What follows belongs to an exercise in optimizing a design on an open flow for small area; a production flow would make more cautious choices. Where RTL was checked, it was by simulation tests only, not by an equivalence proof against the original. Not every run is shown, and edits may drop behaviour that the tests do not exercise. Only the layout flow was run in runs 2, 3 and 11; the RTL was not checked for function there.

**design/flow/run.sh**
```bash
#!/bin/bash
# synth_recipe.tcl (not shown) runs the flow's synth.tcl, then flattens the netlist and writes it again
# the make line also repeats each setting of config.mk as NAME=value (left out here)
make -C /OpenROAD-flow-scripts/flow DESIGN_CONFIG=/design/flow/config.mk WORK_HOME=/design/flow/orfs CLKGATE_MAP_FILE= SYNTH_SCRIPT=/design/flow/synth_recipe.tcl finish
```
**design/flow/config.mk**
```make
export PLATFORM = sky130hd
export DESIGN_NAME = pps_synch
export DESIGN_NICKNAME = pps_synch
export VERILOG_FILES = /design/flow/design.v
export SDC_FILE = /design/flow/constraint.sdc
export NUM_CORES = 4
export LEC_CHECK = 0
export CAP_MARGIN = 20
export CORE_MARGIN = 2
export CORE_UTILIZATION = 40
export SLEW_MARGIN = 20
```
**design/flow/constraint.sdc**
```tcl
create_clock -name core_clock -period 5.0 [get_ports {clk}]
set_input_delay 1.0000 -clock core_clock [delete_from_list [all_inputs] [get_ports {clk}]]
set_output_delay 1.0000 -clock core_clock [all_outputs]
set_load 0.01 [all_outputs]
```
**design/flow/design.v**
```verilog
module pps_synch(
	input		clk,
	input		rst,
	input	[2:0]	pps,
	input	[2:0]	pps_sel,
	input		sysref,
	input	[31:0]	load_secs,
	input	[31:0]	load_ns,
	input	[7:0]	load_subns,
	input	[5:0]	ns_per_clk,
	input	[7:0]	subns_per_clk,
	input	[31:0]	delay_ns,
	input	[3:0]	mode,
	input	[2:0]	sanity_mode,
	input	[15:0]	lockout_ns,
	input	[31:0]	rollover_thresh_ns,
	input	[1:0]	capture_mode,
	output	[31:0]	captured_secs,
	output	[31:0]	captured_ns,
	output	[7:0]	captured_subns,
	output		captured,
	output	[31:0]	secs,
	output	[31:0]	ns,
	output	[7:0]	subns,
	output		running,
	output  [63:0]  timestamp_us,
	output          timestamp_valid
);
	reg	   started;
	reg [3:0]  mode_r;
	reg [1:0]  capture_mode_r;
	reg [2:0]  sanity_mode_r;
	reg [5:0]  ns_per_clk_r;
	reg [7:0]  subns_per_clk_r;
	reg [31:0] delay_ns_r;
	reg [31:0] rollover_thresh_ns_r;
	reg [15:0] lockout_ns_r;
	reg resync;
	assign running = started;
	reg [31:0] secs_r;
	reg [39:0] ns_r;
	reg [39:0] ns_r_pipe;
	reg [39:0] delay;
	assign secs = secs_r;
	assign ns = ns_r[39:8];
	assign subns = ns_r[7:0];
	reg captured_r;
	reg [31:0] captured_secs_r;
	reg [31:0] captured_ns_r;
	reg [7:0]  captured_subns_r;
	assign captured = captured_r;
	assign captured_secs = captured_secs_r;
	assign captured_ns = captured_ns_r;
	assign captured_subns = captured_subns_r;
	reg pps_internal;
	reg last_pps;
	reg last_pps_ext;
	reg sysref_internal;
	reg last_sysref;
	timestamptous tstous (clk, rst, secs, ns, subns, started, timestamp_valid, timestamp_us);
	always @(posedge clk) begin
		if (rst) begin
			started <= 0;
			mode_r <= 0;
			capture_mode_r <= 0;
			sanity_mode_r <= 0;
			ns_per_clk_r <= 0;
			subns_per_clk_r <= 0;
			delay_ns_r <= 0;
			rollover_thresh_ns_r <= 0;
			lockout_ns_r <= 0;
			resync <= 0;
			secs_r <= 0;
			ns_r <= 0;
			ns_r_pipe <= 0;
			delay <= 0;
			captured_r <= 0;
			captured_secs_r <= 0;
			captured_ns_r <= 0;
			captured_subns_r <= 0;
			pps_internal <= 0;
			last_pps <= 0;
			last_pps_ext <= 0;
			sysref_internal <= 0;
			last_sysref <= 0;
		end else begin
		mode_r <= mode;
		sanity_mode_r <= sanity_mode;
		ns_per_clk_r <= ns_per_clk;
		subns_per_clk_r <= subns_per_clk;
		capture_mode_r <= capture_mode;
		delay_ns_r <= delay_ns;
		rollover_thresh_ns_r <= rollover_thresh_ns;
		lockout_ns_r <= lockout_ns;
		sysref_internal <= sysref;
		last_pps <= pps_internal;
		last_sysref <= sysref_internal;
		last_pps_ext <= |(pps & pps_sel);
		if (pps_internal) pps_internal <= 0;
		if (last_pps_ext == 0 && (|(pps & pps_sel)) == 1) begin
			if (delay_ns_r != 0)
				delay <= delay + {26'b0, ns_per_clk_r, subns_per_clk_r};
			else pps_internal <= 1;
		end
		if (delay != 0) delay <= delay + {26'b0, ns_per_clk_r, subns_per_clk_r};
		if (delay[39:8] >= delay_ns_r && delay_ns_r != 0) begin
			pps_internal <= 1;
			delay <= 0;
		end
		if (captured_r == 0 && capture_mode_r == 1) begin
			if (pps_internal == 1 && last_pps == 0) begin
				captured_r <= 1;
				captured_secs_r <= secs_r;
				captured_ns_r <= ns_r[39:8];
				captured_subns_r <= ns_r[7:0];
			end
		end
		if (captured_r == 0 && capture_mode_r == 2) begin
			if (sysref_internal == 1 && last_sysref == 0) begin
				captured_r <= 1;
				captured_secs_r <= secs_r;
				captured_ns_r <= ns_r[39:8];
				captured_subns_r <= ns_r[7:0];
			end
		end
		if (captured_r == 1 && capture_mode_r == 0) captured_r <= 0;
		if (started == 1) begin
			ns_r <= ns_r + {26'b0, ns_per_clk_r, subns_per_clk_r};
			ns_r_pipe <= ns_r +
				{25'b0, ns_per_clk_r, subns_per_clk_r, 1'b0};
			if (mode_r == 1 || mode_r == 2 || mode_r == 5) begin
				if (ns_r_pipe >= 1000*1000*1000*256) begin
					ns_r <= 0;
					secs_r <= secs_r + 1;
					ns_r_pipe <= 0;
				end
			end
			else begin
				if (pps_internal == 1 && last_pps == 0) begin
					if (ns_r_pipe[39:8] < lockout_ns_r & sanity_mode_r[0]) begin
						resync <= sanity_mode_r[2];
					end
					else if (ns_r_pipe[39:8] >= rollover_thresh_ns_r & ~resync & sanity_mode_r[1]) begin
						ns_r <= 0;
						secs_r <= secs_r + 1;
						ns_r_pipe <= 0;
					end else begin
						resync <= 0;
						ns_r <= 0;
						secs_r <= secs_r + 1;
					end
				end
			end
		end
		if (started == 0) begin
			case (mode_r)
				1: begin
					started <= 1;
					secs_r <= load_secs;
					ns_r <= {load_ns, load_subns};
				end
				2,
			        3: begin
					started <= pps_internal;
					secs_r <= load_secs;
					ns_r <= {load_ns, load_subns};
				end
				4,
				5: begin
					started <= sysref_internal & ~last_sysref;
					secs_r <= load_secs;
					ns_r <= {load_ns, load_subns};
				end
			endcase
		end
		if (started == 1 && mode == 0) started <= 0;
		end
	end
endmodule
module timestamptous(
    input       clk,
    input       rst,
    input   [31:0]  secs,
    input   [31:0]  ns,
    input   [7:0]   subns,
    input           started,
    output          valid,
    output  [63:0]  us
);
    reg     [63:0]  us_oreg;
    reg     [63:0]  us_holdreg;
    reg     [63:0]  us_sumreg;
    reg     [5:0]   validdly;
    wire    [31:0]  div_manual;
    wire    [63:0]  ns_pad;
    wire    [63:0]  secs_pad;
    reg     [63:0]  ns_d0_l0;
    reg     [63:0]  ns_d0_l1;
    reg     [63:0]  ns_d0_l2;
    reg     [63:0]  ns_d0_l3;
    reg     [63:0]  ns_d0_l4;
    reg     [63:0]  ns_d1_l0;
    reg     [63:0]  ns_d1_l1;
    reg     [63:0]  ns_d1_l2;
    reg     [63:0]  ns_d2_l0;
    reg     [63:0]  ns_d2_l1;
    reg     [63:0]  ns_d3;
    reg     [63:0]  secs_d0_l0;
    reg     [63:0]  secs_d0_l1;
    reg     [63:0]  secs_d0_l2;
    reg     [63:0]  secs_d0_l3;
    reg     [63:0]  secs_d1_l0;
    reg     [63:0]  secs_d1_l1;
    reg     [63:0]  secs_d2;
    reg     [63:0]  secs_d3;
    assign us = us_oreg;
    assign valid = validdly[5];
    assign ns_pad = {ns, subns, 24'b0};
    assign secs_pad = {32'b0, secs};
    always @(posedge clk) begin
      if (rst) begin
        us_oreg <= 0;
        us_holdreg <= 0;
        us_sumreg <= 0;
        validdly <= 0;
        ns_d0_l0 <= 0;
        ns_d0_l1 <= 0;
        ns_d0_l2 <= 0;
        ns_d0_l3 <= 0;
        ns_d0_l4 <= 0;
        ns_d1_l0 <= 0;
        ns_d1_l1 <= 0;
        ns_d1_l2 <= 0;
        ns_d2_l0 <= 0;
        ns_d2_l1 <= 0;
        ns_d3 <= 0;
        secs_d0_l0 <= 0;
        secs_d0_l1 <= 0;
        secs_d0_l2 <= 0;
        secs_d0_l3 <= 0;
        secs_d1_l0 <= 0;
        secs_d1_l1 <= 0;
        secs_d2 <= 0;
        secs_d3 <= 0;
      end else begin
        us_oreg <= us_holdreg;
        us_sumreg <= secs_d3 + ns_d3;
        if (us_sumreg > us_holdreg) us_holdreg <= us_sumreg;
        ns_d0_l0 <= (ns_pad >> 10) + (ns_pad >> 16);
        ns_d0_l1 <= (ns_pad >> 17) + (ns_pad >> 21);
        ns_d0_l2 <= (ns_pad >> 24) + (ns_pad >> 27);
        ns_d0_l3 <= (ns_pad >> 28) + (ns_pad >> 30);
        ns_d0_l4 <= (ns_pad >> 31) + (ns_pad >> 32);
        ns_d1_l0 <= ns_d0_l1 + ns_d0_l4;
        ns_d1_l1 <= ns_d0_l2 + ns_d0_l3;
        ns_d1_l2 <= ns_d0_l0;
        ns_d2_l0 <= ns_d1_l2 + ns_d1_l0;
        ns_d2_l1 <= ns_d1_l1;
        ns_d3 <= (ns_d2_l0 + ns_d2_l1) >> 32;
        secs_d0_l0 <= (secs_pad << 19) + (secs_pad << 18);
        secs_d0_l1 <= (secs_pad << 17) + (secs_pad << 16);
        secs_d0_l2 <= (secs_pad << 14) + (secs_pad << 9);
        secs_d0_l3 <= (secs_pad << 6);
        secs_d1_l0 <= secs_d0_l0 + secs_d0_l2;
        secs_d1_l1 <= secs_d0_l1 + secs_d0_l3;
        secs_d2 <= secs_d1_l0 + secs_d1_l1;
        secs_d3 <= secs_d2;
        validdly[5] <= validdly[4];
        validdly[4] <= validdly[3];
        validdly[3] <= validdly[2];
        validdly[2] <= validdly[1];
        validdly[1] <= validdly[0];
        validdly[0] <= started;
      end
    end
endmodule
```
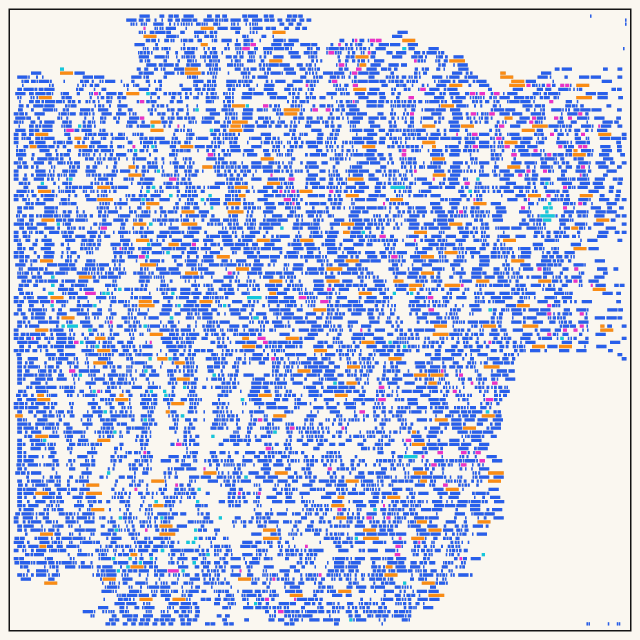
*Sizing map, run 1*
Drawn at 1.5 px/um.
colour	size	cells	share
orange	_6 and larger	207	2.5%
cyan	_3 and _4 cells	113	1.4%
blue	_0 and _1 cells	7,769	94%
magenta	_2 cells	173	2.1%

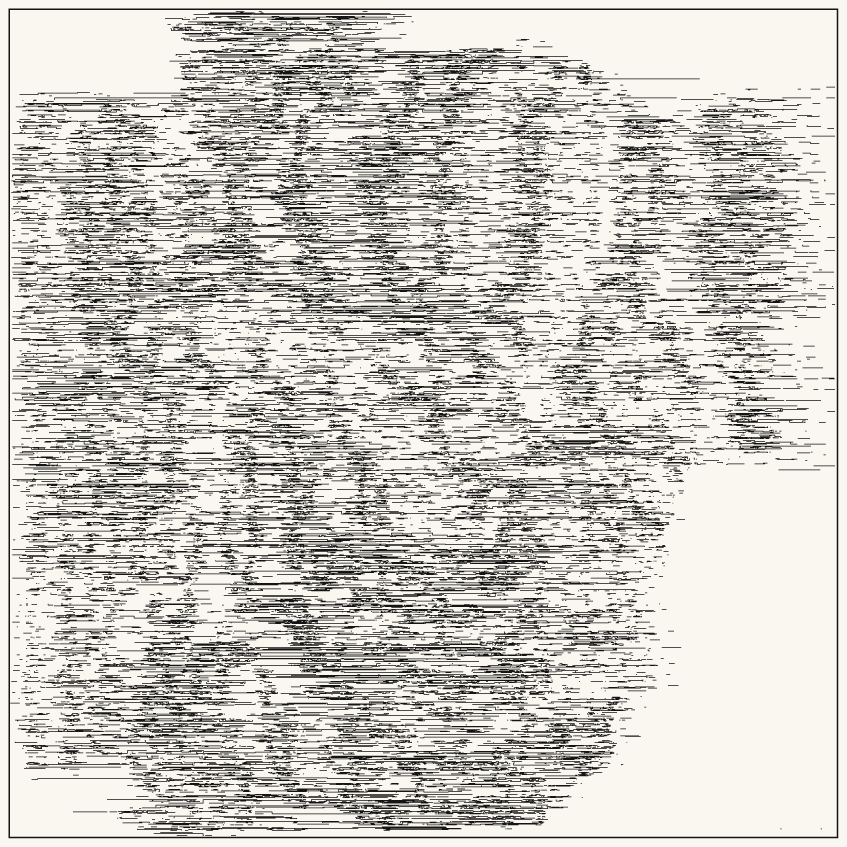
*Signal wires on met1, run 1*
Drawn at 2 px/um.
wire length on this layer	96.4 mm
longest straight run	75.9 um
main direction	horizontal
nets with wire on the layer	8,608

==> run summary, run 1 <==
met1 WL=roughly 96 mm; final setup vio count=0; multi-input logic area=0.0399 sq mm; number of global-route vias before repair=54,800; register area=around 0.025 sq mm; largest net degree at the start of global routing=186; cell taking the most area after synthesis=dfxtp_1; gpl congestion=~0.98; worst setup path category=flop to flop; Area growth syn-to-layout=17.1%; Post-synth EDFFs=0; Slew Viols, Final=0; R2R setup slack=around 700 ps; number of nets with antenna violations after routing=0; relative slew slack=~22%; drt first-iter violations=around 4,000; antenna cells=7; I/O Pins=about 400; main combinational cell family by area after synthesis=compound AO/OA/AOI/OAI gates; met2 WL post-DR=slightly above 90 mm; Post-synth top flop=dfxtp_1; met3 GRT Util=~4%; Avg Inst Size Synth=approximately 8.6 sq um; most frequent cell after synthesis=dfxtp_1; mux contribution to synthesized area=~1.2%; Worst Skew=between 30 and 40 ps; run status=no timing/DRC/antenna violations; TNS Setup=0 ps; max reg flops=56; Die Wd=between 400 and 500 um; Least-Margin Pin Slew=roughly 1200 ps; FP Rows=150; commonest non-fill, non-tap cell in the layout=dfxtp_1; Non-clock buffers=between 400 and 500; Pre-Repair DR Iteration Count=6; Seq/total area=31.6%; final hold violation count=0; share of cells above drive strength 1=slightly below 6%; mean number of vias per cell=around 5.4; Critical Path Source=ns_r[6]
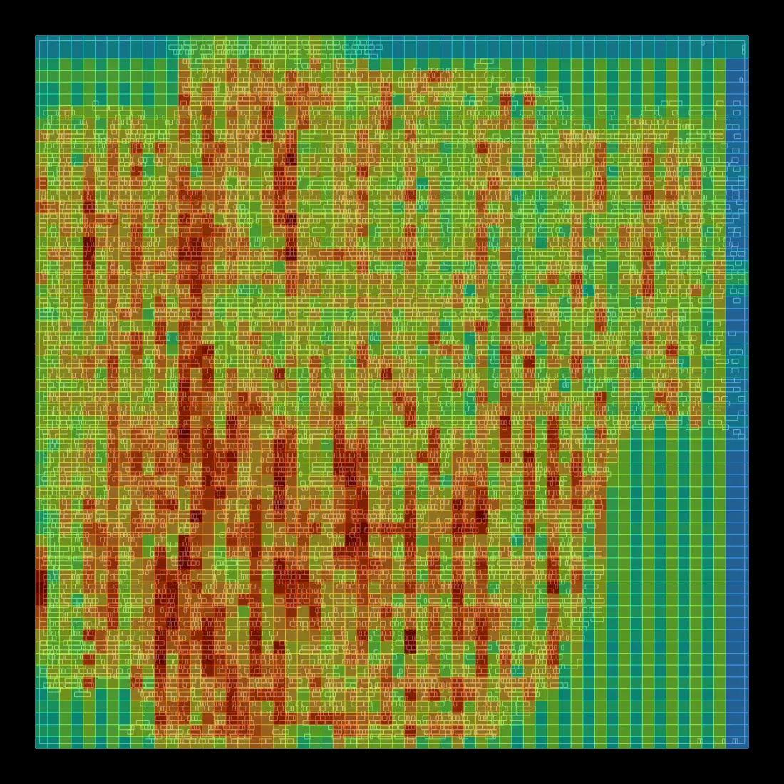
*Track usage over the die, run 1*
Core Util, Final: 47.0%
met2 GRT Util: 37.5%
GRT met1 Usage: 32.1%

[run 1: cells by family (layout without fill, tap and decap cells)]
family / count (synthesis) / count (layout)
AOI/OAI and AO/OA: 2036 / 2036
other: 1 / 16
buffers and inverters: 624 / 1090
adders and majority gates: 688 / 688
DFF: 1237 / 1237
xor gates and xnor gates: 453 / 453
muxes: 75 / 75
and+or+nand+nor: 2674 / 2674
[run 1: critical path, stage by stage, from the launching register on]
cell and delay (ps):
dfxtp_1 700, ha_1 280, inv_1 60, fa_1 380, nor2b_1 160, o21ai_0 120
a21oi_1 260, o22a_1 260, a21oi_1 120, o21ai_0 360, o21ai_0 360, o31ai_1 710
nor4_1 100, a211o_1 290
[run 1: per-stage QoR]
step | instances | util, % | instance area (sq um) | hold WS, ps
after floorplan | 7796 | - | 67100 | 414
after global placement | 10200 | 44.0 | 73400 | 417
after detailed placement | 10200 | 44.0 | 73400 | 420
after CTS | 10500 | 47.0 | 78500 | 426
after global routing | 10500 | 47.0 | 78500 | 450
final | 10500 | 47.0 | 78500 | 431
### The whole layout, all layers, run 1

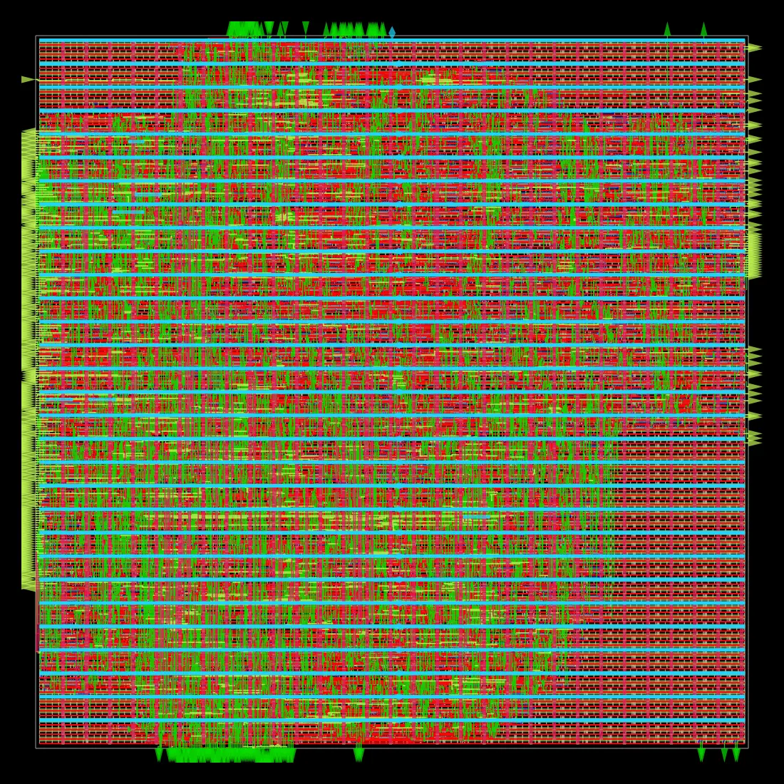

==> run 2: a larger rewrite; changed files in full <==
==> design/flow/design.v <==
module pps_synch(
	input		clk,
	input		rst,
	input	[2:0]	pps,
	input	[2:0]	pps_sel,
	input		sysref,
	input	[31:0]	load_secs,
	input	[31:0]	load_ns,
	input	[7:0]	load_subns,
	input	[5:0]	ns_per_clk,
	input	[7:0]	subns_per_clk,
	input	[31:0]	delay_ns,
	input	[3:0]	mode,
	input	[2:0]	sanity_mode,
	input	[15:0]	lockout_ns,
	input	[31:0]	rollover_thresh_ns,
	input	[1:0]	capture_mode,
	output	[31:0]	captured_secs,
	output	[31:0]	captured_ns,
	output	[7:0]	captured_subns,
	output		captured,
	output	[31:0]	secs,
	output	[31:0]	ns,
	output	[7:0]	subns,
	output		running,
	output  [63:0]  timestamp_us,
	output          timestamp_valid
);
	reg        started;
	reg [2:0]  mode_r;
	reg [1:0]  capture_mode_r;
	reg [2:0]  sanity_mode_r;
	reg [13:0] step_r;
	reg        resync;
	reg        delay_nz_r;     
	reg        delay_ge_r;     
	reg        lock_lt_r;      
	reg        thr_ge_r;       
	reg [31:0] secs_r;
	reg [39:0] ns_r;
	reg [31:0] pipe_r;         
	reg [39:0] delay;
	reg        captured_r;
	reg [31:0] captured_secs_r;
	reg [39:0] captured_ns_r;
	reg pps_internal;
	reg last_pps;
	reg last_pps_ext;
	reg sysref_internal;
	reg last_sysref;
	assign running = started;
	assign secs = secs_r;
	assign ns = ns_r[39:8];
	assign subns = ns_r[7:0];
	assign captured = captured_r;
	assign captured_secs = captured_secs_r;
	assign captured_ns = captured_ns_r[39:8];
	assign captured_subns = captured_ns_r[7:0];
	wire pps_ext  = |(pps & pps_sel);
	wire edge_ext = ~last_pps_ext & pps_ext;
	wire ev_pps   = pps_internal & ~last_pps;
	wire ev_sys   = sysref_internal & ~last_sysref;
	wire delay_hit = delay_ge_r & delay_nz_r;
	wire delay_inc = (edge_ext & delay_nz_r) | (|delay);
	wire [39:0] delay_sum = delay + {26'b0, step_r};
	wire [39:0] delay_nx = (delay_inc & ~delay_hit) ? delay_sum : 40'd0;
	wire pps_int_nx = (edge_ext & ~delay_nz_r) | delay_hit;
	wire freerun = (mode_r == 3'd1) | (mode_r == 3'd2) | (mode_r == 3'd5);
	wire ge_sec  = pipe_r >= 32'd1000000000;
	wire lock    = lock_lt_r & sanity_mode_r[0];
	wire thr     = thr_ge_r & ~resync & sanity_mode_r[1];
	wire pps_roll = ~freerun & ev_pps & ~lock;
	wire roll     = freerun ? ge_sec : pps_roll;
	wire pipe_clr = freerun ? ge_sec : (pps_roll & thr);
	wire [39:0] ns_inc   = ns_r + {26'b0, step_r};
	wire [39:0] pipe_full = ns_r + {25'b0, step_r, 1'b0};
	wire [31:0] pipe_nx = started ? (pipe_clr ? 32'd0 : pipe_full[39:8]) : pipe_r;
	always @(posedge clk) begin
		step_r <= {ns_per_clk, subns_per_clk};
		sanity_mode_r <= sanity_mode;
		capture_mode_r <= capture_mode;
		last_pps <= pps_internal;
		last_sysref <= sysref_internal;
		delay_ge_r <= delay_nx[39:8] >= delay_ns;
		lock_lt_r <= pipe_nx < {16'b0, lockout_ns};
		thr_ge_r <= pipe_nx >= rollover_thresh_ns;
		if (~captured_r & ((capture_mode_r == 2'd1 & ev_pps) | (capture_mode_r == 2'd2 & ev_sys))) begin
			captured_secs_r <= secs_r;
			captured_ns_r <= ns_r;
		end
		if (rst) begin
			started <= 0;
			mode_r <= 0;
			resync <= 0;
			delay_nz_r <= 0;
			secs_r <= 0;
			ns_r <= 0;
			pipe_r <= 0;
			delay <= 0;
			captured_r <= 0;
			pps_internal <= 0;
			last_pps_ext <= 0;
			sysref_internal <= 0;
		end else begin
			mode_r <= (mode[3] | (mode[2:1] == 2'b11)) ? 3'd0 : mode[2:0];
			delay_nz_r <= |delay_ns;
			sysref_internal <= sysref;
			last_pps_ext <= pps_ext;
			delay <= delay_nx;
			pps_internal <= pps_int_nx;
			pipe_r <= pipe_nx;
			if (~captured_r & ((capture_mode_r == 2'd1 & ev_pps) | (capture_mode_r == 2'd2 & ev_sys)))
				captured_r <= 1;
			if (captured_r & (capture_mode_r == 2'd0))
				captured_r <= 0;
			if (started) begin
				ns_r <= roll ? 40'd0 : ns_inc;
				if (roll) secs_r <= secs_r + 1;
				if (~freerun & ev_pps) begin
					if (lock) resync <= sanity_mode_r[2];
					else if (~thr) resync <= 0;
				end
				if (mode == 4'd0) started <= 0;
			end else if (mode_r != 3'd0) begin
				secs_r <= load_secs;
				ns_r <= {load_ns, load_subns};
				case (mode_r)
					3'd1: started <= 1;
					3'd2, 3'd3: started <= pps_internal;
					default: started <= ev_sys;
				endcase
			end
		end
	end
	timestamptous tstous (clk, rst, secs_r, ns_r, started, timestamp_valid, timestamp_us);
endmodule
module timestamptous(
	input         clk,
	input         rst,
	input  [31:0] secs,
	input  [39:0] x,
	input         started,
	output        valid,
	output [63:0] us
);
	wire [31:0] q = x[39:8];
	wire [7:0]  r = x[7:0];
	wire [54:0] s_q = ({q, 22'b0} + {q, 17'b0} + {q, 11'b0} + {q, 8'b0} + {q, 6'b0})
	                - ({q, 15'b0} + {q, 3'b0} + q);
	wire [22:0] s_r = {r, 14'b0} + {r, 8'b0} + {r, 7'b0} + {r, 3'b0} + r
	                + (r >> 3) + (r >> 4) + (r >> 6) + (r >> 7);
	wire [54:0] s_all = s_q + s_r;
	wire [22:0] nsus = s_all[54:32];
	reg [31:0] a_secs;
	reg [22:0] a_us;
	reg [51:0] b, d1, d2, d3, d4, u;
	reg [5:0]  validdly;
	reg [2:0]  cnt;
	wire [45:0] secs_m = ({a_secs, 14'b0} + {a_secs, 8'b0} + {a_secs, 3'b0} + a_secs)
	                   - {a_secs, 10'b0};
	wire [51:0] m = {secs_m, 6'b0} + a_us;
	wire settled = &cnt;
	always @(posedge clk) begin
		a_secs <= secs;
		a_us <= nsus;
		b <= m;
		d1 <= b;
		d2 <= d1;
		d3 <= d2;
		d4 <= d3;
		if (~settled | (d4 > u)) u <= d4;
		if (rst) begin
			validdly <= 0;
			cnt <= 0;
		end else begin
			validdly <= {validdly[4:0], started};
			if (~settled) cnt <= cnt + 1;
		end
	end
	assign us = {12'b0, u};
	assign valid = validdly[5];
endmodule
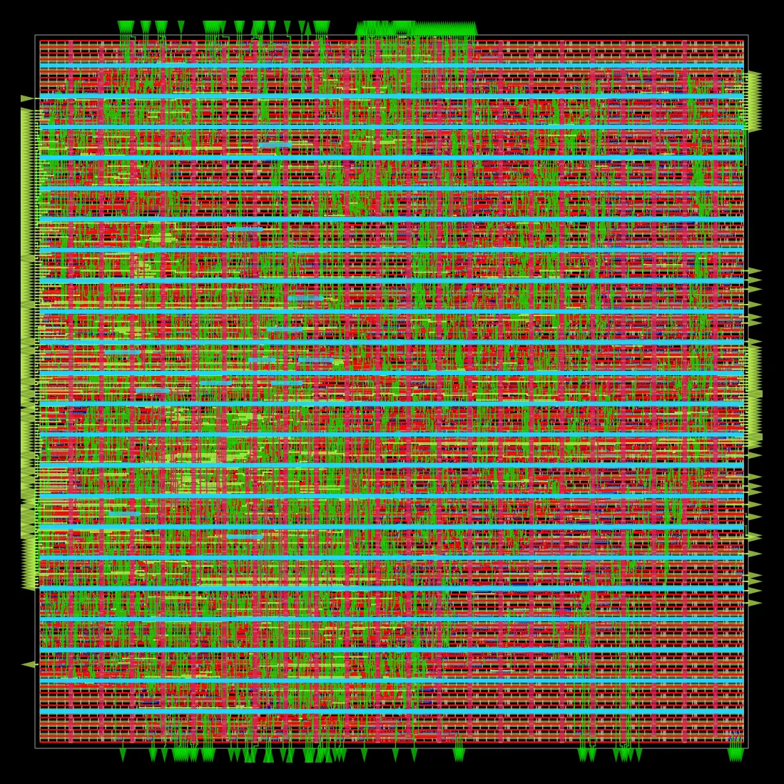
*The whole layout, all layers, run 2*
Die Wd: 315 um
Die Y-Extent: 315 um
Core Util, Final: 54.0%
FP Rows: 114

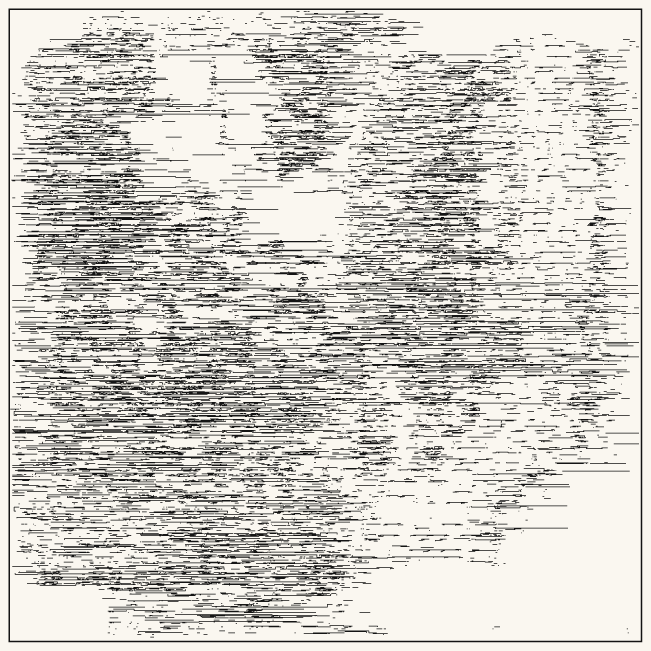
*Signal wires on met1, run 2*
Drawn at 2 px/um.
wire length on this layer	49.6 mm
longest straight run	77.7 um
nets with wire on the layer	5,374
main direction	horizontal
routed vias: 31,300
GRT met1 Usage: 29.3%
Total Wirelength: 116 mm

==> run summary, run 2 <==
run status=finished with violations; layout check faults=setup timing; Pre-Repair DR Iteration Count=6 (unchanged); CP delay by family, top=compound AO/OA/AOI/OAI gates; cell taking the most area after synthesis=dfxtp_1; post-CTS sizing=94; drt drc=0; HP Class=flop to flop; Least-Margin Pin Slew=1060 ps (-110 ps); most frequent cell after synthesis=inv_1; Placed Area=0.0482 sq mm (-34%); Worst Slack Setup Final=-1610 ps; worst setup path category=flop to flop; Area growth syn-to-layout=34.3%; drt first-iter violations=1,816 (-54%); final hold slack=312 ps (-119 ps); gpl congestion=0.920 (-6.1%); Post-synth top flop=dfxtp_1; CP peak stage delay=550 ps (-160 ps); Critical Path AT=between 7000 and 8000 ps; number of global-route vias before repair=31,100 (-43%); Hold Buf Count CTS=0; largest net degree at the start of global routing=73 (-61%); post-route cell area=0.0521 sq mm (-34%); non-filler cells in the finished layout=6,165 (-41%); TNS Setup=-30,900 ps (-30,900 ps); final setup vio count=31 (+31); initial antenna violation count=21; main combinational cell family by area after synthesis=adder cells; Avg Inst Size Synth=9.93 sq um (+15%); Port Buf Inserts=about 380; relative slew slack=29.0% (+7.3 points); share of cells above drive strength 1=19.6% (+14 points); critical path buffer and inverter count=2 (+1); final hold violation count=0 (unchanged); Crit-path slowest cell=fa_1; Mapped Area=between 0.03 and 0.04 sq mm; mean number of vias per cell=5.07 (-6.5%); R2R setup slack=-1610 ps (-2310 ps); Worst Skew=36.9 ps (+3.90 ps); I/O Pins=395 (unchanged); Placed Instances=5,987 (-41%); Critical Path RT=~5500 ps; mux contribution to synthesized area=0.490% (-0.71 points); Post-synth EDFFs=124 (+124); number of nets with antenna violations after routing=0 (unchanged); CP Max Fanout=3; commonest non-fill, non-tap cell in the layout=buf_4; Area contributors post-synth=dfxtp_1 26%, ha_1 14%, fa_1 14%
==> run 2: cell types whose count changed in the layout (fill, tap and decap cells not counted), sizes merged, moves of 226 or more <==
cell   previous run  this run
fa               17       265
a21oi           611       235
buf              99       562
dfxtp          1237       502
nor2            788       295
nor2b           434        67
o21ai           352       126
nand2           598       165
==> run 2: how the worst max path moves through the flow <==
stage          startpoint               to  slack [ps]  cells past startpoint
2_1_floorplan     ns_r[8]  tstous.a_us[22]       -1470                     29
3_3_place_gp     ns_r[20]  tstous.a_us[20]       -1780                     30
3_5_place_dp     ns_r[20]  tstous.a_us[20]       -1830                     30
4_1_cts           ns_r[8]  tstous.a_us[22]       -1730                     28
5_1_grt           ns_r[8]  tstous.a_us[22]       -1920                     28
6_report          ns_r[8]  tstous.a_us[22]       -1610                     27
==> run 2: metal layers <==
layer  GRT usage, %  wire length [um]
met2           37.5             53800
met4           8.32              3900
met1           29.3             49600
met3           5.94              8470
met5              0               154
==> run 2: final cells by class <==
cell class                 instances  area [sq um]
timing repair buffer             943          8170
multi-input combinational       2668         24000
clock inverter                    32           377
fill                            8657         44300
sequential                       626         13800
tap                             1276          1600
clock buffer                      98          2120
inverter                         515          1940
antenna                            7          17.5
### Selected gate families, run 2

Drawn at 1.5 px/um.
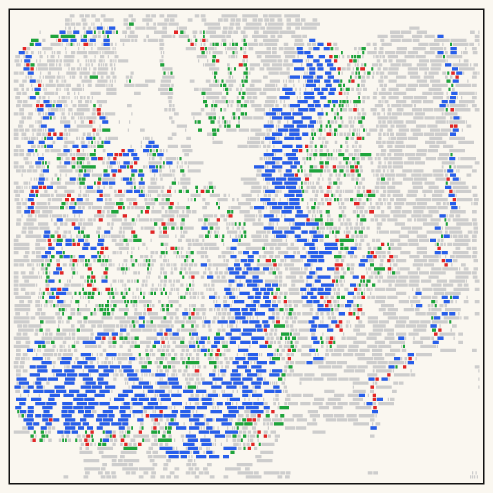

--- run 3 (diff from run 2) ---
--- a/design/flow/design.v
+++ b/design/flow/design.v
@@ -145,30 +145,36 @@
 );
 	wire [31:0] q = x[39:8];
 	wire [7:0]  r = x[7:0];
-	wire [54:0] s_q = ({q, 22'b0} + {q, 17'b0} + {q, 11'b0} + {q, 8'b0} + {q, 6'b0})
-	                - ({q, 15'b0} + {q, 3'b0} + q);
-	wire [22:0] s_r = {r, 14'b0} + {r, 8'b0} + {r, 7'b0} + {r, 3'b0} + r
-	                + (r >> 3) + (r >> 4) + (r >> 6) + (r >> 7);
-	wire [54:0] s_all = s_q + s_r;
-	wire [22:0] nsus = s_all[54:32];
-	reg [31:0] a_secs;
-	reg [22:0] a_us;
-	reg [51:0] b, d1, d2, d3, d4, u;
+	wire [35:0] lo = {4'b0, q[9:0], 22'b0} + {4'b0, q[14:0], 17'b0} + {4'b0, q[20:0], 11'b0}
+	               + {4'b0, q[23:0], 8'b0} + {4'b0, q[25:0], 6'b0}
+	               + {r, 14'b0} + {r, 8'b0} + {r, 7'b0} + {r, 3'b0} + r
+	               + (r >> 3) + (r >> 4) + (r >> 6) + (r >> 7)
+	               - {4'b0, q[16:0], 15'b0} - {4'b0, q[28:0], 3'b0} - {4'b0, q};
+	reg [31:0] s1_secs;
+	reg [21:0] s1_q;       
+	reg [3:0]  s1_c;       
+	wire [22:0] nsus = {1'b0, s1_q} + (s1_q >> 5) + (s1_q >> 11) + (s1_q >> 14) + (s1_q >> 16)
+	                 - (s1_q >> 7) - (s1_q >> 19) + {{19{s1_c[3]}}, s1_c};
+	reg [31:0] s2_secs;
+	reg [22:0] s2_us;
+	wire [45:0] secs_m = {s2_secs, 14'b0} + {s2_secs, 8'b0} + {s2_secs, 3'b0} + s2_secs
+	                   - {s2_secs, 10'b0};
+	wire [51:0] m = {secs_m, 6'b0} + s2_us;
+	reg [51:0] b, d1, d2, d3, u;
 	reg [5:0]  validdly;
 	reg [2:0]  cnt;
-	wire [45:0] secs_m = ({a_secs, 14'b0} + {a_secs, 8'b0} + {a_secs, 3'b0} + a_secs)
-	                   - {a_secs, 10'b0};
-	wire [51:0] m = {secs_m, 6'b0} + a_us;
 	wire settled = &cnt;
 	always @(posedge clk) begin
-		a_secs <= secs;
-		a_us <= nsus;
+		s1_secs <= secs;
+		s1_q <= q[31:10];
+		s1_c <= lo[35:32];
+		s2_secs <= s1_secs;
+		s2_us <= nsus;
 		b <= m;
 		d1 <= b;
 		d2 <= d1;
 		d3 <= d2;
-		d4 <= d3;
-		if (~settled | (d4 > u)) u <= d4;
+		if (~settled | (d3 > u)) u <= d3;
 		if (rst) begin
 			validdly <= 0;
 			cnt <= 0;
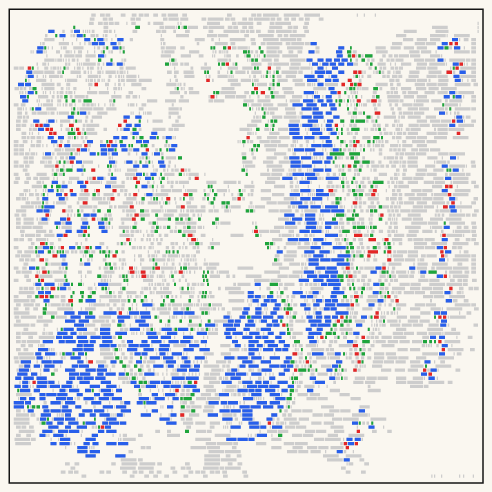
*Selected gate families, run 3*
Drawn at 1.5 px/um.
colour	family	cells
green	inverting AOI/OAI gates	530
blue	adder and majority cells	732
red	AND-OR and OR-AND gates	165

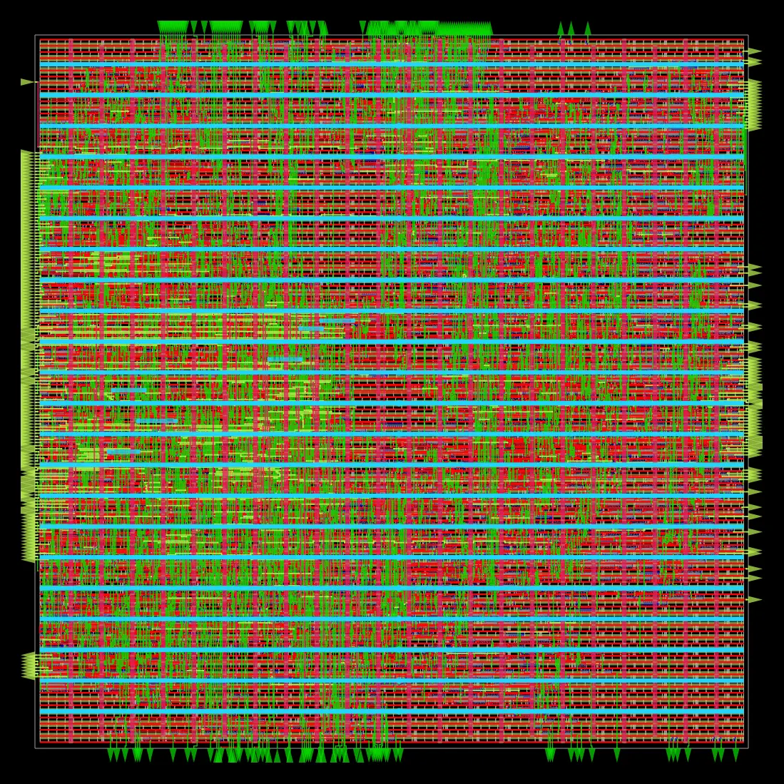
*The whole layout, all layers, run 3*
I/O Pins: 395
Die ar.: 0.0991 sq mm
Total Wirelength: 110 mm

==> run summary, run 3 <==
worst setup path category=flop to flop; Seq/total area=27.8% (+1.3 points); Least-Margin Pin Slew=966 ps (-95.7 ps); non-filler cells in the finished layout=5,925 (-3.9%); TNS Setup=-747 ps (+30,150 ps); Well-Tap Cells=1,276 (unchanged); layout check faults=setup timing; GRT met1 Usage=27.7% (-1.6 points); Worst Slack Setup Final=-250 ps (+1360 ps); Avg Inst Size Synth=10.1 sq um (+1.8%); clkbuf count=96 (-2.0%); final hold violation count=0 (unchanged); largest net degree at the start of global routing=74 (+1.4%); Die Wd=315 um (-0.16%); most frequent cell after synthesis=inv_1; HP Class=flop to flop; met1 WL=46.4 mm (-6.5%); Core Util, Final=52.1% (-1.9 points); final setup vio count=4 (-87%); Placed Instances=5,752 (-3.9%); commonest non-fill, non-tap cell in the layout=inv_1; number of global-route vias before repair=30,100 (-3.3%); DR WL met3=6.78 mm (-20%); Die Y-Extent=315 um (-0.16%); routed vias=29,700 (-4.9%); multi-input logic area=0.0231 sq mm (-3.8%); Non-clock buffer share=13.5% (-2.2 points); total number of sequential cells=632 (+0.96%); CP Capture Point=tstous.s1_c[2]; drt first-iter violations=1,691 (-6.9%); FP Rows=114 (unchanged); clk cell area share=5.03% (+0.23 points); Non-clock buffers=766 (-19%); met3 GRT Util=4.63% (-1.3 points); Inverters excl. clock=577 (+12%); multi-input gates=2,539 (-4.8%); Area growth syn-to-layout=29.7%; run status=finished with violations; critical path depth=26 (-3.7%); Area contributors post-synth=dfxtp_1 26%, fa_1 15%, ha_1 14%; post-route cell area=0.0501 sq mm (-3.7%); Hold Buf Count CTS=0 (unchanged); post-CTS sizing=85 (-9.6%); Post-synth EDFFs=124 (unchanged)
==> run 3: changes by cell type in the layout (fill, tap and decap cells not counted), moves of 21 or more <==
cell / previous run / this run
a21o_1: 108 / 76
a21oi_1: 194 / 148
buf_4: 536 / 373
fa_1: 261 / 289
inv_1: 501 / 559
nand4_1: 77 / 52
xnor2_1: 134 / 113
==> run 3: kinds of logic after synthesis <==
logic type                 after synthesis  synth area share, %
and+or+nand+nor                        922                 11.8
adders and majority gates              732                 29.4
AOI/OAI and AO/OA                      695                 12.1
buffers and inverters                  665                 6.59
DFF                                    632                 35.9
xor gates and xnor gates               164                 3.79
muxes                                   14                0.363
other                                    1              0.00970
==> run 3: how the worst min path moves through the flow <==
stage / from / end / slack, ps / depth (start not counted)
after floorplan: tstous.s1_secs[14] / tstous.s2_secs[14] / 310 / 0
after global placement: tstous.s1_secs[17] / tstous.s2_secs[17] / 310 / 0
after detailed placement: tstous.s1_secs[14] / tstous.s2_secs[14] / 310 / 0
after CTS: tstous.s1_secs[8] / tstous.s2_secs[8] / 300 / 0
after global routing: tstous.s1_secs[6] / tstous.s2_secs[6] / 310 / 0
final: tstous.s1_secs[8] / tstous.s2_secs[8] / 300 / 0
### Signal wires on met1, run 3

Drawn at 2 px/um.
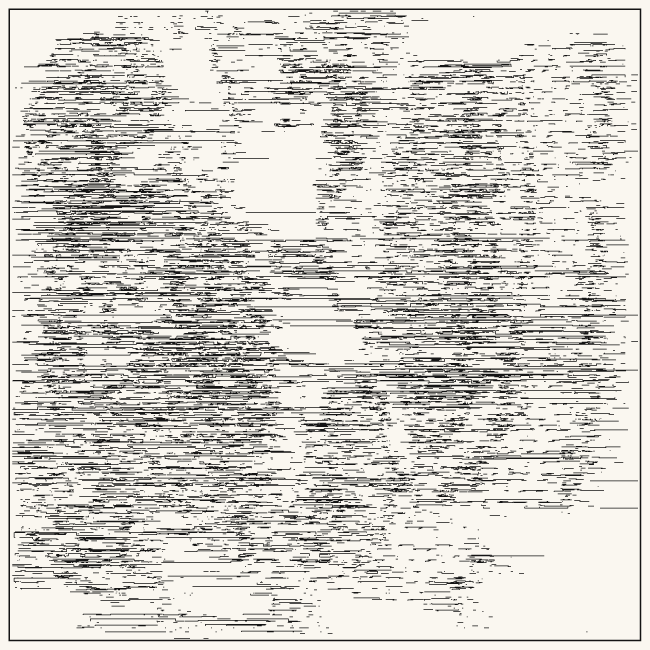

## Run 4: large edit since run 3, in outline
design/flow/design.v: 188 -> 920 lines; modules unchanged: 1
  timestamptous: edited, 52 -> 784 lines
==> design/flow/flow/run.sh (new file) <==
#!/bin/bash
export BUFFER_PORTS_ARGS="-buffer_cell sky130_fd_sc_hd__buf_1"
bash standard.sh > standard.log 2>&1
==> design/flow/standard.sh (new file) <==
#!/bin/bash
# synth_recipe.tcl (not shown) runs the flow's synth.tcl, then flattens the netlist and writes it again
# the make line also repeats each setting of config.mk as NAME=value (left out here)
make -C /OpenROAD-flow-scripts/flow DESIGN_CONFIG=/design/flow/config.mk WORK_HOME=/design/flow/orfs CLKGATE_MAP_FILE= SYNTH_SCRIPT=/design/flow/synth_recipe.tcl "${@:-finish}"
removed: design/flow/run.sh
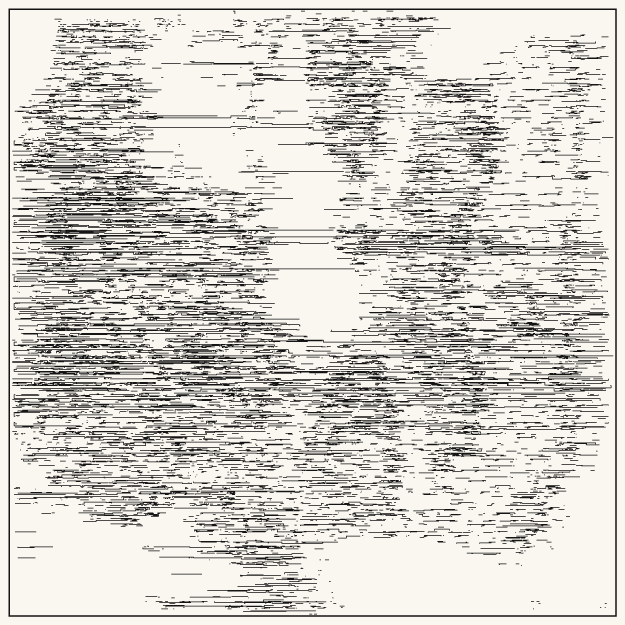
*Signal wires on met1, run 4*
Drawn at 2 px/um.
wire length on this layer	42.4 mm
main direction	horizontal

==> run summary, run 4 <==
Hold Path End=tstous.d2[15]; simple-gate share of the synthesized area=10.9% (-0.95 points); Total Wirelength=98.0 mm (-11%); xor/xnor share of the synthesized area=3.29% (-0.50 points); final hold violation count=0 (unchanged); Die Y-Extent=303 um (-3.9%); HP Class=flop to flop; Die ar.=0.0916 sq mm (-7.6%); routed vias=26,000 (-13%); met1 WL=42.4 mm (-8.6%); multi-input logic area=0.0198 sq mm (-14%); post-route cell area=0.0422 sq mm (-16%); Critical Path RT=between 5000 and 6000 ps; run status=no timing/DRC/antenna violations; Seq/Total Area, Yosys=39.0%; final setup vio count=0 (-4); mux contribution to synthesized area=0.786% (+0.42 points); hold_sp=tstous.d1[15]; CP Capture Point=tstous.s2_us[22]; Worst Hold Path Cells=0 (unchanged); Post-synth EDFFs=124 (unchanged); cell count after synthesis=about 3,400; largest net degree at the start of global routing=55 (-26%); commonest non-fill, non-tap cell in the layout=dfxtp_1; Hold Buf Count CTS=0 (unchanged); mean number of vias per cell=around 5.0; Placed Instances=5,038 (-12%); FP Rows=109 (-4.4%); post-CTS sizing=3 (-96%); DR WL met3=5.75 mm (-15%); CTS tree=built; Placed Area=around 0.039 sq mm; CP peak stage delay=between 500 and 600 ps; CTS sink cnt=between 600 and 700; non-filler cells in the finished layout=5,176 (-13%); Critical Path Source=tstous.s1_q[15]; I/O Pins=395 (unchanged); most frequent cell after synthesis=dfxtp_1; worst setup path category=flop to flop; number of global-route vias before repair=26,000 (-14%); adder-cell share of the synthesized area=28.6% (-0.79 points); Least-Margin Pin Slew=917 ps (-49.2 ps); Area contributors post-synth=dfxtp_1 29%, fa_1 17%, ha_1 12%; Die Wd=303 um (-3.9%); Core Util, Final=47.8% (-4.3 points); Critical Path AT=~5400 ps; TNS Setup=0 ps (+747 ps); main combinational cell family by area after synthesis=adder cells; Port Buf Inserts=382; DP Worst Slack=-168 ps; Avg Inst Size Synth=10.5 sq um (+3.4%)
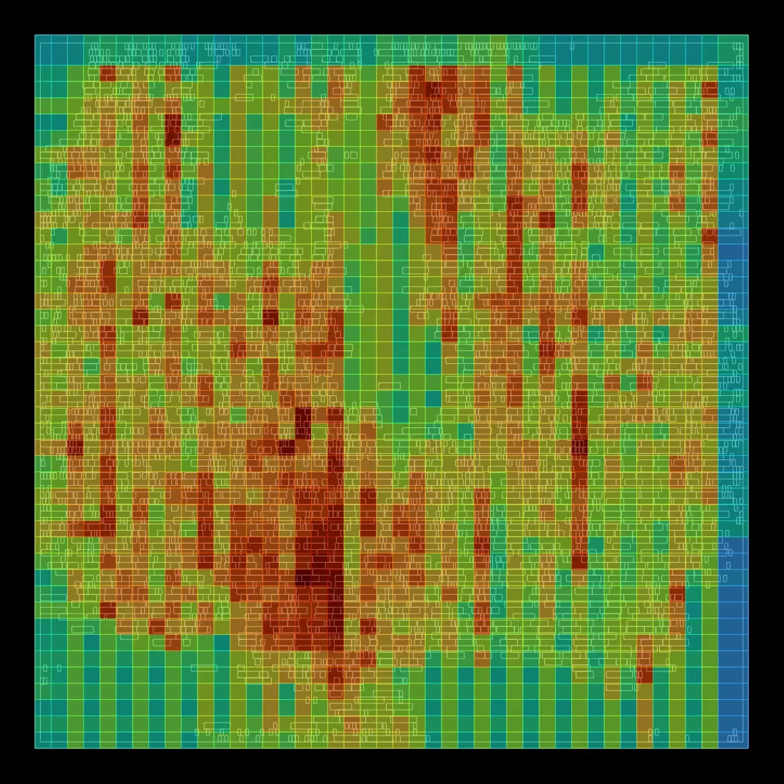
*Track usage over the die, run 4*
met2 GRT Util: 36.1%
met3 GRT Util: 3.50%
WL per Instance: 18.9 um
GRT met1 Usage: 27.7%

==> run 4: cell types whose count changed in the layout (fill, tap and decap cells not counted), moves of 20 or more <==
cell	before	now
buf_1	0	381
nor3_1	71	45
nand2_1	171	127
a21oi_1	148	177
ha_4	24	0
xnor2_1	113	93
buf_4	373	147
a31oi_1	35	14
clkdlybuf4s50_1	381	0
inv_1	559	487
ha_1	412	335
nand3_1	71	47
==> run 4: cell type report <==
type,instances,area share [%]
clock inverter,41,1.40
clock buffer,89,4.71
inverter,493,4.39
tap,1165,3.45
timing repair buffer,533,6.21
multi-input combinational,2219,46.9
antenna,4,0.0237
sequential,632,32.9
==> run 4: cell families after synthesis <==
kind of cell               Yosys count
AOI/OAI and AO/OA                  625
xor gates and xnor gates           134
adders and majority gates          635
buffers and inverters              573
DFF                                632
muxes                               28
other                                1
and+or+nand+nor                    785
==> run 4: critical path: cells and delay by family (launching register included) <==
kind | cells | cell delay (ps)
AND/OR/NAND/NOR | 2 | 200
flip-flops | 1 | 330
AO/OA/AOI/OAI | 7 | 1540
buffers and inverters | 4 | 180
XOR/XNOR | 1 | 80
adder cells (fa/ha/maj) | 5 | 2430
### The whole layout, all layers, run 4

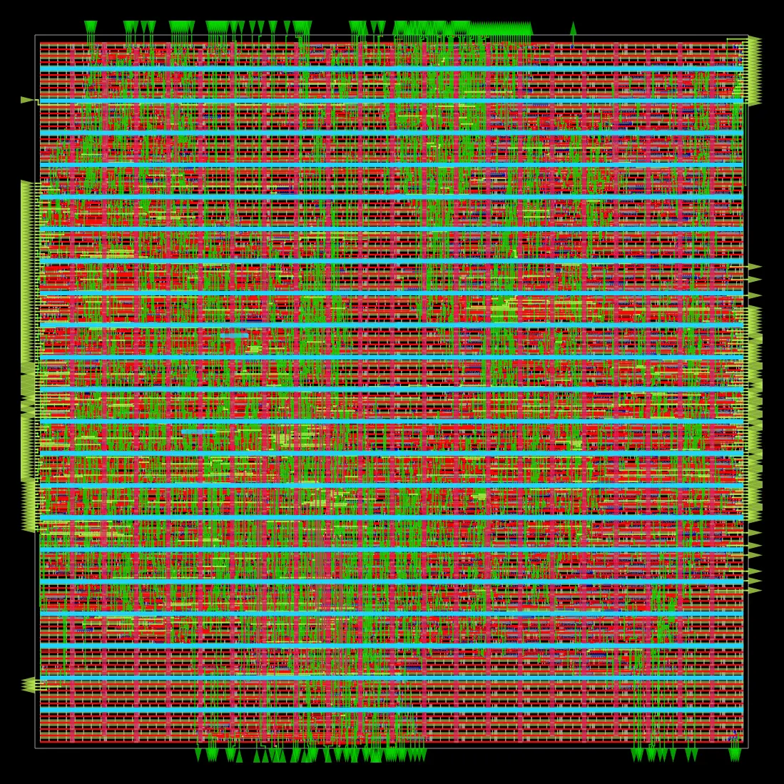

--- run 5 (diff from run 4) ---
==> design/flow/run.sh (new file) <==
#!/bin/bash
# synth_recipe.tcl (not shown) runs the flow's synth.tcl, then flattens the netlist and writes it again
# the make line also repeats each setting of config.mk as NAME=value (left out here)
make -C /OpenROAD-flow-scripts/flow DESIGN_CONFIG=/design/flow/config.mk WORK_HOME=/design/flow/orfs CLKGATE_MAP_FILE= SYNTH_SCRIPT=/design/flow/synth_recipe.tcl finish
removed: design/flow/flow/run.sh
removed: design/flow/standard.sh
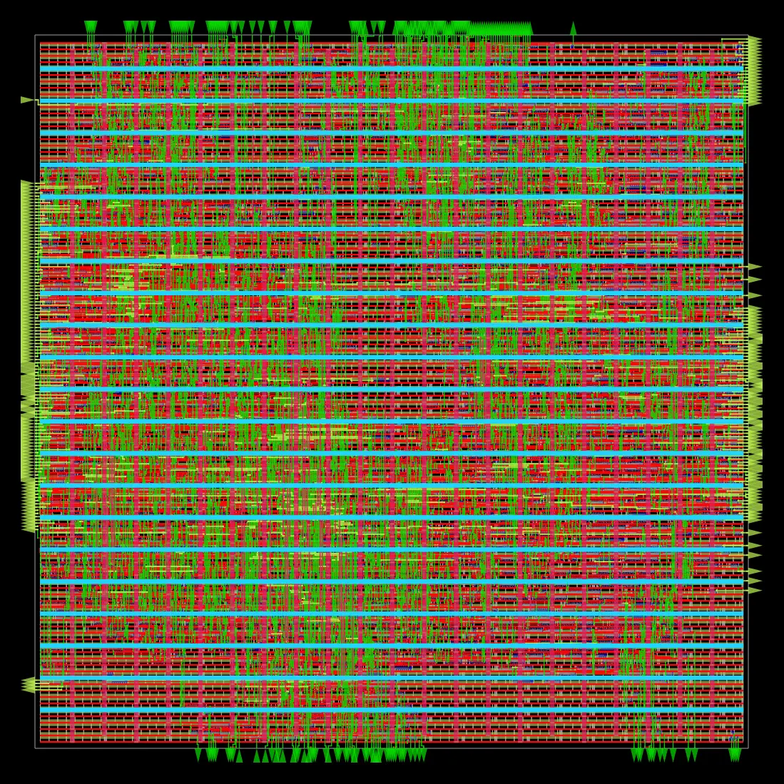
*The whole layout, all layers, run 5*
post-route cell area: 0.0445 sq mm
Die ar.: 0.0916 sq mm
non-filler cells in the finished layout: 5,176
Die Y-Extent: 303 um

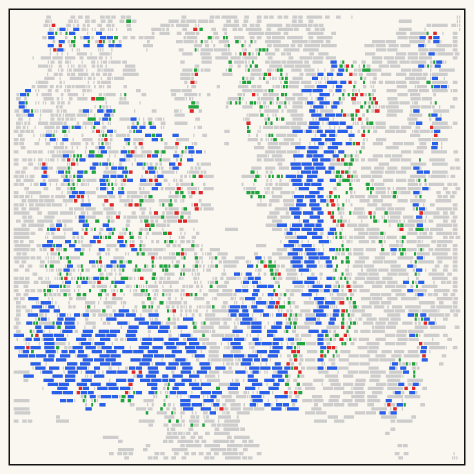
*Selected gate families, run 5*
Drawn at 1.5 px/um.
colour	family	cells
blue	adder and majority cells	635
red	AND-OR and OR-AND gates	136
green	inverting AOI/OAI gates	489
commonest non-fill, non-tap cell in the layout: dfxtp_1
multi-input gate share of the layout cell area: 44.5%

==> run summary, run 5 <==
simple-gate share of the synthesized area=10.9% (unchanged); largest net degree at the start of global routing=59 (+7.3%); number of global-route vias before repair=25,800 (-0.81%); run status=no timing/DRC/antenna violations; TNS Setup=0 ps (unchanged); Post-synth EDFFs=124 (unchanged); CP peak stage delay=530 ps (-20 ps); final hold violation count=0 (unchanged); routed vias=25,900 (-0.40%); DR WL met3=5.49 mm (-4.4%); most frequent cell after synthesis=dfxtp_1; Die Wd=303 um (unchanged); Critical Path Source=ns_r[7]; met3 GRT Util=3.44% (-0.057 points); FP Rows=109 (unchanged); HP Class=flop to flop; Placed Instances=5,038 (unchanged); worst setup path category=flop to flop; DP Worst Slack=-126 ps (+42.7 ps); CP delay by family, top=adder cells; adder-cell share of the synthesized area=28.6% (unchanged); I/O Pins=395 (unchanged); Avg Inst Size Synth=10.5 sq um (unchanged); Placed Area=0.0418 sq mm (+6.0%); Core Util, Final=50.3% (+2.5 points); Critical Path RT=5540 ps (+20 ps); CTS tree=built
==> run 5: worst paths after layout <==
| check | slack, ps | cells after the start | endpoint |
|---|---|---|---|
| setup / recovery | 220 | 16 | tstous.s1_c[2] |
| hold / removal | 310 | 0 | tstous.d2[4] |
| setup reg to reg | 220 | 16 | tstous.s1_c[2] |
| hold reg to reg | 310 | 0 | tstous.d2[4] |
==> run 5: what timing repair did <==
action                                  CTS  global route
setup buffers                             0             4
hold buffers                              0             0
pin swaps                                14            18
endpoints found under the setup margin    2            12
resized for setup                         8            32
==> run 5: cells by family after synthesis <==
logic type | Yosys count
xor gates and xnor gates | 134
DFF | 632
other | 1
muxes | 28
AOI/OAI and AO/OA | 625
adders and majority gates | 635
buffers and inverters | 573
and+or+nand+nor | 785
==> run 5: area by class of cell <==
| cell class | count | area, sq um | share of cell area [%] |
|---|---|---|---|
| multi-input combinational | 2219 | 19800 | 44.5 |
| sequential | 632 | 13900 | 31.3 |
| timing repair buffer | 534 | 5010 | 11.3 |
| clock buffer | 99 | 2110 | 4.74 |
| inverter | 493 | 1860 | 4.18 |
| tap | 1165 | 1460 | 3.28 |
| clock inverter | 32 | 338 | 0.760 |
| antenna | 2 | 5.00 | 0.0113 |
### Signal wires on met1, run 5

Drawn at 2 px/um.
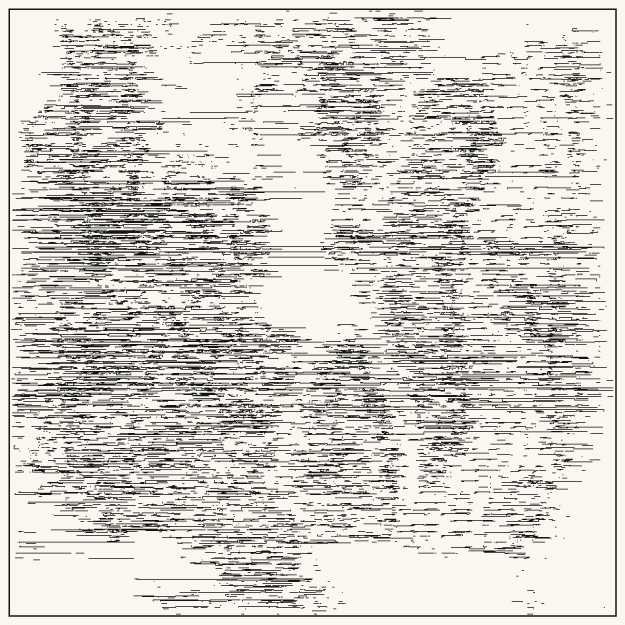

--- run 6 (diff from run 5) ---
==> design/flow/flow/run.sh (new file) <==
#!/bin/bash
export BUFFER_PORTS_ARGS="-buffer_cell sky130_fd_sc_hd__buf_1"
export CTS_ARGS="-sink_clustering_enable -repair_clock_nets -dont_use_dummy_load -buf_list {sky130_fd_sc_hd__clkbuf_8} -root_buf sky130_fd_sc_hd__clkbuf_8 -sink_clustering_size 14 -sink_clustering_max_diameter 60"
bash standard.sh > standard.log 2>&1
==> design/flow/standard.sh (new file) <==
#!/bin/bash
# synth_recipe.tcl (not shown) runs the flow's synth.tcl, then flattens the netlist and writes it again
# the make line also repeats each setting of config.mk as NAME=value (left out here)
make -C /OpenROAD-flow-scripts/flow DESIGN_CONFIG=/design/flow/config.mk WORK_HOME=/design/flow/orfs CLKGATE_MAP_FILE= SYNTH_SCRIPT=/design/flow/synth_recipe.tcl "${@:-finish}"
--- a/design/flow/config.mk
+++ b/design/flow/config.mk
@@ -7,5 +7,5 @@
 export LEC_CHECK = 0
 export CAP_MARGIN = 20
 export CORE_MARGIN = 2
-export CORE_UTILIZATION = 40
+export CORE_UTILIZATION = 55
 export SLEW_MARGIN = 20
removed: design/flow/run.sh
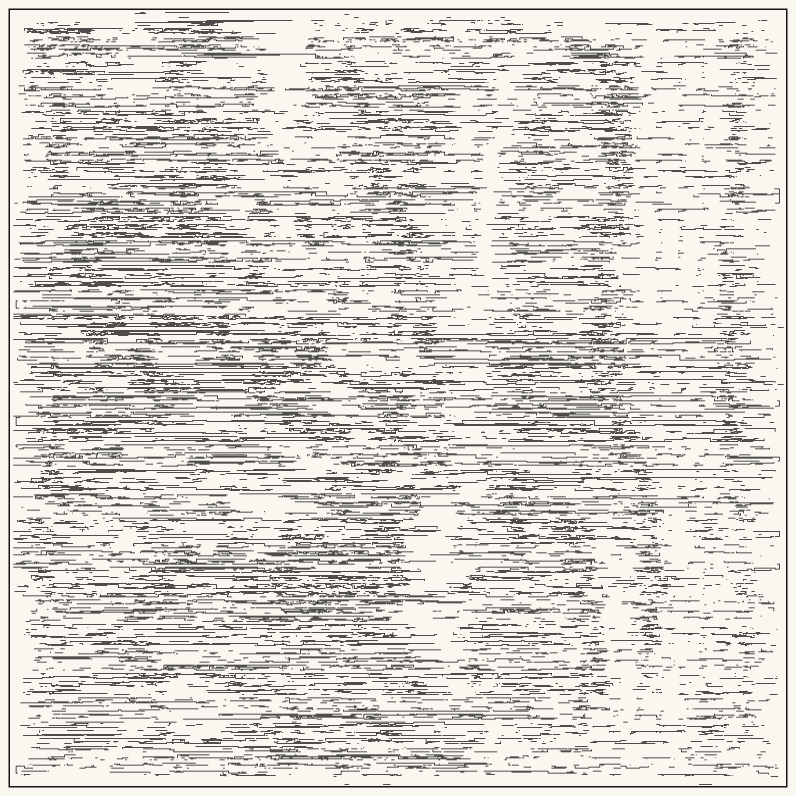
*Signal wires on met1, run 6*
Drawn at 3 px/um.
longest straight run	66.7 um
wire length on this layer	40.4 mm
nets with wire on the layer	4,459

==> run summary, run 6 <==
run status=no timing/DRC/antenna violations; gpl congestion=a little under 1; R2R setup slack=150 ps (-70 ps); FP Rows=93 (-15%); number of global-route vias before repair=27,100 (+5.2%); I/O Pins=395 (unchanged); worst setup path category=flop to flop; register area=0.0139 sq mm (about the same); Core Util, Final=62.4% (+12 points); max-capacitance violation count=0; most frequent cell after synthesis=dfxtp_1; Die Y-Extent=259 um (-15%); CTS root buf=clkbuf_8; CP peak stage delay=530 ps (about the same); FF-to-FF Start=tstous.s1_q[17]; fmax=~200 MHz; DP Worst Slack=-204 ps (-78.5 ps); largest net degree at the start of global routing=87 (+47%); Worst Slack Setup Final=between 100 and 150 ps; Post-synth EDFFs=124 (unchanged); CTS tree=built; Pre-Repair DR Iteration Count=6; multi-input logic area=0.0198 sq mm (about the same); Die Wd=259 um (-15%); CP delay by family, top=adder cells; commonest non-fill, non-tap cell in the layout=dfxtp_1; HP Class=flop to flop; Die ar.=0.0669 sq mm (-27%); Critical Path RT=5560 ps (+20 ps); final hold violation count=0 (unchanged); simple-gate share of the synthesized area=10.9% (unchanged); adder-cell share of the synthesized area=28.6% (unchanged); Critical Path Source=tstous.s1_q[17]; Initial Utilization=a little under three fifths; Avg Inst Size Synth=10.5 sq um (unchanged); complex-gate fraction of the synthesized area=between 10% and 20%; routed vias=26,700 (+3.1%); first-pass GRT wire length=151 mm; CTS max path bufs=3; clock latency (worst-skew pair)=approximately 710 ps
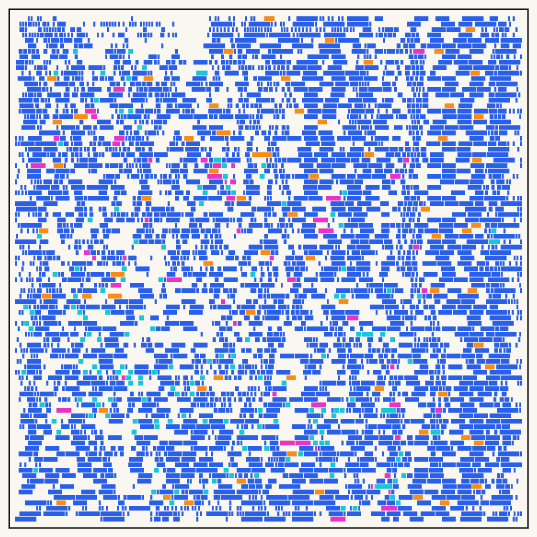
*Sizing map, run 6*
Drawn at 2 px/um.
colour	size	cells	share
magenta	_2 cells	51	1.3%
orange	_6 and larger	65	1.7%
cyan	_3 and _4 cells	154	3.9%
blue	_0 and _1 cells	3,667	93%

run 6: per-layer routing:
layer,part of all wire [%],GRT usage [%]
met1,41,37.5
met2,48,50.1
met3,6.6,4.77
met4,3.8,10.3
met5,0.042,0
run 6: worst paths after layout:
check | endpoint | cells past startpoint
min | tstous.d2[30] | 0
max reg2reg | tstous.s2_us[22] | 19
max | tstous.s2_us[22] | 19
min reg2reg | tstous.d2[30] | 0
run 6: timing repair:
item | in CTS | in global routing
pin swaps | 4 | 18
setup buffers | 1 | 5
endpoints found under the setup margin | 2 | 11
gates resized for setup | 6 | 30
run 6: final cells by class:
class	count	share of cell area (%)
Timing Repair Buffer	535	6.66
Antenna cell	3	0.0187
Sequential cell	632	34.7
Clock buffer	58	1.99
Multi-Input combinational cell	2219	49.3
Inverter	493	4.62
Tap cell	855	2.67
run 6: through the flow:
step | setup TNS, ps | area (sq um) | std cells
finish | 0 | 40100 | 4795
global route | -96.1 | 40100 | 4795
CTS | 0 | 39900 | 4786
detailed placement | -236 | 39100 | 4727
global placement | -206 | 39100 | 4726
floorplan | 0 | 35700 | 3424
### The whole layout, all layers, run 6

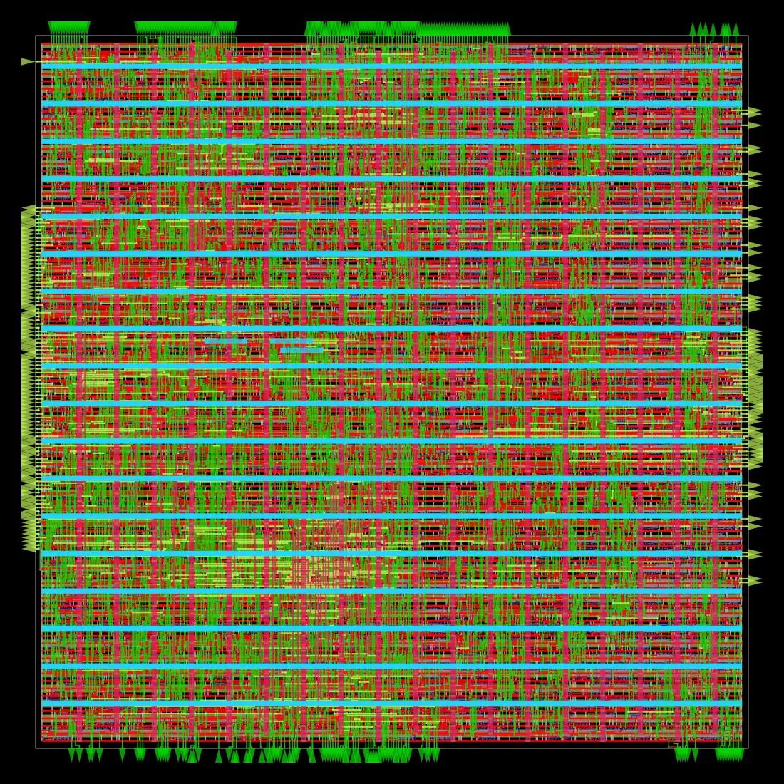

--- run 7 (diff from run 6) ---
--- a/design/flow/config.mk
+++ b/design/flow/config.mk
@@ -5,7 +5,7 @@
 export SDC_FILE = /design/flow/constraint.sdc
 export NUM_CORES = 4
 export LEC_CHECK = 0
-export CAP_MARGIN = 20
+export CAP_MARGIN = 0
 export CORE_MARGIN = 2
 export CORE_UTILIZATION = 55
-export SLEW_MARGIN = 20
+export SLEW_MARGIN = 0
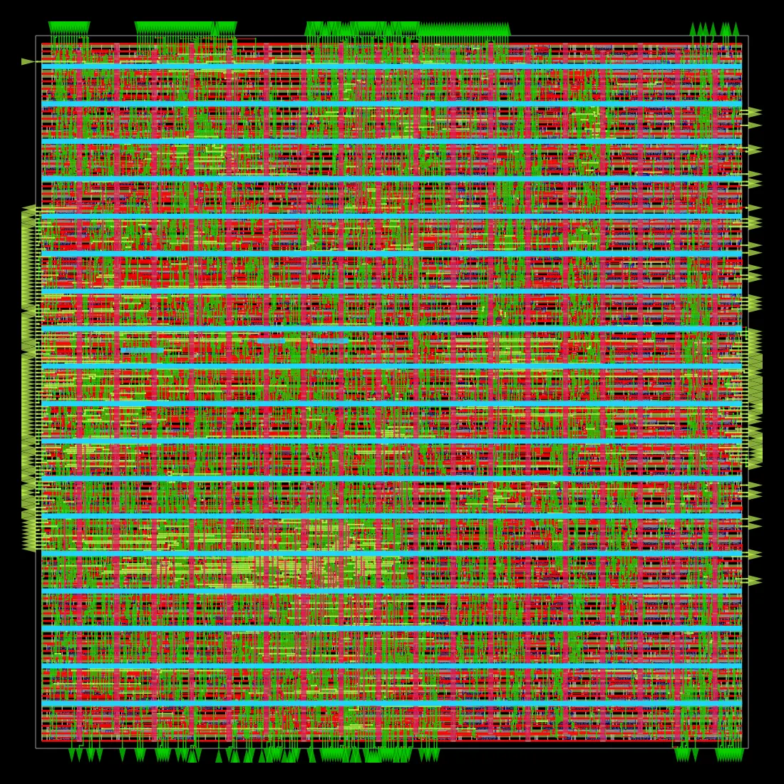
*The whole layout, all layers, run 7*
non-filler cells in the finished layout: 4,791
FP Rows: 93
Total Wirelength: 97.9 mm
Die Y-Extent: 259 um

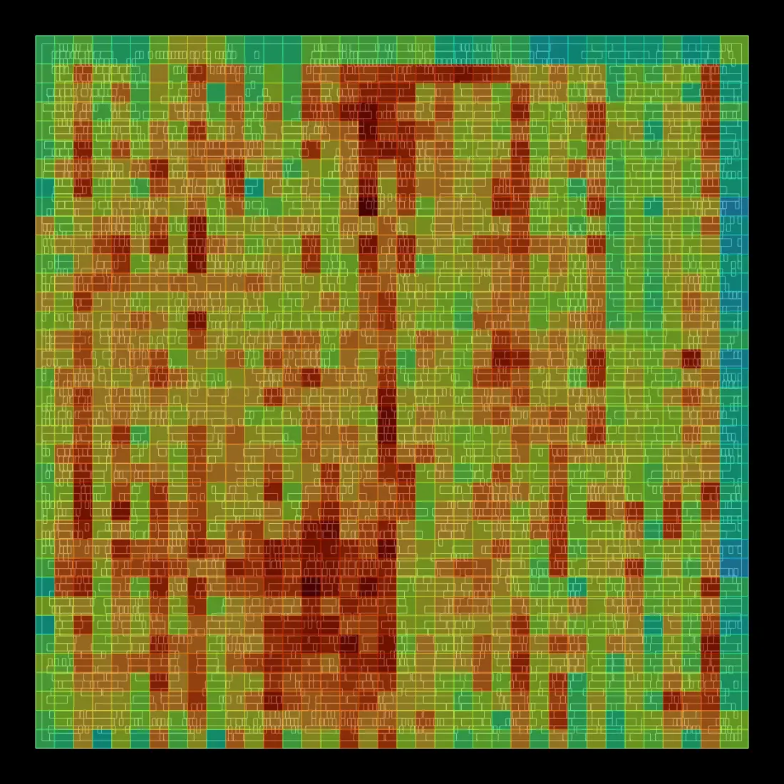
*Track usage over the die, run 7*
gr usage total: 29.1%
WL per Instance: 20.4 um
met3 GRT Util: 4.96%
met2 GRT Util: 49.4%

==> run summary, run 7 <==
Post-synth EDFFs=124 (unchanged); run status=no timing/DRC/antenna violations; complex-gate fraction of the synthesized area=11.3% (unchanged); I/O Pins=395 (unchanged); adder-cell share of the synthesized area=28.6% (unchanged); Avg Inst Size Synth=10.5 sq um (unchanged); Placed Area=0.0391 sq mm (about the same); CP peak stage delay=560 ps (+30 ps); first-pass GRT wire length=151 mm (-0.17%); most frequent cell after synthesis=dfxtp_1; Die ar.=0.0669 sq mm (unchanged); Core Util, Final=62.3% (-0.080 points); Pre-Repair DR Iteration Count=8 (+2); post-route cell area=0.0400 sq mm (-0.13%); max-capacitance violation count=0 (unchanged); routed vias=26,700 (-0.26%); clock latency (worst-skew pair)=670 ps (-40 ps); number of global-route vias before repair=27,200 (+0.45%); Die Wd=259 um (unchanged); DP Worst Slack=-192 ps (+12.2 ps); simple-gate share of the synthesized area=10.9% (unchanged); CTS max path bufs=3 (unchanged); Worst Slack Setup Final=159 ps (+11.1 ps); CTS tree=built; fmax=207 MHz (+0.23%); commonest non-fill, non-tap cell in the layout=dfxtp_1; HP Class=flop to flop; Initial Utilization=55.5% (unchanged); post-CTS sizing=4 (-2); Critical Path RT=5560 ps (about the same); largest net degree at the start of global routing=87 (unchanged); Placed Instances=4,726 (-0.021%); gpl congestion=0.979 (unchanged); CP delay by family, top=adder cells; final hold slack=around 270 ps; worst setup path category=flop to flop; TNS Setup=0 ps (unchanged)
==> run 7: final cells by class <==
cell class	count	area (sq um)	area share (%)
Clock buffer	56	771	1.93
Inverter	493	1850	4.62
Tap cell	855	1070	2.67
Antenna cell	2	5.00	0.0125
Multi-Input combinational cell	2219	19800	49.4
Timing Repair Buffer	534	2640	6.59
Sequential cell	632	13900	34.8
==> run 7: final timing paths <==
| kind | from | endpoint | slack (ps) | depth (start not counted) |
|---|---|---|---|---|
| worst max-delay path | tstous.s1_q[18] | tstous.s2_us[22] | 160 | 19 |
| worst min-delay path | tstous.b[30] | tstous.d1[30] | 270 | 0 |
| worst max register to register | tstous.s1_q[18] | tstous.s2_us[22] | 160 | 19 |
| worst min register to register | tstous.b[30] | tstous.d1[30] | 270 | 0 |
==> run 7: metal layers <==
layer	wire, um	GRT usage (%)	vias up
met2	47100	49.4	989
li1	-	-	12600
met1	40200	37.3	12900
met4	3910	11.2	6
met5	33	0	-
met3	6650	4.96	233
==> run 7: cell families after synthesis <==
group / after synthesis
xor+xnor: 134
fa+ha+maj: 635
buf+inv: 573
other cells: 1
mux: 28
simple gates: 785
compound gates: 625
flops: 632
### Sizing map, run 7

Drawn at 2 px/um.
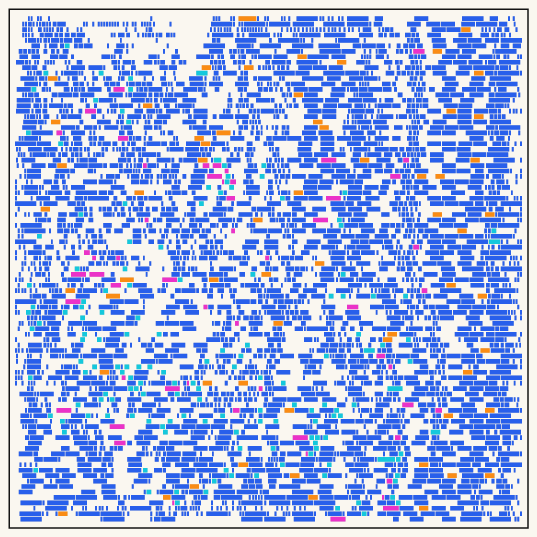

--- run 8 (diff from run 7) ---
==> design/flow/flow/run.sh (replaced) <==
#!/bin/bash
export BUFFER_PORTS_ARGS="-buffer_cell sky130_fd_sc_hd__buf_1"
export CTS_ARGS="-sink_clustering_enable -repair_clock_nets -dont_use_dummy_load -buf_list {sky130_fd_sc_hd__clkbuf_4 sky130_fd_sc_hd__clkbuf_8} -root_buf sky130_fd_sc_hd__clkbuf_8"
bash standard.sh > standard.log 2>&1
==> design/flow/config.mk (replaced) <==
export PLATFORM = sky130hd
export DESIGN_NAME = pps_synch
export DESIGN_NICKNAME = pps_synch
export VERILOG_FILES = /design/flow/design.v
export SDC_FILE = /design/flow/constraint.sdc
export NUM_CORES = 4
export LEC_CHECK = 0
export CAP_MARGIN = 20
export CORE_MARGIN = 2
export CORE_UTILIZATION = 40
export SLEW_MARGIN = 20
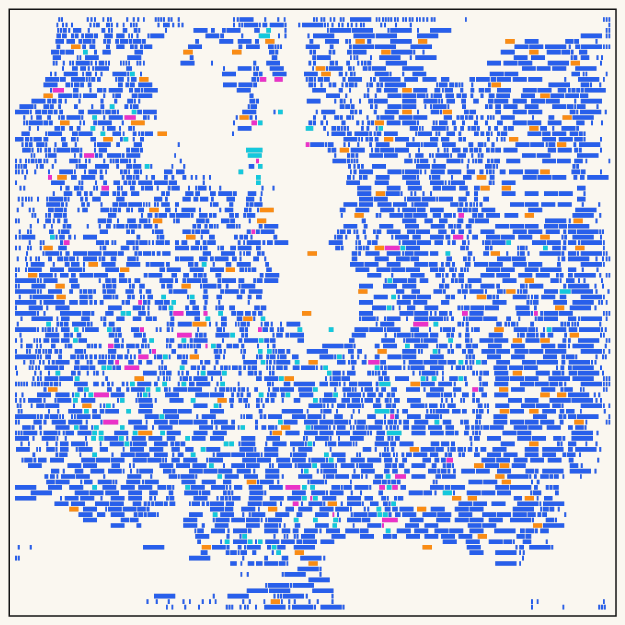
*Sizing map, run 8*
Drawn at 2 px/um.
colour	size	cells	share
blue	_0 and _1 cells	3,671	92%
orange	_6 and larger	110	2.8%
cyan	_3 and _4 cells	157	3.9%
magenta	_2 cells	45	1.1%

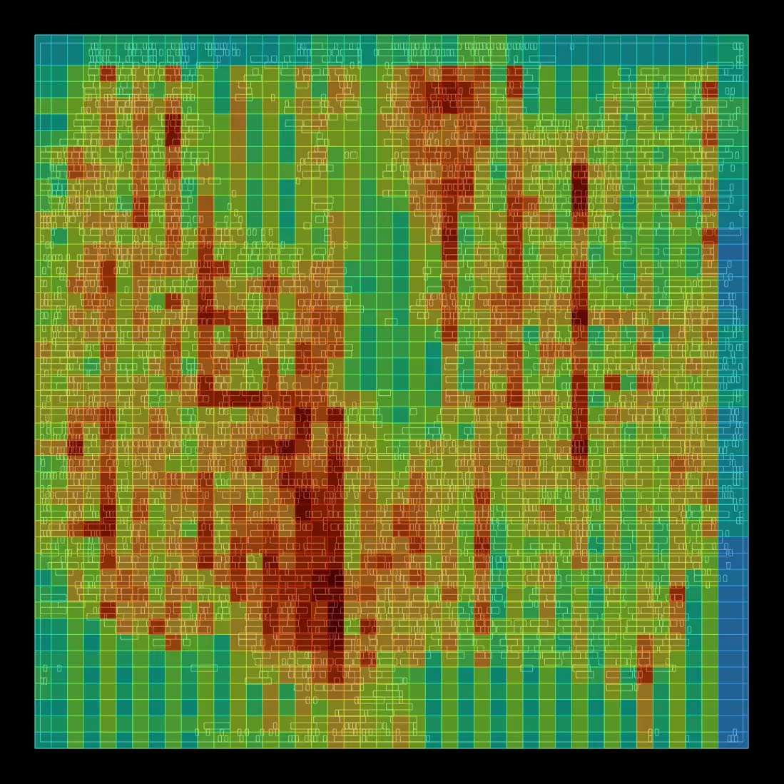
*Track usage over the die, run 8*
global routing's busiest layer: met2
Core Util, Final: 46.5%

==> run summary, run 8 <==
run status=no timing/DRC/antenna violations; Placed Instances=5,038 (+6.6%); met3 GRT Util=3.51% (-1.5 points); DP Worst Slack=-168 ps (+23.6 ps); post-route cell area=0.0411 sq mm (+2.7%); Hold Path End=tstous.d2[42]; WL per Instance=19.0 um (-7.0%); Die Y-Extent=303 um (+17%); largest net degree at the start of global routing=55 (-37%); worst setup path category=flop to flop; number of global-route vias before repair=26,200 (-3.9%); non-filler cells in the finished layout=5,154 (+7.6%); R2R setup slack=130 ps (-20 ps); gpl congestion=0.924 (-5.7%); CTS tree=built; Initial Utilization=40.4% (-15 points); Avg Inst Size Synth=10.5 sq um (unchanged); CTS max path bufs=3 (unchanged); Total Wirelength=97.9 mm (about the same); TNS Setup=0 ps (unchanged); reg2reg end=tstous.s2_us[22]; hold_sp=tstous.d1[42]; post-CTS sizing=3 (-1); Die Wd=303 um (+17%); I/O Pins=395 (unchanged); met2 WL post-DR=47.1 mm (-0.12%); met1 WL=42.2 mm (+4.9%); Post-synth EDFFs=124 (unchanged); routed vias=25,900 (-2.7%); FP Rows=109 (+17%); met2 GRT Util=36.1% (-13 points); commonest non-fill, non-tap cell in the layout=dfxtp_1; first-pass GRT wire length=150 mm (-0.73%); Pre-Repair DR Iteration Count=5 (-3); final hold slack=284 ps (+13.3 ps); gr usage total=21.4% (-7.7 points)
[run 8: cell counts after synthesis]
No cell type changed its count.
[run 8: cell families after synthesis]
group / after synthesis / share of synthesized area (%)
DFF: 632 / 39.0
buffers and inverters: 573 / 6.16
AOI/OAI and AO/OA: 625 / 11.3
other: 1 / 0.0105
muxes: 28 / 0.786
adders and majority gates: 635 / 28.6
xor gates and xnor gates: 134 / 3.29
and+or+nand+nor: 785 / 10.9
[run 8: critical path: stages, from the launching register on]
cell      delay [ps]
dfxtp_2          330
inv_2             40
fa_1             550
inv_2             40
fa_1             480
fa_1             550
inv_1             50
fa_1             490
inv_2             50
fa_2             360
a21o_1           190
a21oi_2          140
o21bai_1         110
a221o_1          380
a31oi_4          250
nor3_4            60
o41ai_2          370
a21boi_1         110
nor2_1           140
xnor2_1           80
[run 8: area by class of cell]
class                           instances  area, sq um
Multi-Input combinational cell       2219        19800
Antenna cell                            6         15.0
Sequential cell                       632        13900
Clock buffer                          106         1460
Tap cell                             1165         1460
Inverter                              493         1850
Timing Repair Buffer                  533         2620
Fill cell                            8481        47300
### Wiring by layer, run 8

Drawn at 1.5 px/um.
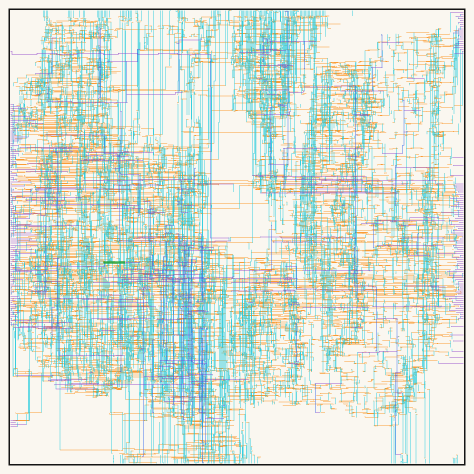

--- run 9 (diff from run 8) ---
==> design/flow/flow/run.sh (replaced) <==
#!/bin/bash
export BUFFER_PORTS_ARGS="-buffer_cell sky130_fd_sc_hd__buf_1"
export CTS_ARGS="-sink_clustering_enable -repair_clock_nets -dont_use_dummy_load -buf_list {sky130_fd_sc_hd__clkbuf_8} -root_buf sky130_fd_sc_hd__clkbuf_8 -sink_clustering_size 18 -sink_clustering_max_diameter 70"
bash standard.sh > standard.log 2>&1
--- a/design/flow/config.mk
+++ b/design/flow/config.mk
@@ -7,5 +7,5 @@
 export LEC_CHECK = 0
 export CAP_MARGIN = 20
 export CORE_MARGIN = 2
-export CORE_UTILIZATION = 40
+export CORE_UTILIZATION = 60
 export SLEW_MARGIN = 20
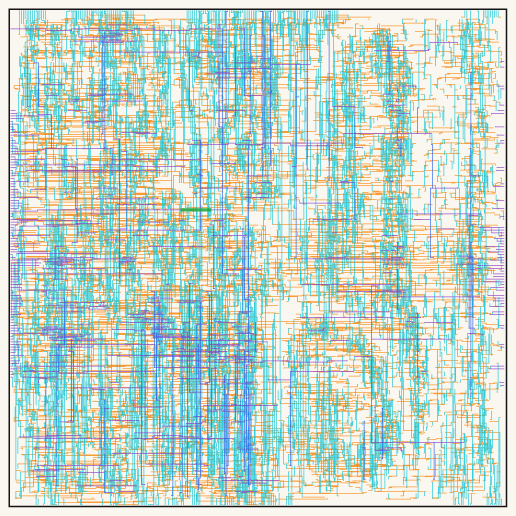
*Wiring by layer, run 9*
Drawn at 2 px/um.
colour	layer	wire length
green	metal 5	13.8 um
blue	metal 4	3,950 um
purple	metal 3	5,350 um
cyan	metal 2	46.6 mm
orange	metal 1	39.6 mm
Total Wirelength: 95.6 mm
gr usage total: 30.9%
routed vias: 26,600
WL per Instance: 20.4 um

==> run summary, run 9 <==
simple-gate share of the synthesized area=10.9% (unchanged); Die Wd=248 um (-18%); main combinational cell family by area after synthesis=adder cells; largest net degree at the start of global routing=87 (+58%); gpl congestion=0.951 (+3.0%); CTS tree=built; DP Worst Slack=-217 ps (-48.6 ps); CP peak stage delay=540 ps (about the same); Die Y-Extent=248 um (-18%); Seq/Total Area, Yosys=39.0%; complex-gate fraction of the synthesized area=11.3% (unchanged); Post-synth EDFFs=124 (unchanged); non-filler cells in the finished layout=4,693 (-8.9%); CP Launch Type=flop; Hold Buf Count CTS=0; mux contribution to synthesized area=0.786% (unchanged); final hold slack=286 ps (+1.34 ps); post-route cell area=0.0398 sq mm (-3.1%); xor/xnor share of the synthesized area=3.29% (unchanged); Core Util, Final=67.6% (+21 points); drt first-iter violations=between 1,500 and 2,000; critical path buffer and inverter count=0 (-4); Placed Instances=4,632 (-8.1%); first-pass GRT wire length=146 mm (-2.6%); TNS Setup=0 ps (unchanged); Pre-Repair DR Iteration Count=5 (unchanged); adder-cell share of the synthesized area=28.6% (unchanged); Crit-path slowest cell=fa_1; number of global-route vias before repair=26,900 (+2.7%); CTS max path bufs=3 (unchanged); I/O Pins=395 (unchanged); worst setup path category=flop to flop; critical-path cell list=fa_1 > fa_1 > fa_1 > fa_1 > ha_1 > a21o_1 > a21o_1 > a211o_1 > o41ai_2 > o211ai_1 > a21oi_2 > nor2_1 > nor2_1 > xor2_1; Avg Inst Size Synth=10.5 sq um (unchanged); CP most frequent cell=fa_1; commonest non-fill, non-tap cell in the layout=dfxtp_1; post-synthesis register bit count=632; FP Rows=89 (-18%); Initial Utilization=60.5% (+20 points); run status=no timing/DRC/antenna violations; CP delay by family, top=adder cells; commonest cells after routing, fill and taps aside=494 x dfxtp_1, 488 x inv_1, 381 x buf_1
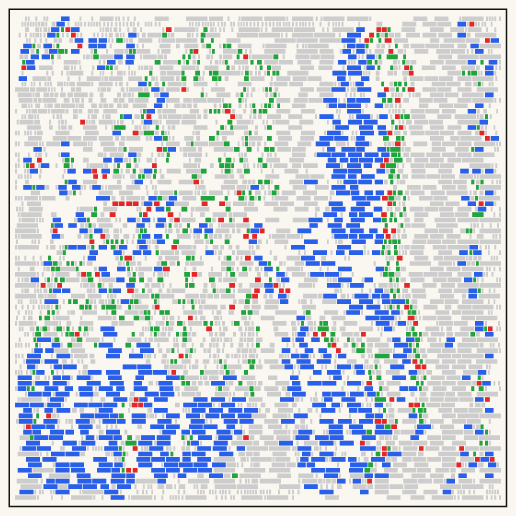
*Selected gate families, run 9*
Drawn at 2 px/um.
colour	family	cells	where
blue	adder and majority cells	635	widely spread
green	inverting AOI/OAI gates	489	widely spread
red	AND-OR and OR-AND gates	136	widely spread

run 9: cell counts after synthesis:
Identical to the previous run, type by type.
run 9: metal layers:
metal	part of all wire, %	track usage [%]	wire length [um]	up-vias
li1	-	-	-	12500
met1	41	39.9	39600	12900
met2	49	52.6	46600	954
met3	5.6	4.02	5350	212
met4	4.1	12.4	3950	2
met5	0.014	0	13	-
run 9: worst paths after layout:
check              startpoint              to  slack (ps)  cells after the start
setup / recovery     ns_r[19]  tstous.s1_c[2]         120                     14
hold / removal    tstous.b[6]    tstous.d1[6]         290                      0
hold reg to reg   tstous.b[6]    tstous.d1[6]         290                      0
setup reg to reg     ns_r[19]  tstous.s1_c[2]         120                     14
run 9: final cells by class:
cell class                      count  area [sq um]
Inverter                          493          1850
Timing Repair Buffer              521          2560
Tap cell                          773           967
Sequential cell                   632         13900
Fill cell                        4754         19100
Multi-Input combinational cell   2219         19800
Clock buffer                       48           661
Antenna cell                        7          17.5
run 9: what timing repair did:
| item | in CTS | in global routing |
|---|---|---|
| setup buffers | 0 | 5 |
| cloned | 0 | 0 |
| pin swaps | 1 | 19 |
| setup endpoints to repair | 3 | 16 |
| resized for setup | 5 | 42 |
### Track usage over the die, run 9

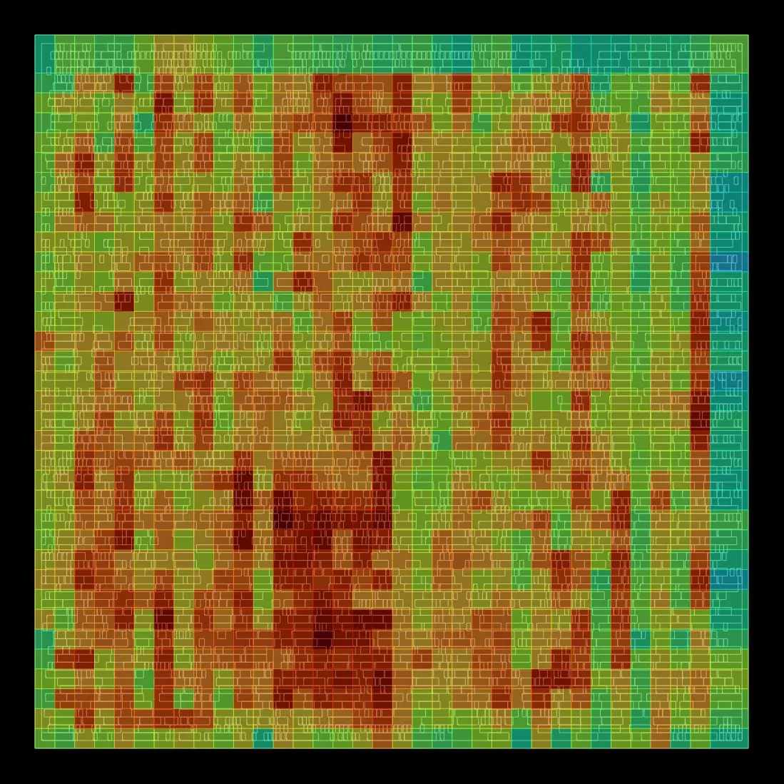

--- run 10 (diff from run 9) ---
==> design/flow/flow/run.sh (replaced) <==
#!/bin/bash
export BUFFER_PORTS_ARGS="-buffer_cell sky130_fd_sc_hd__buf_1"
export CTS_ARGS="-sink_clustering_enable -repair_clock_nets -dont_use_dummy_load -buf_list {sky130_fd_sc_hd__clkbuf_8} -root_buf sky130_fd_sc_hd__clkbuf_8 -sink_clustering_size 16 -sink_clustering_max_diameter 70"
bash standard.sh > standard.log 2>&1
==> design/flow/config.mk (replaced) <==
export PLATFORM = sky130hd
export DESIGN_NAME = pps_synch
export DESIGN_NICKNAME = pps_synch
export VERILOG_FILES = /design/flow/design.v
export SDC_FILE = /design/flow/constraint.sdc
export NUM_CORES = 4
export LEC_CHECK = 0
export CAP_MARGIN = 0
export CORE_MARGIN = 2
export CORE_UTILIZATION = 65
export SLEW_MARGIN = 0
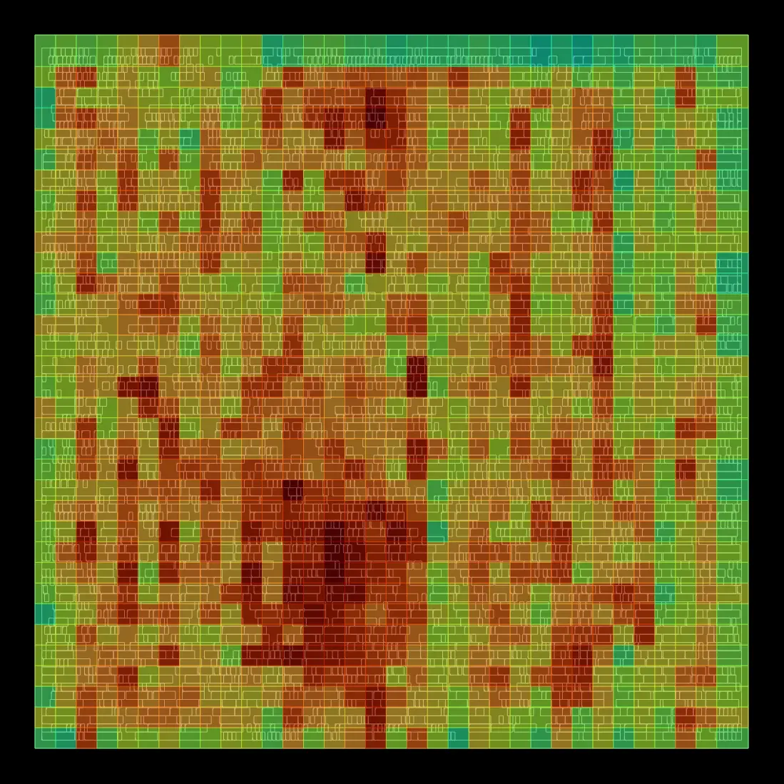
*Track usage over the die, run 10*
Core Util, Final: 73.2%
GRT met1 Usage: 42.0%

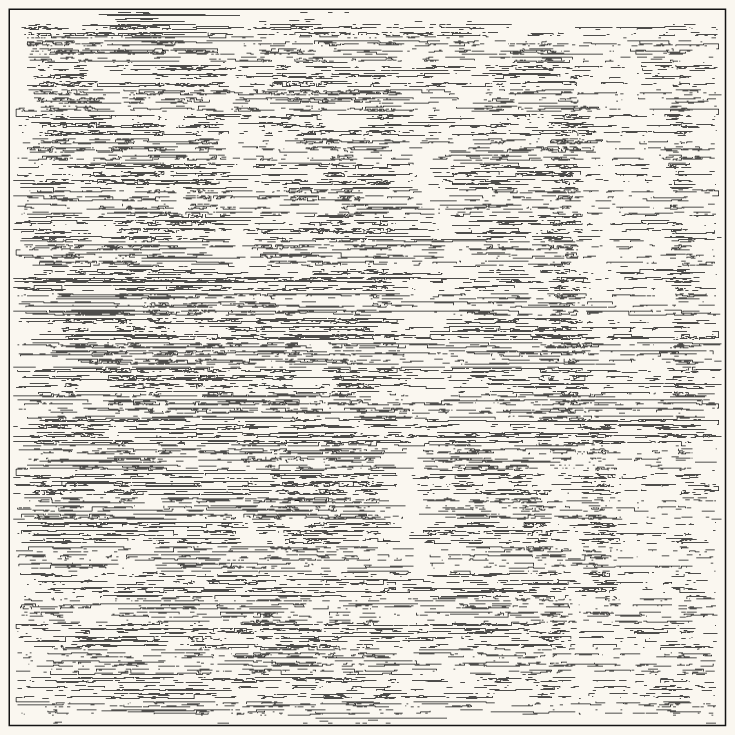
*Signal wires on met1, run 10*
Drawn at 3 px/um.
nets with wire on the layer	4,442
share of all routed wire	40%
wire length on this layer	37.5 mm
Total Wirelength: 94.4 mm
routed vias: 26,800

==> run summary, run 10 <==
post-CTS sizing=5 (unchanged); largest net degree at the start of global routing=88 (+1.1%); post-synthesis register bit count=632 (unchanged); drt first-iter violations=2,022 (+11%); Worst Slack Setup Final=about 150 ps; gr usage total=32.9% (+2.0 points); global routing's busiest layer=met2; CP peak stage delay=560 ps (+20 ps); Post-synth EDFFs=124 (unchanged); first-pass GRT wire length=144 mm (-0.95%); Reg2Reg Depth=19 (+5); most frequent cells after synthesis=508 x dfxtp_1, 493 x inv_1, 335 x ha_1; Hold Buf Count CTS=0 (unchanged); Worst Skew=about 85 ps; I/O Pins=395 (unchanged); number of global-route vias before repair=26,900 (+0.17%); Die Y-Extent=238 um (-3.9%); Seq/Total Area, Yosys=39.0% (unchanged); FF-to-FF Start=tstous.s1_q[15]; FP Rows=85 (-4.5%); max layer used=met4; reg2reg end=tstous.s2_us[22]; CP Launch Type=flop; Avg Inst Size Synth=10.5 sq um (unchanged); commonest non-fill, non-tap cell in the layout=dfxtp_1; critical path depth=19 (+5); # fillers=3,918 (-18%); met3 GRT Util=5.71% (+1.7 points); gpl congestion=0.962 (+1.1%); CTS tree=built; CP delay by family, top=adder cells; met2 GRT Util=55.0% (+2.5 points); WL per Instance=20.5 um (+0.62%); met2 WL post-DR=44.8 mm (-3.9%); post-route cell area=0.0396 sq mm (-0.63%); commonest cells after routing, fill and taps aside=494 x dfxtp_1, 487 x inv_1, 381 x buf_1; Placed Instances=4,554 (-1.7%); Initial Utilization=66.0% (+5.5 points); period utilisation layout=between 90% and 100%; R2R setup slack=150 ps (+30 ps); Worst Hold Path Cells=0 (unchanged); met1 WL=37.5 mm (-5.3%); Crit-path slowest cell=fa_1; non-filler cells in the finished layout=4,609 (-1.8%); final hold slack=294 ps (+8.28 ps); Hold Path End=tstous.d1[28]; run status=no timing/DRC/antenna violations; TNS Setup=0 ps (unchanged); Pre-Repair DR Iteration Count=6 (+1); hold_sp=tstous.b[28]; CP most frequent cell=fa_1; DR WL met3=7.48 mm (+40%)
## run 10: cell counts after synthesis
Identical to the previous run, type by type.
## run 10: area by class of cell
cell class              instances  area (sq um)  share of cell area (%)
diodes                          4          10.0                  0.0253
clock buffers                  49           674                    1.70
inverters                     493          1850                    4.68
multi-input cells            2219         19800                    50.0
flip-flops and latches        632         13900                    35.2
well taps                     696           871                    2.20
repair buffers                516          2440                    6.18
## run 10: worst max-delay path by stage
stage                                from  slack, ps                to
after floorplan           tstous.s1_q[17]          7  tstous.s2_us[22]
after global placement    tstous.s1_q[17]       -130  tstous.s2_us[22]
after detailed placement  tstous.s1_q[17]       -210  tstous.s2_us[22]
after CTS                       step_r[0]          8        delay_ge_r
after global routing      tstous.s1_q[15]        -50  tstous.s2_us[22]
final                     tstous.s1_q[15]        150  tstous.s2_us[22]
## run 10: cells by family after synthesis
group / Yosys count / share of synthesized area (%)
compound gates: 625 / 11.3
xor+xnor: 134 / 3.29
fa+ha+maj: 635 / 28.6
buf+inv: 573 / 6.16
flops: 632 / 39.0
mux: 28 / 0.786
other cells: 1 / 0.0105
simple gates: 785 / 10.9
### Selected gate families, run 10

Drawn at 2 px/um.
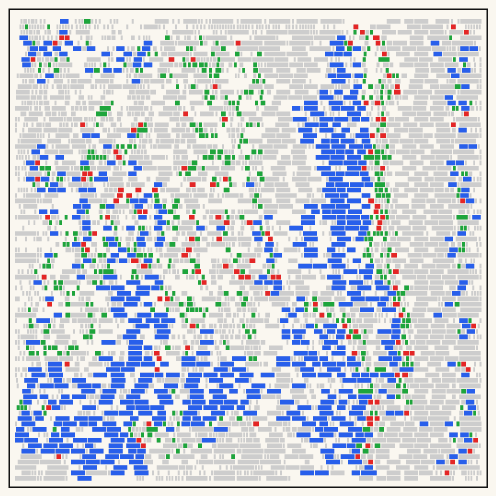

--- run 11 (diff from run 10) ---
--- a/design/flow/design.v
+++ b/design/flow/design.v
@@ -62,7 +62,10 @@
 	wire ev_sys   = sysref_internal & ~last_sysref;
 	wire delay_hit = delay_ge_r & delay_nz_r;
 	wire delay_inc = (edge_ext & delay_nz_r) | (|delay);
-	wire [39:0] delay_sum = delay + {26'b0, step_r};
+	wire [14:0] delay_lo = {1'b0, delay[13:0]} + {1'b0, step_r};
+	wire [26:0] delay_p;
+	pfx_and #(26) u_dp (delay[39:14], delay_p);
+	wire [39:0] delay_sum = {delay[39:14] ^ ({26{delay_lo[14]}} & delay_p[25:0]), delay_lo[13:0]};
 	wire [39:0] delay_nx = (delay_inc & ~delay_hit) ? delay_sum : 40'd0;
 	wire pps_int_nx = (edge_ext & ~delay_nz_r) | delay_hit;
 	wire freerun = (mode_r == 3'd1) | (mode_r == 3'd2) | (mode_r == 3'd5);
@@ -72,8 +75,16 @@
 	wire pps_roll = ~freerun & ev_pps & ~lock;
 	wire roll     = freerun ? ge_sec : pps_roll;
 	wire pipe_clr = freerun ? ge_sec : (pps_roll & thr);
-	wire [39:0] ns_inc   = ns_r + {26'b0, step_r};
-	wire [39:0] pipe_full = ns_r + {25'b0, step_r, 1'b0};
+	wire [14:0] ns_lo   = {1'b0, ns_r[13:0]} + {1'b0, step_r};
+	wire [15:0] pipe_lo = {1'b0, ns_r[14:0]} + {1'b0, step_r, 1'b0};
+	wire [25:0] ns_p;
+	pfx_and #(25) u_nsp (ns_r[39:15], ns_p);
+	wire        ns_c15 = ns_lo[14] & ns_r[14];
+	wire [39:0] ns_inc = {ns_r[39:15] ^ ({25{ns_c15}} & ns_p[24:0]), ns_r[14] ^ ns_lo[14], ns_lo[13:0]};
+	wire [39:0] pipe_full = {ns_r[39:15] ^ ({25{pipe_lo[15]}} & ns_p[24:0]), pipe_lo[14:0]};
+	wire [32:0] secs_p;
+	pfx_and #(32) u_sp (secs_r, secs_p);
+	wire [31:0] secs_inc = secs_r ^ secs_p[31:0];
 	wire [31:0] pipe_nx = started ? (pipe_clr ? 32'd0 : pipe_full[39:8]) : pipe_r;
 	always @(posedge clk) begin
 		step_r <= {ns_per_clk, subns_per_clk};
@@ -81,7 +92,7 @@
 		capture_mode_r <= capture_mode;
 		last_pps <= pps_internal;
 		last_sysref <= sysref_internal;
-		delay_ge_r <= delay_nx[39:8] >= delay_ns;
+		delay_ge_r <= (delay_inc & ~delay_hit) & (delay_sum[39:8] >= delay_ns);
 		lock_lt_r <= pipe_nx < {16'b0, lockout_ns};
 		thr_ge_r <= pipe_nx >= rollover_thresh_ns;
 		if (~captured_r & ((capture_mode_r == 2'd1 & ev_pps) | (capture_mode_r == 2'd2 & ev_sys))) begin
@@ -115,7 +126,7 @@
 				captured_r <= 0;
 			if (started) begin
 				ns_r <= roll ? 40'd0 : ns_inc;
-				if (roll) secs_r <= secs_r + 1;
+				if (roll) secs_r <= secs_inc;
 				if (~freerun & ev_pps) begin
 					if (lock) resync <= sanity_mode_r[2];
 					else if (~thr) resync <= 0;
@@ -134,6 +145,26 @@
 	end
 	timestamptous tstous (clk, rst, secs_r, ns_r, started, timestamp_valid, timestamp_us);
 endmodule
+module pfx_and #(parameter W = 8) (
+	input  [W-1:0] x,
+	output [W:0]   p
+);
+	localparam NG = (W + 3) / 4;
+	wire [4*NG-1:0] xp = {{(4*NG-W){1'b1}}, x};
+	wire [NG:0] gc;
+	wire [4*NG:0] pp;
+	assign gc[0] = 1'b1;
+	genvar j;
+	generate for (j = 0; j < NG; j = j + 1) begin : g
+		assign gc[j+1] = gc[j] & (&xp[4*j+3:4*j]);
+		assign pp[4*j]   = gc[j];
+		assign pp[4*j+1] = gc[j] & xp[4*j];
+		assign pp[4*j+2] = gc[j] & (&xp[4*j+1:4*j]);
+		assign pp[4*j+3] = gc[j] & (&xp[4*j+2:4*j]);
+	end endgenerate
+	assign pp[4*NG] = gc[NG];
+	assign p = pp[W:0];
+endmodule
 module timestamptous(
 	input         clk,
 	input         rst,
==> design/flow/flow/run.sh (replaced) <==
#!/bin/bash
export BUFFER_PORTS_ARGS="-buffer_cell sky130_fd_sc_hd__buf_1"
export CTS_ARGS="-sink_clustering_enable -repair_clock_nets -dont_use_dummy_load -buf_list {sky130_fd_sc_hd__clkbuf_8} -root_buf sky130_fd_sc_hd__clkbuf_8 -sink_clustering_size 18 -sink_clustering_max_diameter 70"
bash standard.sh > standard.log 2>&1
==> design/flow/config.mk (replaced) <==
export PLATFORM = sky130hd
export DESIGN_NAME = pps_synch
export DESIGN_NICKNAME = pps_synch
export VERILOG_FILES = /design/flow/design.v
export SDC_FILE = /design/flow/constraint.sdc
export NUM_CORES = 4
export LEC_CHECK = 0
export CAP_MARGIN = 20
export CORE_MARGIN = 2
export CORE_UTILIZATION = 60
export SLEW_MARGIN = 20
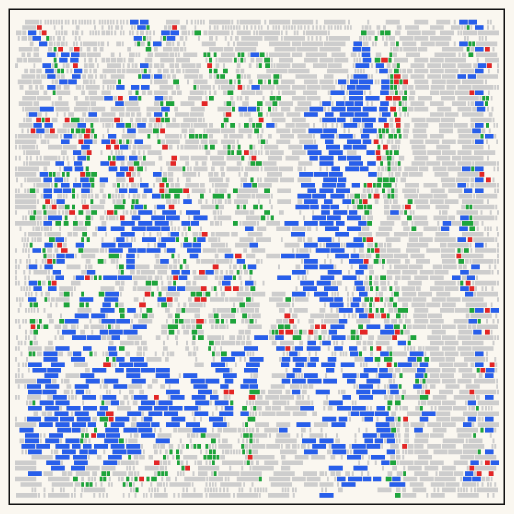
*Selected gate families, run 11*
Drawn at 2 px/um.
colour	family	cells	where
blue	adder and majority cells	647	widely spread
red	AND-OR and OR-AND gates	137	widely spread
green	inverting AOI/OAI gates	473	widely spread
multi-input gate share of the layout cell area: 48.9%
non-filler cells in the finished layout: 4,667

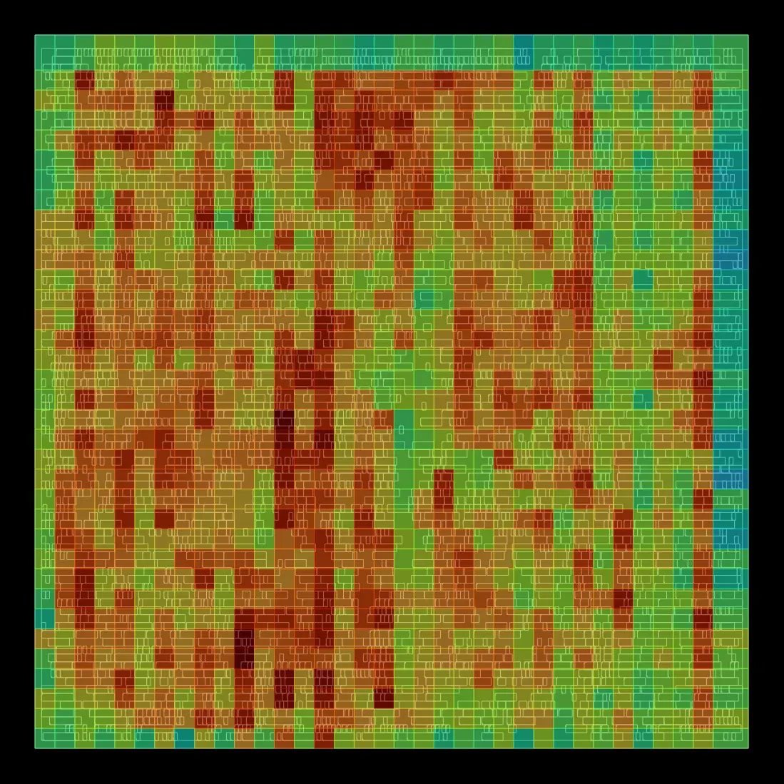
*Track usage over the die, run 11*
met3 GRT Util: 5.13%
GRT met1 Usage: 39.9%
WL per Instance: 20.3 um
gr usage total: 31.1%
met2 GRT Util: 52.2%

==> run summary, run 11 <==
Worst setup EP type=flop; Placed Instances=4,599 (+0.99%); CP most frequent cell=fa_1; CP Capture Point=tstous.s2_us[22]; post-CTS sizing=3 (-2); synth unique cells=79; Pre-Repair DR Iteration Count=5 (-1); Avg Inst Size Synth=10.6 sq um (+1.4%); number of nets with antenna violations after routing=0; H-tree levels=2; Hold Buf Count CTS=0 (unchanged); CP Launch Type=flop; post-route cell area=0.0399 sq mm (+0.85%); worst setup path category=flop to flop; hpwl dp=roughly 76 mm; critical path depth=20 (+1); Worst Skew=57.8 ps (-27.6 ps); routed vias=26,200 (-2.1%); CTS tree=built; post-synthesis register bit count=632 (unchanged); largest net degree at the start of global routing=75 (-15%); Die ar.=a little over 0.06 sq mm; FP Rows=88 (+3.5%); Crit-path slowest cell=fa_1; layout check faults=setup timing; first-pass GRT wire length=145 mm (+0.69%); CP peak stage delay=550 ps (about the same); most frequent cells after synthesis=508 x dfxtp_1, 493 x inv_1, 347 x ha_1; Worst Slack Setup Final=-106 ps (-258 ps); final hold slack=279 ps (-14.5 ps); number of global-route vias before repair=27,100 (+0.55%); reg2reg end=tstous.s2_us[22]; FF-to-FF Start=tstous.s1_q[17]; Reg2Reg Depth=20 (+1); drt first-iter violations=1,653 (-18%); Initial Utilization=60.9% (-5.1 points); Die Y-Extent=247 um (+3.6%); Total Wirelength=94.9 mm (+0.50%); commonest non-fill, non-tap cell in the layout=dfxtp_1; CP delay by family, top=adder cells; RSZ-0062 raised after global routing=true; Seq/Total Area, Yosys=39.3% (+0.34 points); Worst Hold Path Cells=0 (unchanged); hold_sp=tstous.d1[34]; TNS Setup=-106 ps (-106 ps); Core Util, Final=68.8% (-4.5 points); run status=finished with violations; Die Wd=approximately 250 um; final setup vio count=1; R2R setup slack=-110 ps (-260 ps); commonest cells after routing, fill and taps aside=494 x dfxtp_1, 488 x inv_1, 381 x buf_1; Post-synth EDFFs=124 (unchanged); Hold Path End=tstous.d2[34]; Critical Path Source=tstous.s1_q[17]; I/O Pins=395 (unchanged); gpl congestion=1.00 (+4.4%)
-- run 11: final cells by class --
| cell class | count | area (sq um) |
|---|---|---|
| Multi-Input combinational cell | 2146 | 19500 |
| Tap cell | 765 | 957 |
| Clock buffer | 48 | 661 |
| Inverter | 494 | 1860 |
| Sequential cell | 632 | 13900 |
| Fill cell | 4510 | 18100 |
| Antenna cell | 6 | 15.0 |
| Timing Repair Buffer | 576 | 2960 |
-- run 11: logic make-up after synthesis --
| group | Yosys count | synth area share, % |
|---|---|---|
| AOI/OAI and AO/OA | 610 | 11.3 |
| DFF | 632 | 39.3 |
| muxes | 15 | 0.428 |
| adders and majority gates | 647 | 29.3 |
| and+or+nand+nor | 728 | 10.2 |
| xor gates and xnor gates | 134 | 3.32 |
| other | 1 | 0.0106 |
| buffers and inverters | 570 | 6.18 |
-- run 11: metal layers --
metal  routed length [um]  share of wire, %  track usage, %  vias to the layer above
li1                     -                 -               -                    12400
met1                39100                41            39.9                    12700
met2                45100                47            52.2                      945
met3                 6500               6.9            5.13                      245
met4                 4180               4.4            13.1                       10
met5                   62             0.065               0                        -
### Signal wires on met1, run 11

Drawn at 3 px/um.
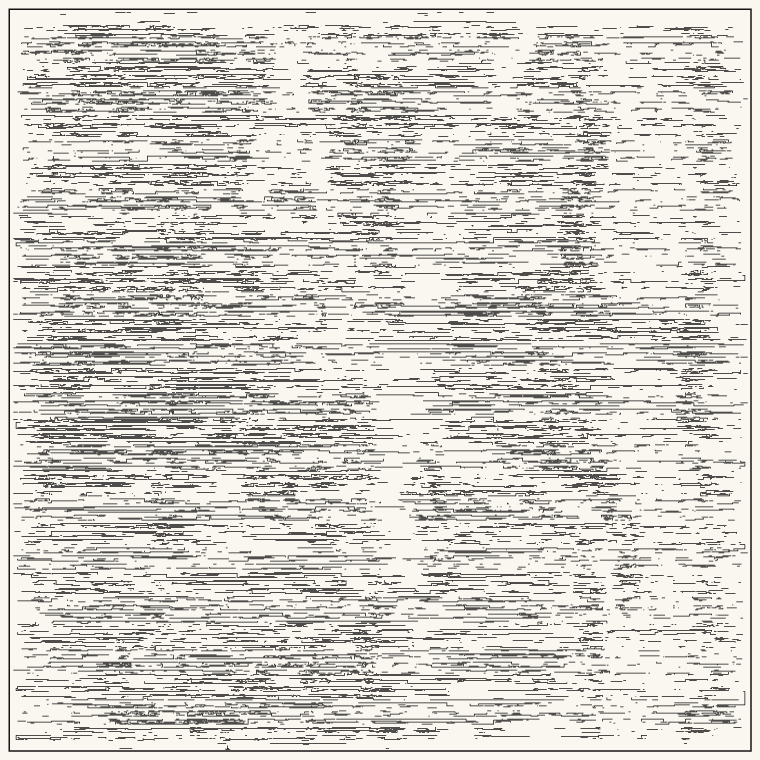

==> run 12: too many edits to list; what changed since run 11 <==
design/flow/design.v: 951 -> 979 lines; modules unchanged: 2
  timestamptous: edited, 784 -> 812 lines
==> design/flow/flow/run.sh (replaced) <==
#!/bin/bash
export BUFFER_PORTS_ARGS="-buffer_cell sky130_fd_sc_hd__buf_1"
export CTS_ARGS="-sink_clustering_enable -repair_clock_nets -dont_use_dummy_load -buf_list {sky130_fd_sc_hd__clkbuf_16} -root_buf sky130_fd_sc_hd__clkbuf_16 -sink_clustering_size 28 -sink_clustering_max_diameter 90"
bash standard.sh > standard.log 2>&1
--- a/design/flow/config.mk
+++ b/design/flow/config.mk
@@ -6,6 +6,6 @@
 export NUM_CORES = 4
 export LEC_CHECK = 0
-export CAP_MARGIN = 20
+export CAP_MARGIN = 0
 export CORE_MARGIN = 2
-export CORE_UTILIZATION = 60
-export SLEW_MARGIN = 20
+export CORE_UTILIZATION = 65
+export SLEW_MARGIN = 0
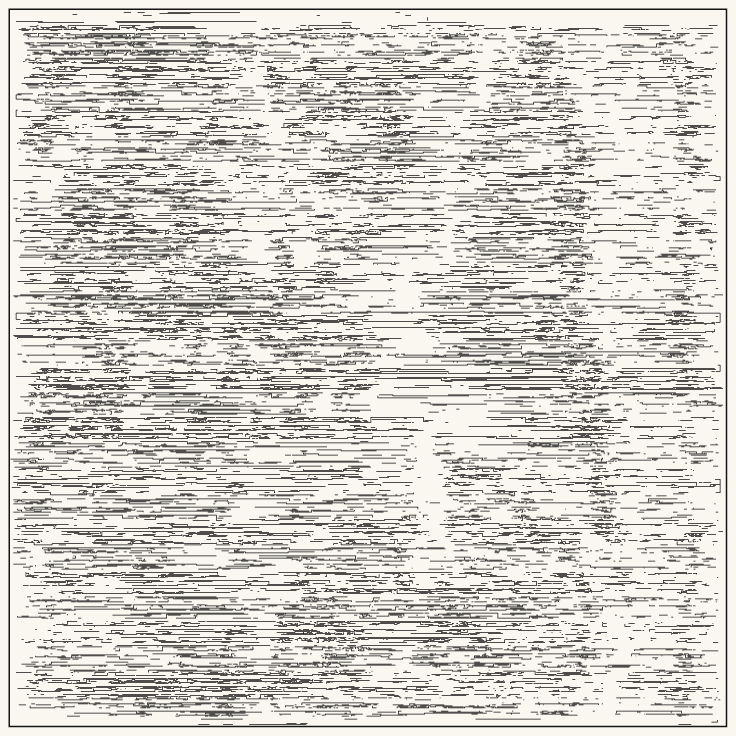
*Signal wires on met1, run 12*
Drawn at 3 px/um.
main direction	horizontal
nets with wire on the layer	4,374
longest straight run	61.2 um

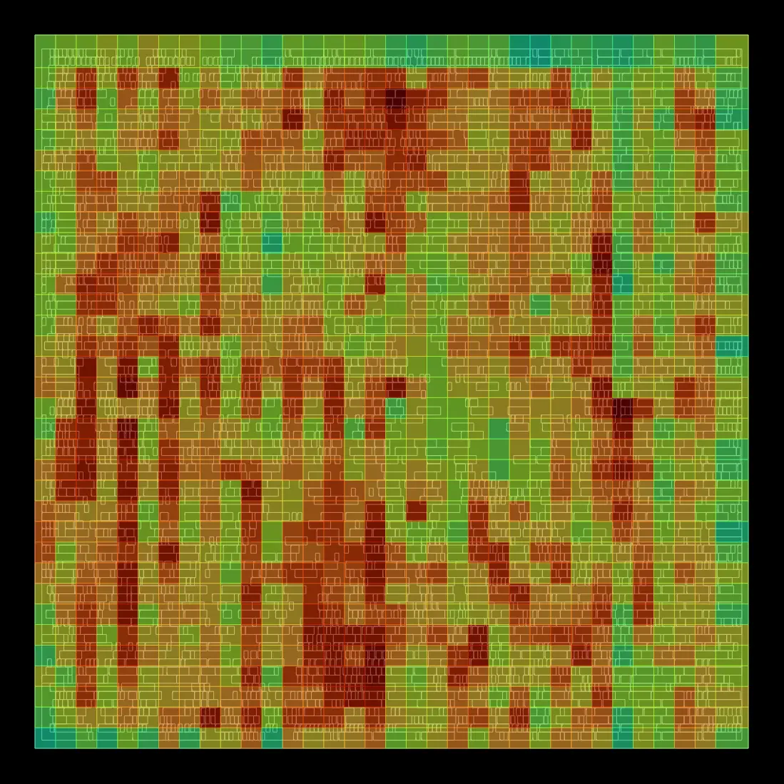
*Track usage over the die, run 12*
WL per Instance: 20.7 um
Core Util, Final: 72.8%
GRT met1 Usage: 41.5%
met2 GRT Util: 55.9%
met3 GRT Util: 4.33%

==> run summary, run 12 <==
run status=no timing/DRC/antenna violations; drt first-iter violations=1,734 (+4.9%); Inverters excl. clock=527 (+6.7%); non-filler cells in the finished layout=4,495 (-3.7%); commonest non-fill, non-tap cell in the layout=inv_1; Initial Utilization=66.1% (+5.2 points); multi-input gates=2,116 (-1.4%); # fillers=3,835 (-15%); global routing's busiest layer=met2; CP most frequent cell=fa_1; Pre-Repair DR Iteration Count=6 (+1); hpwl dp=74.3 mm (-2.4%); gpl congestion=0.953 (-5.1%); Post-synth EDFFs=124 (unchanged); Die Y-Extent=239 um (-3.3%); largest class=multi-input combinational cells; multi-input logic area=0.0195 sq mm (-0.21%); synth unique cells=78 (-1.3%); Placed Instances=4,455 (-3.1%); Crit-path slowest cell=fa_1; RSZ-0062 raised after global routing=false; number of nets with antenna violations after routing=0 (unchanged); final hold slack=289 ps (+9.24 ps); DR WL met3=5.87 mm (-9.7%); clk cell area share=1.90% (+0.25 points); multi-input gate share of the layout cell area=49.4% (+0.50 points); Worst Slack Setup Final=256 ps (+362 ps); final setup vio count=0 (-1); worst setup path category=flop to flop; antenna cells=5 (-1); Die Wd=239 um (-3.3%); routed vias=25,800 (-1.7%); Seq/total area=35.9% (+1.0 points); max layer used=met5; FP Rows=85 (-3.4%); Hold Buf Count CTS=0 (unchanged); Non-clock buffers=477 (-17%); gr usage total=32.5% (+1.4 points); CP delay by family, top=adder cells; register area=0.0141 sq mm (+1.7%); H-tree levels=1 (-1)
==> run 12: kinds of logic (layout without fill, tap and decap cells) <==
| logic type | after synthesis | count (layout) | synth area share, % |
|---|---|---|---|
| buffers and inverters | 605 | 1034 | 6.51 |
| DFF | 644 | 644 | 39.5 |
| and+or+nand+nor | 679 | 679 | 9.57 |
| xor gates and xnor gates | 159 | 159 | 3.89 |
| AOI/OAI and AO/OA | 590 | 590 | 10.7 |
| other | 1 | 17 | 0.0105 |
| adders and majority gates | 663 | 663 | 29.4 |
| muxes | 13 | 13 | 0.364 |
==> run 12: final timing paths <==
path	slack, ps	endpoint	start	depth (start not counted)
worst min-delay path	290	tstous.d1[29]	tstous.b[29]	0
worst max-delay path	260	tstous.b[48]	tstous.s2_secs[8]	17
worst min register to register	290	tstous.d1[29]	tstous.b[29]	0
worst max register to register	260	tstous.b[48]	tstous.s2_secs[8]	17
==> run 12: what timing repair did <==
action | in CTS | in global routing
buffers inserted | 0 | 5
pin swaps | 0 | 6
endpoints found under the setup margin | 1 | 27
resized for setup | 1 | 29
### The whole layout, all layers, run 12

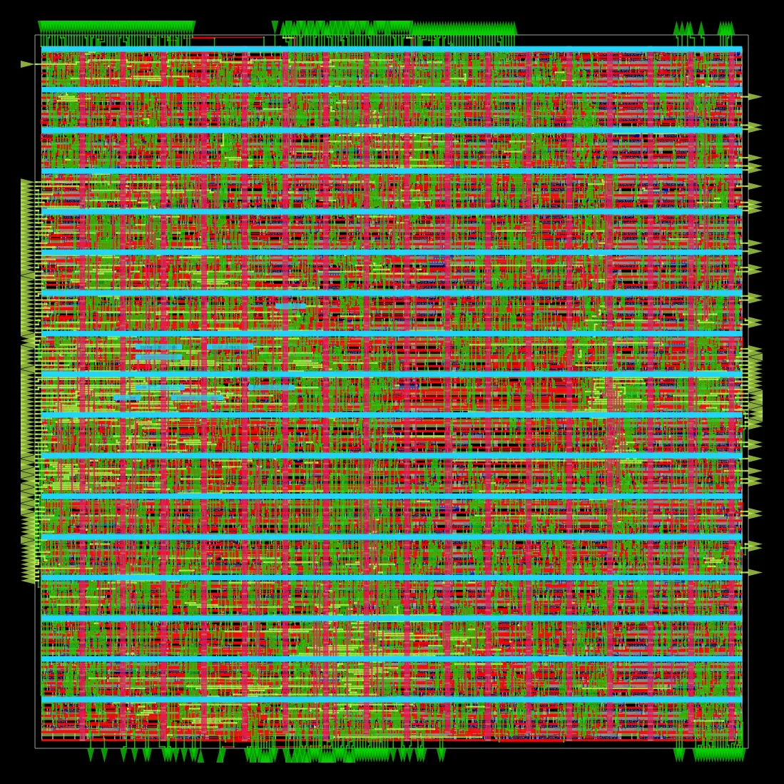

--- run 13 (diff from run 12) ---
==> design/flow/flow/run.sh (replaced) <==
#!/bin/bash
export BUFFER_PORTS_ARGS="-buffer_cell sky130_fd_sc_hd__buf_1"
export CTS_ARGS="-sink_clustering_enable -repair_clock_nets -dont_use_dummy_load -buf_list {sky130_fd_sc_hd__clkbuf_8} -root_buf sky130_fd_sc_hd__clkbuf_8 -sink_clustering_size 20 -sink_clustering_max_diameter 60"
bash standard.sh > standard.log 2>&1
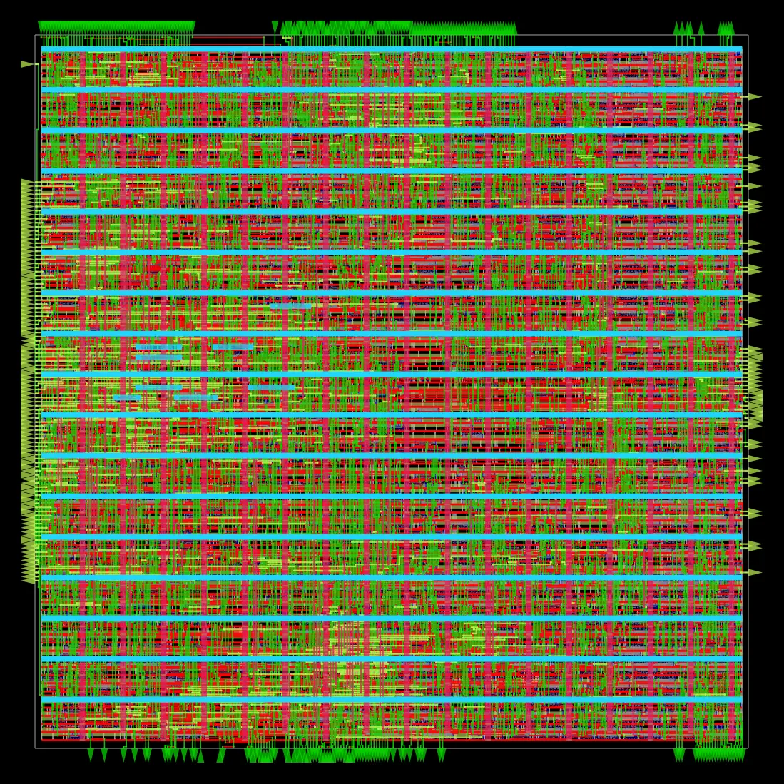
*The whole layout, all layers, run 13*
Core Util, Final: 72.6%
non-filler cells in the finished layout: 4,514
post-route cell area: 0.0393 sq mm
Die ar.: 0.0569 sq mm
FP Rows: 85

==> run summary, run 13 <==
H-tree levels=2 (+1); reg2reg end=tstous.s2_us[22]; simple-gate share of the synthesized area=9.57% (unchanged); run status=no timing/DRC/antenna violations; CP most frequent cell=fa_1; met2 GRT Util=55.5% (-0.46 points); mux contribution to synthesized area=0.364% (unchanged); FF-to-FF Start=tstous.s1_q[7]; Crit-path slowest cell=fa_1; CP delay by family, top=compound AO/OA/AOI/OAI gates; post-CTS sizing=1 (unchanged); CP Capture Point=tstous.s2_us[22]; worst setup path category=flop to flop; Initial Utilization=66.1% (unchanged); WL per Instance=20.5 um (-1.1%); Pre-Repair DR Iteration Count=5 (-1); Placed Instances=4,455 (unchanged); met3 GRT Util=5.48% (+1.2 points); commonest non-fill, non-tap cell in the layout=inv_1; GRT met1 Usage=40.8% (-0.74 points); hpwl dp=74.3 mm (unchanged); xor/xnor share of the synthesized area=3.89% (unchanged); DR WL met3=6.36 mm (+8.3%); Reg2Reg Depth=17 (unchanged); complex-gate fraction of the synthesized area=10.7% (unchanged); Die Y-Extent=239 um (unchanged); Hold Path End=tstous.d1[22]; global routing's busiest layer=met2; # fillers=3,850 (+0.39%); Die Wd=239 um (unchanged); drt first-iter violations=1,769 (+2.0%); critical path depth=17 (unchanged); final setup vio count=0 (unchanged); adder-cell share of the synthesized area=29.4% (unchanged); Post-synth EDFFs=124 (unchanged)
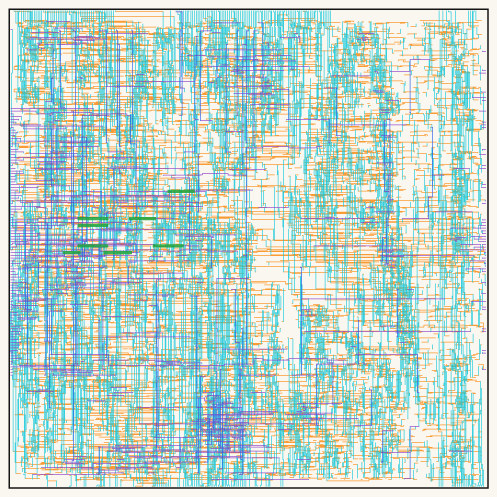
*Wiring by layer, run 13*
Drawn at 2 px/um.
colour	layer	wire length
green	metal 5	99.4 um
purple	metal 3	6,360 um
orange	metal 1	37.3 mm
blue	metal 4	3,460 um
cyan	metal 2	45.3 mm
gr usage total: 32.3%
Total Wirelength: 92.6 mm
routed vias: 25,800

==> run 13: cell counts after synthesis <==
No cell type changed its count.
==> run 13: through the flow <==
stage	area, sq um	setup slack, ps	hold WS, ps	util (%)
6_report	39300	210	283	72.6
2_1_floorplan	35800	78.2	310	-
4_1_cts	39200	21.2	289	72.4
3_3_place_gp	38500	50.0	310	71.2
3_5_place_dp	38500	-39.7	312	71.2
5_1_grt	39300	-5.61	284	72.6
==> run 13: final cells by class <==
| class | count | share of cell area (%) |
|---|---|---|
| Antenna cell | 6 | 0.0382 |
| Clock buffer | 48 | 1.68 |
| Inverter | 527 | 5.03 |
| Multi-Input combinational cell | 2116 | 49.6 |
| Sequential cell | 644 | 36.0 |
| Tap cell | 696 | 2.21 |
| Timing Repair Buffer | 477 | 5.50 |
### Track usage over the die, run 13

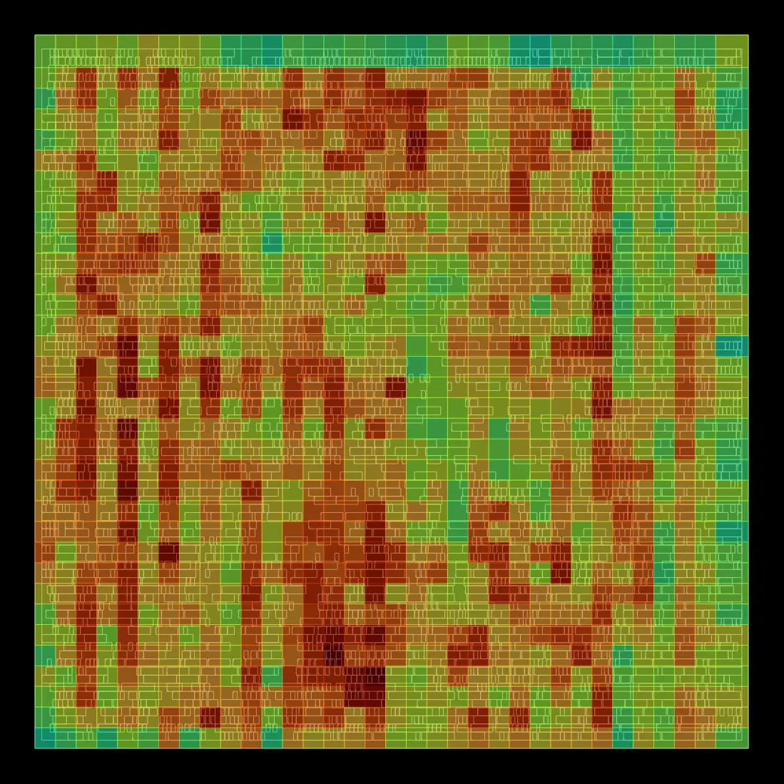

--- run 14 (diff from run 13) ---
==> design/flow/flow/run.sh (replaced) <==
#!/bin/bash
export BUFFER_PORTS_ARGS="-buffer_cell sky130_fd_sc_hd__buf_1"
export CTS_ARGS="-sink_clustering_enable -repair_clock_nets -dont_use_dummy_load -buf_list {sky130_fd_sc_hd__clkbuf_8} -root_buf sky130_fd_sc_hd__clkbuf_8 -sink_clustering_size 16 -sink_clustering_max_diameter 70"
bash standard.sh > standard.log 2>&1
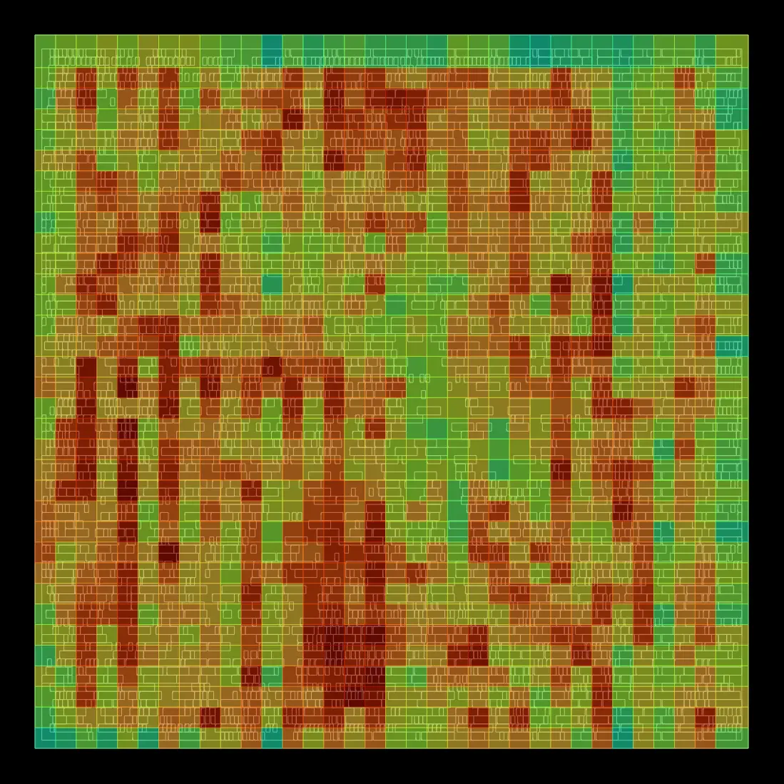
*Track usage over the die, run 14*
gr usage total: 32.6%
GRT met1 Usage: 41.1%
met2 GRT Util: 56.0%
Core Util, Final: 72.6%
WL per Instance: 20.7 um

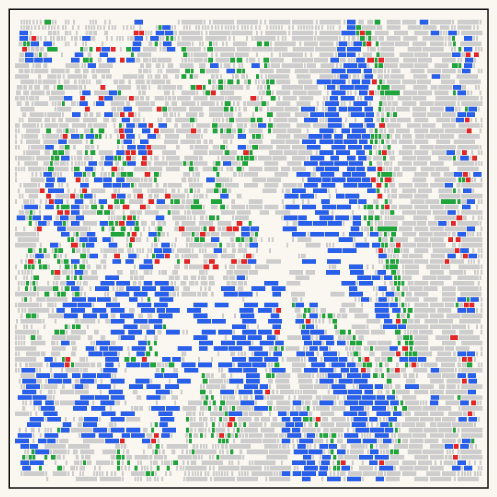
*Selected gate families, run 14*
Drawn at 2 px/um.
colour	family	cells	where
green	inverting AOI/OAI gates	453	widely spread
red	AND-OR and OR-AND gates	137	widely spread
blue	adder and majority cells	663	widely spread
non-filler cells in the finished layout: 4,513
multi-input gate share of the layout cell area: 49.5%
commonest non-fill, non-tap cell in the layout: inv_1

==> run summary, run 14 <==
Seq/Total Area, Yosys=39.5%; DP Worst Slack=-39.7 ps (unchanged); antenna cells=5 (-1); worst setup path category=flop to flop; Hold Path End=tstous.s2_secs[0]; Worst Slack Setup Final=134 ps (-76.4 ps); post-route cell area=0.0393 sq mm (about the same); Inverters excl. clock=527 (unchanged); global routing's busiest layer=met2; reg2reg end=tstous.s2_us[22]; multi-input gates=2,116 (unchanged); Pre-Repair DR Iteration Count=6 (+1); Seq/total area=36.0% (about the same); clk cell area share=1.72% (+0.035 points); final hold slack=259 ps (-24.0 ps); final setup vio count=0 (unchanged); Die ar.=0.0569 sq mm (unchanged); FF-to-FF Start=tstous.s1_q[7]; Reg2Reg Depth=17 (unchanged); Slew Viols, Final=0; CP delay by family, top=compound AO/OA/AOI/OAI gates; CP Capture Point=tstous.s2_us[22]; critical path depth=17 (unchanged); CTS tree=built; Initial Utilization=66.1% (unchanged); routed vias=25,900 (+0.20%); total number of sequential cells=644 (unchanged); largest class=multi-input combinational cells; Placed Instances=4,455 (unchanged); Crit-path slowest cell=fa_1; DR WL met3=6.00 mm (-5.6%); clkbuf count=49 (+2.1%); Non-clock buffer share=5.48% (-0.018 points); run status=no timing/DRC/antenna violations; Non-clock buffers=476 (-0.21%); Placed Area=0.0385 sq mm (unchanged); FP Rows=85 (unchanged); clock latency (worst-skew pair)=~680 ps; Die Y-Extent=239 um (unchanged); Die Wd=239 um (unchanged); hpwl dp=74.3 mm (unchanged); # fillers=3,857 (+0.18%); H-tree levels=2 (unchanged)
## run 14: cell counts after synthesis
No cell type changed its count.
## run 14: cell families (layout without fill, tap and decap cells)
| logic type | Yosys count | after routing | share of synthesized area (%) |
|---|---|---|---|
| xor+xnor | 159 | 159 | 3.89 |
| other cells | 1 | 17 | 0.0105 |
| flops | 644 | 644 | 39.5 |
| buf+inv | 605 | 1052 | 6.51 |
| compound gates | 590 | 590 | 10.7 |
| fa+ha+maj | 663 | 663 | 29.4 |
| mux | 13 | 13 | 0.364 |
| simple gates | 679 | 679 | 9.57 |
## run 14: worst register-to-register path, delay by kind of cell (launching register included)
family,cells,cell delay [ps]
AO/OA/AOI/OAI,9,2100
adder cells (fa/ha/maj),4,1820
flip-flops,1,410
buffers and inverters,2,170
AND/OR/NAND/NOR,1,140
XOR/XNOR,1,130

port drivers added, routing unchanged:
The results above use ideal ports. As a check the final layouts listed here were re-extracted and re-timed, cells and wires unchanged. Step 1, drivers: a clkbuf_16 drives clk and a buf_2 each remaining input, both assumed. Step 2 adds t to the input delays and takes it off the output delays; t is the mean of the earliest and latest rising clock arrival at the registers after step 1. Input paths then give back, and output paths get back, about the clock's delay inside the block. a / b / c = ideal ports / drivers / drivers and shift; a / b = the first two.
run | t (ns) | setup WS [ns] | worst setup path at the end
run 1 | 0.875 | 0.702 / 0.702 / 0.702 | register to register
run 2 | 0.685 | -1.610 / -1.610 / -1.610 | register to register
run 3 | 0.698 | -0.250 / -0.250 / -0.250 | register to register
run 4 | 0.683 | 0.149 / 0.149 / 0.149 | register to register
run 5 | 0.673 | 0.220 / 0.220 / 0.167 | input to register
run 6 | 0.723 | 0.148 / 0.148 / 0.148 | register to register
run 7 | 0.712 | 0.159 / 0.159 / 0.142 | input to register
run 8 | 0.779 | 0.135 / 0.135 / 0.135 | register to register
run 9 | 0.697 | 0.124 / 0.124 / 0.124 | register to register
run 10 | 0.707 | 0.152 / 0.152 / 0.152 | register to register
run 11 | 0.708 | -0.106 / -0.106 / -0.106 | register to register
run 12 | 0.635 | 0.256 / 0.256 / 0.256 | register to register
run 13 | 0.696 | 0.210 / 0.210 / 0.210 | register to register
run 14 | 0.704 | 0.134 / 0.134 / 0.134 | register to register
For run 5, which loses most, drivers alone change the setup slack by 0.000 ns; drivers and shift together by -0.053 ns.
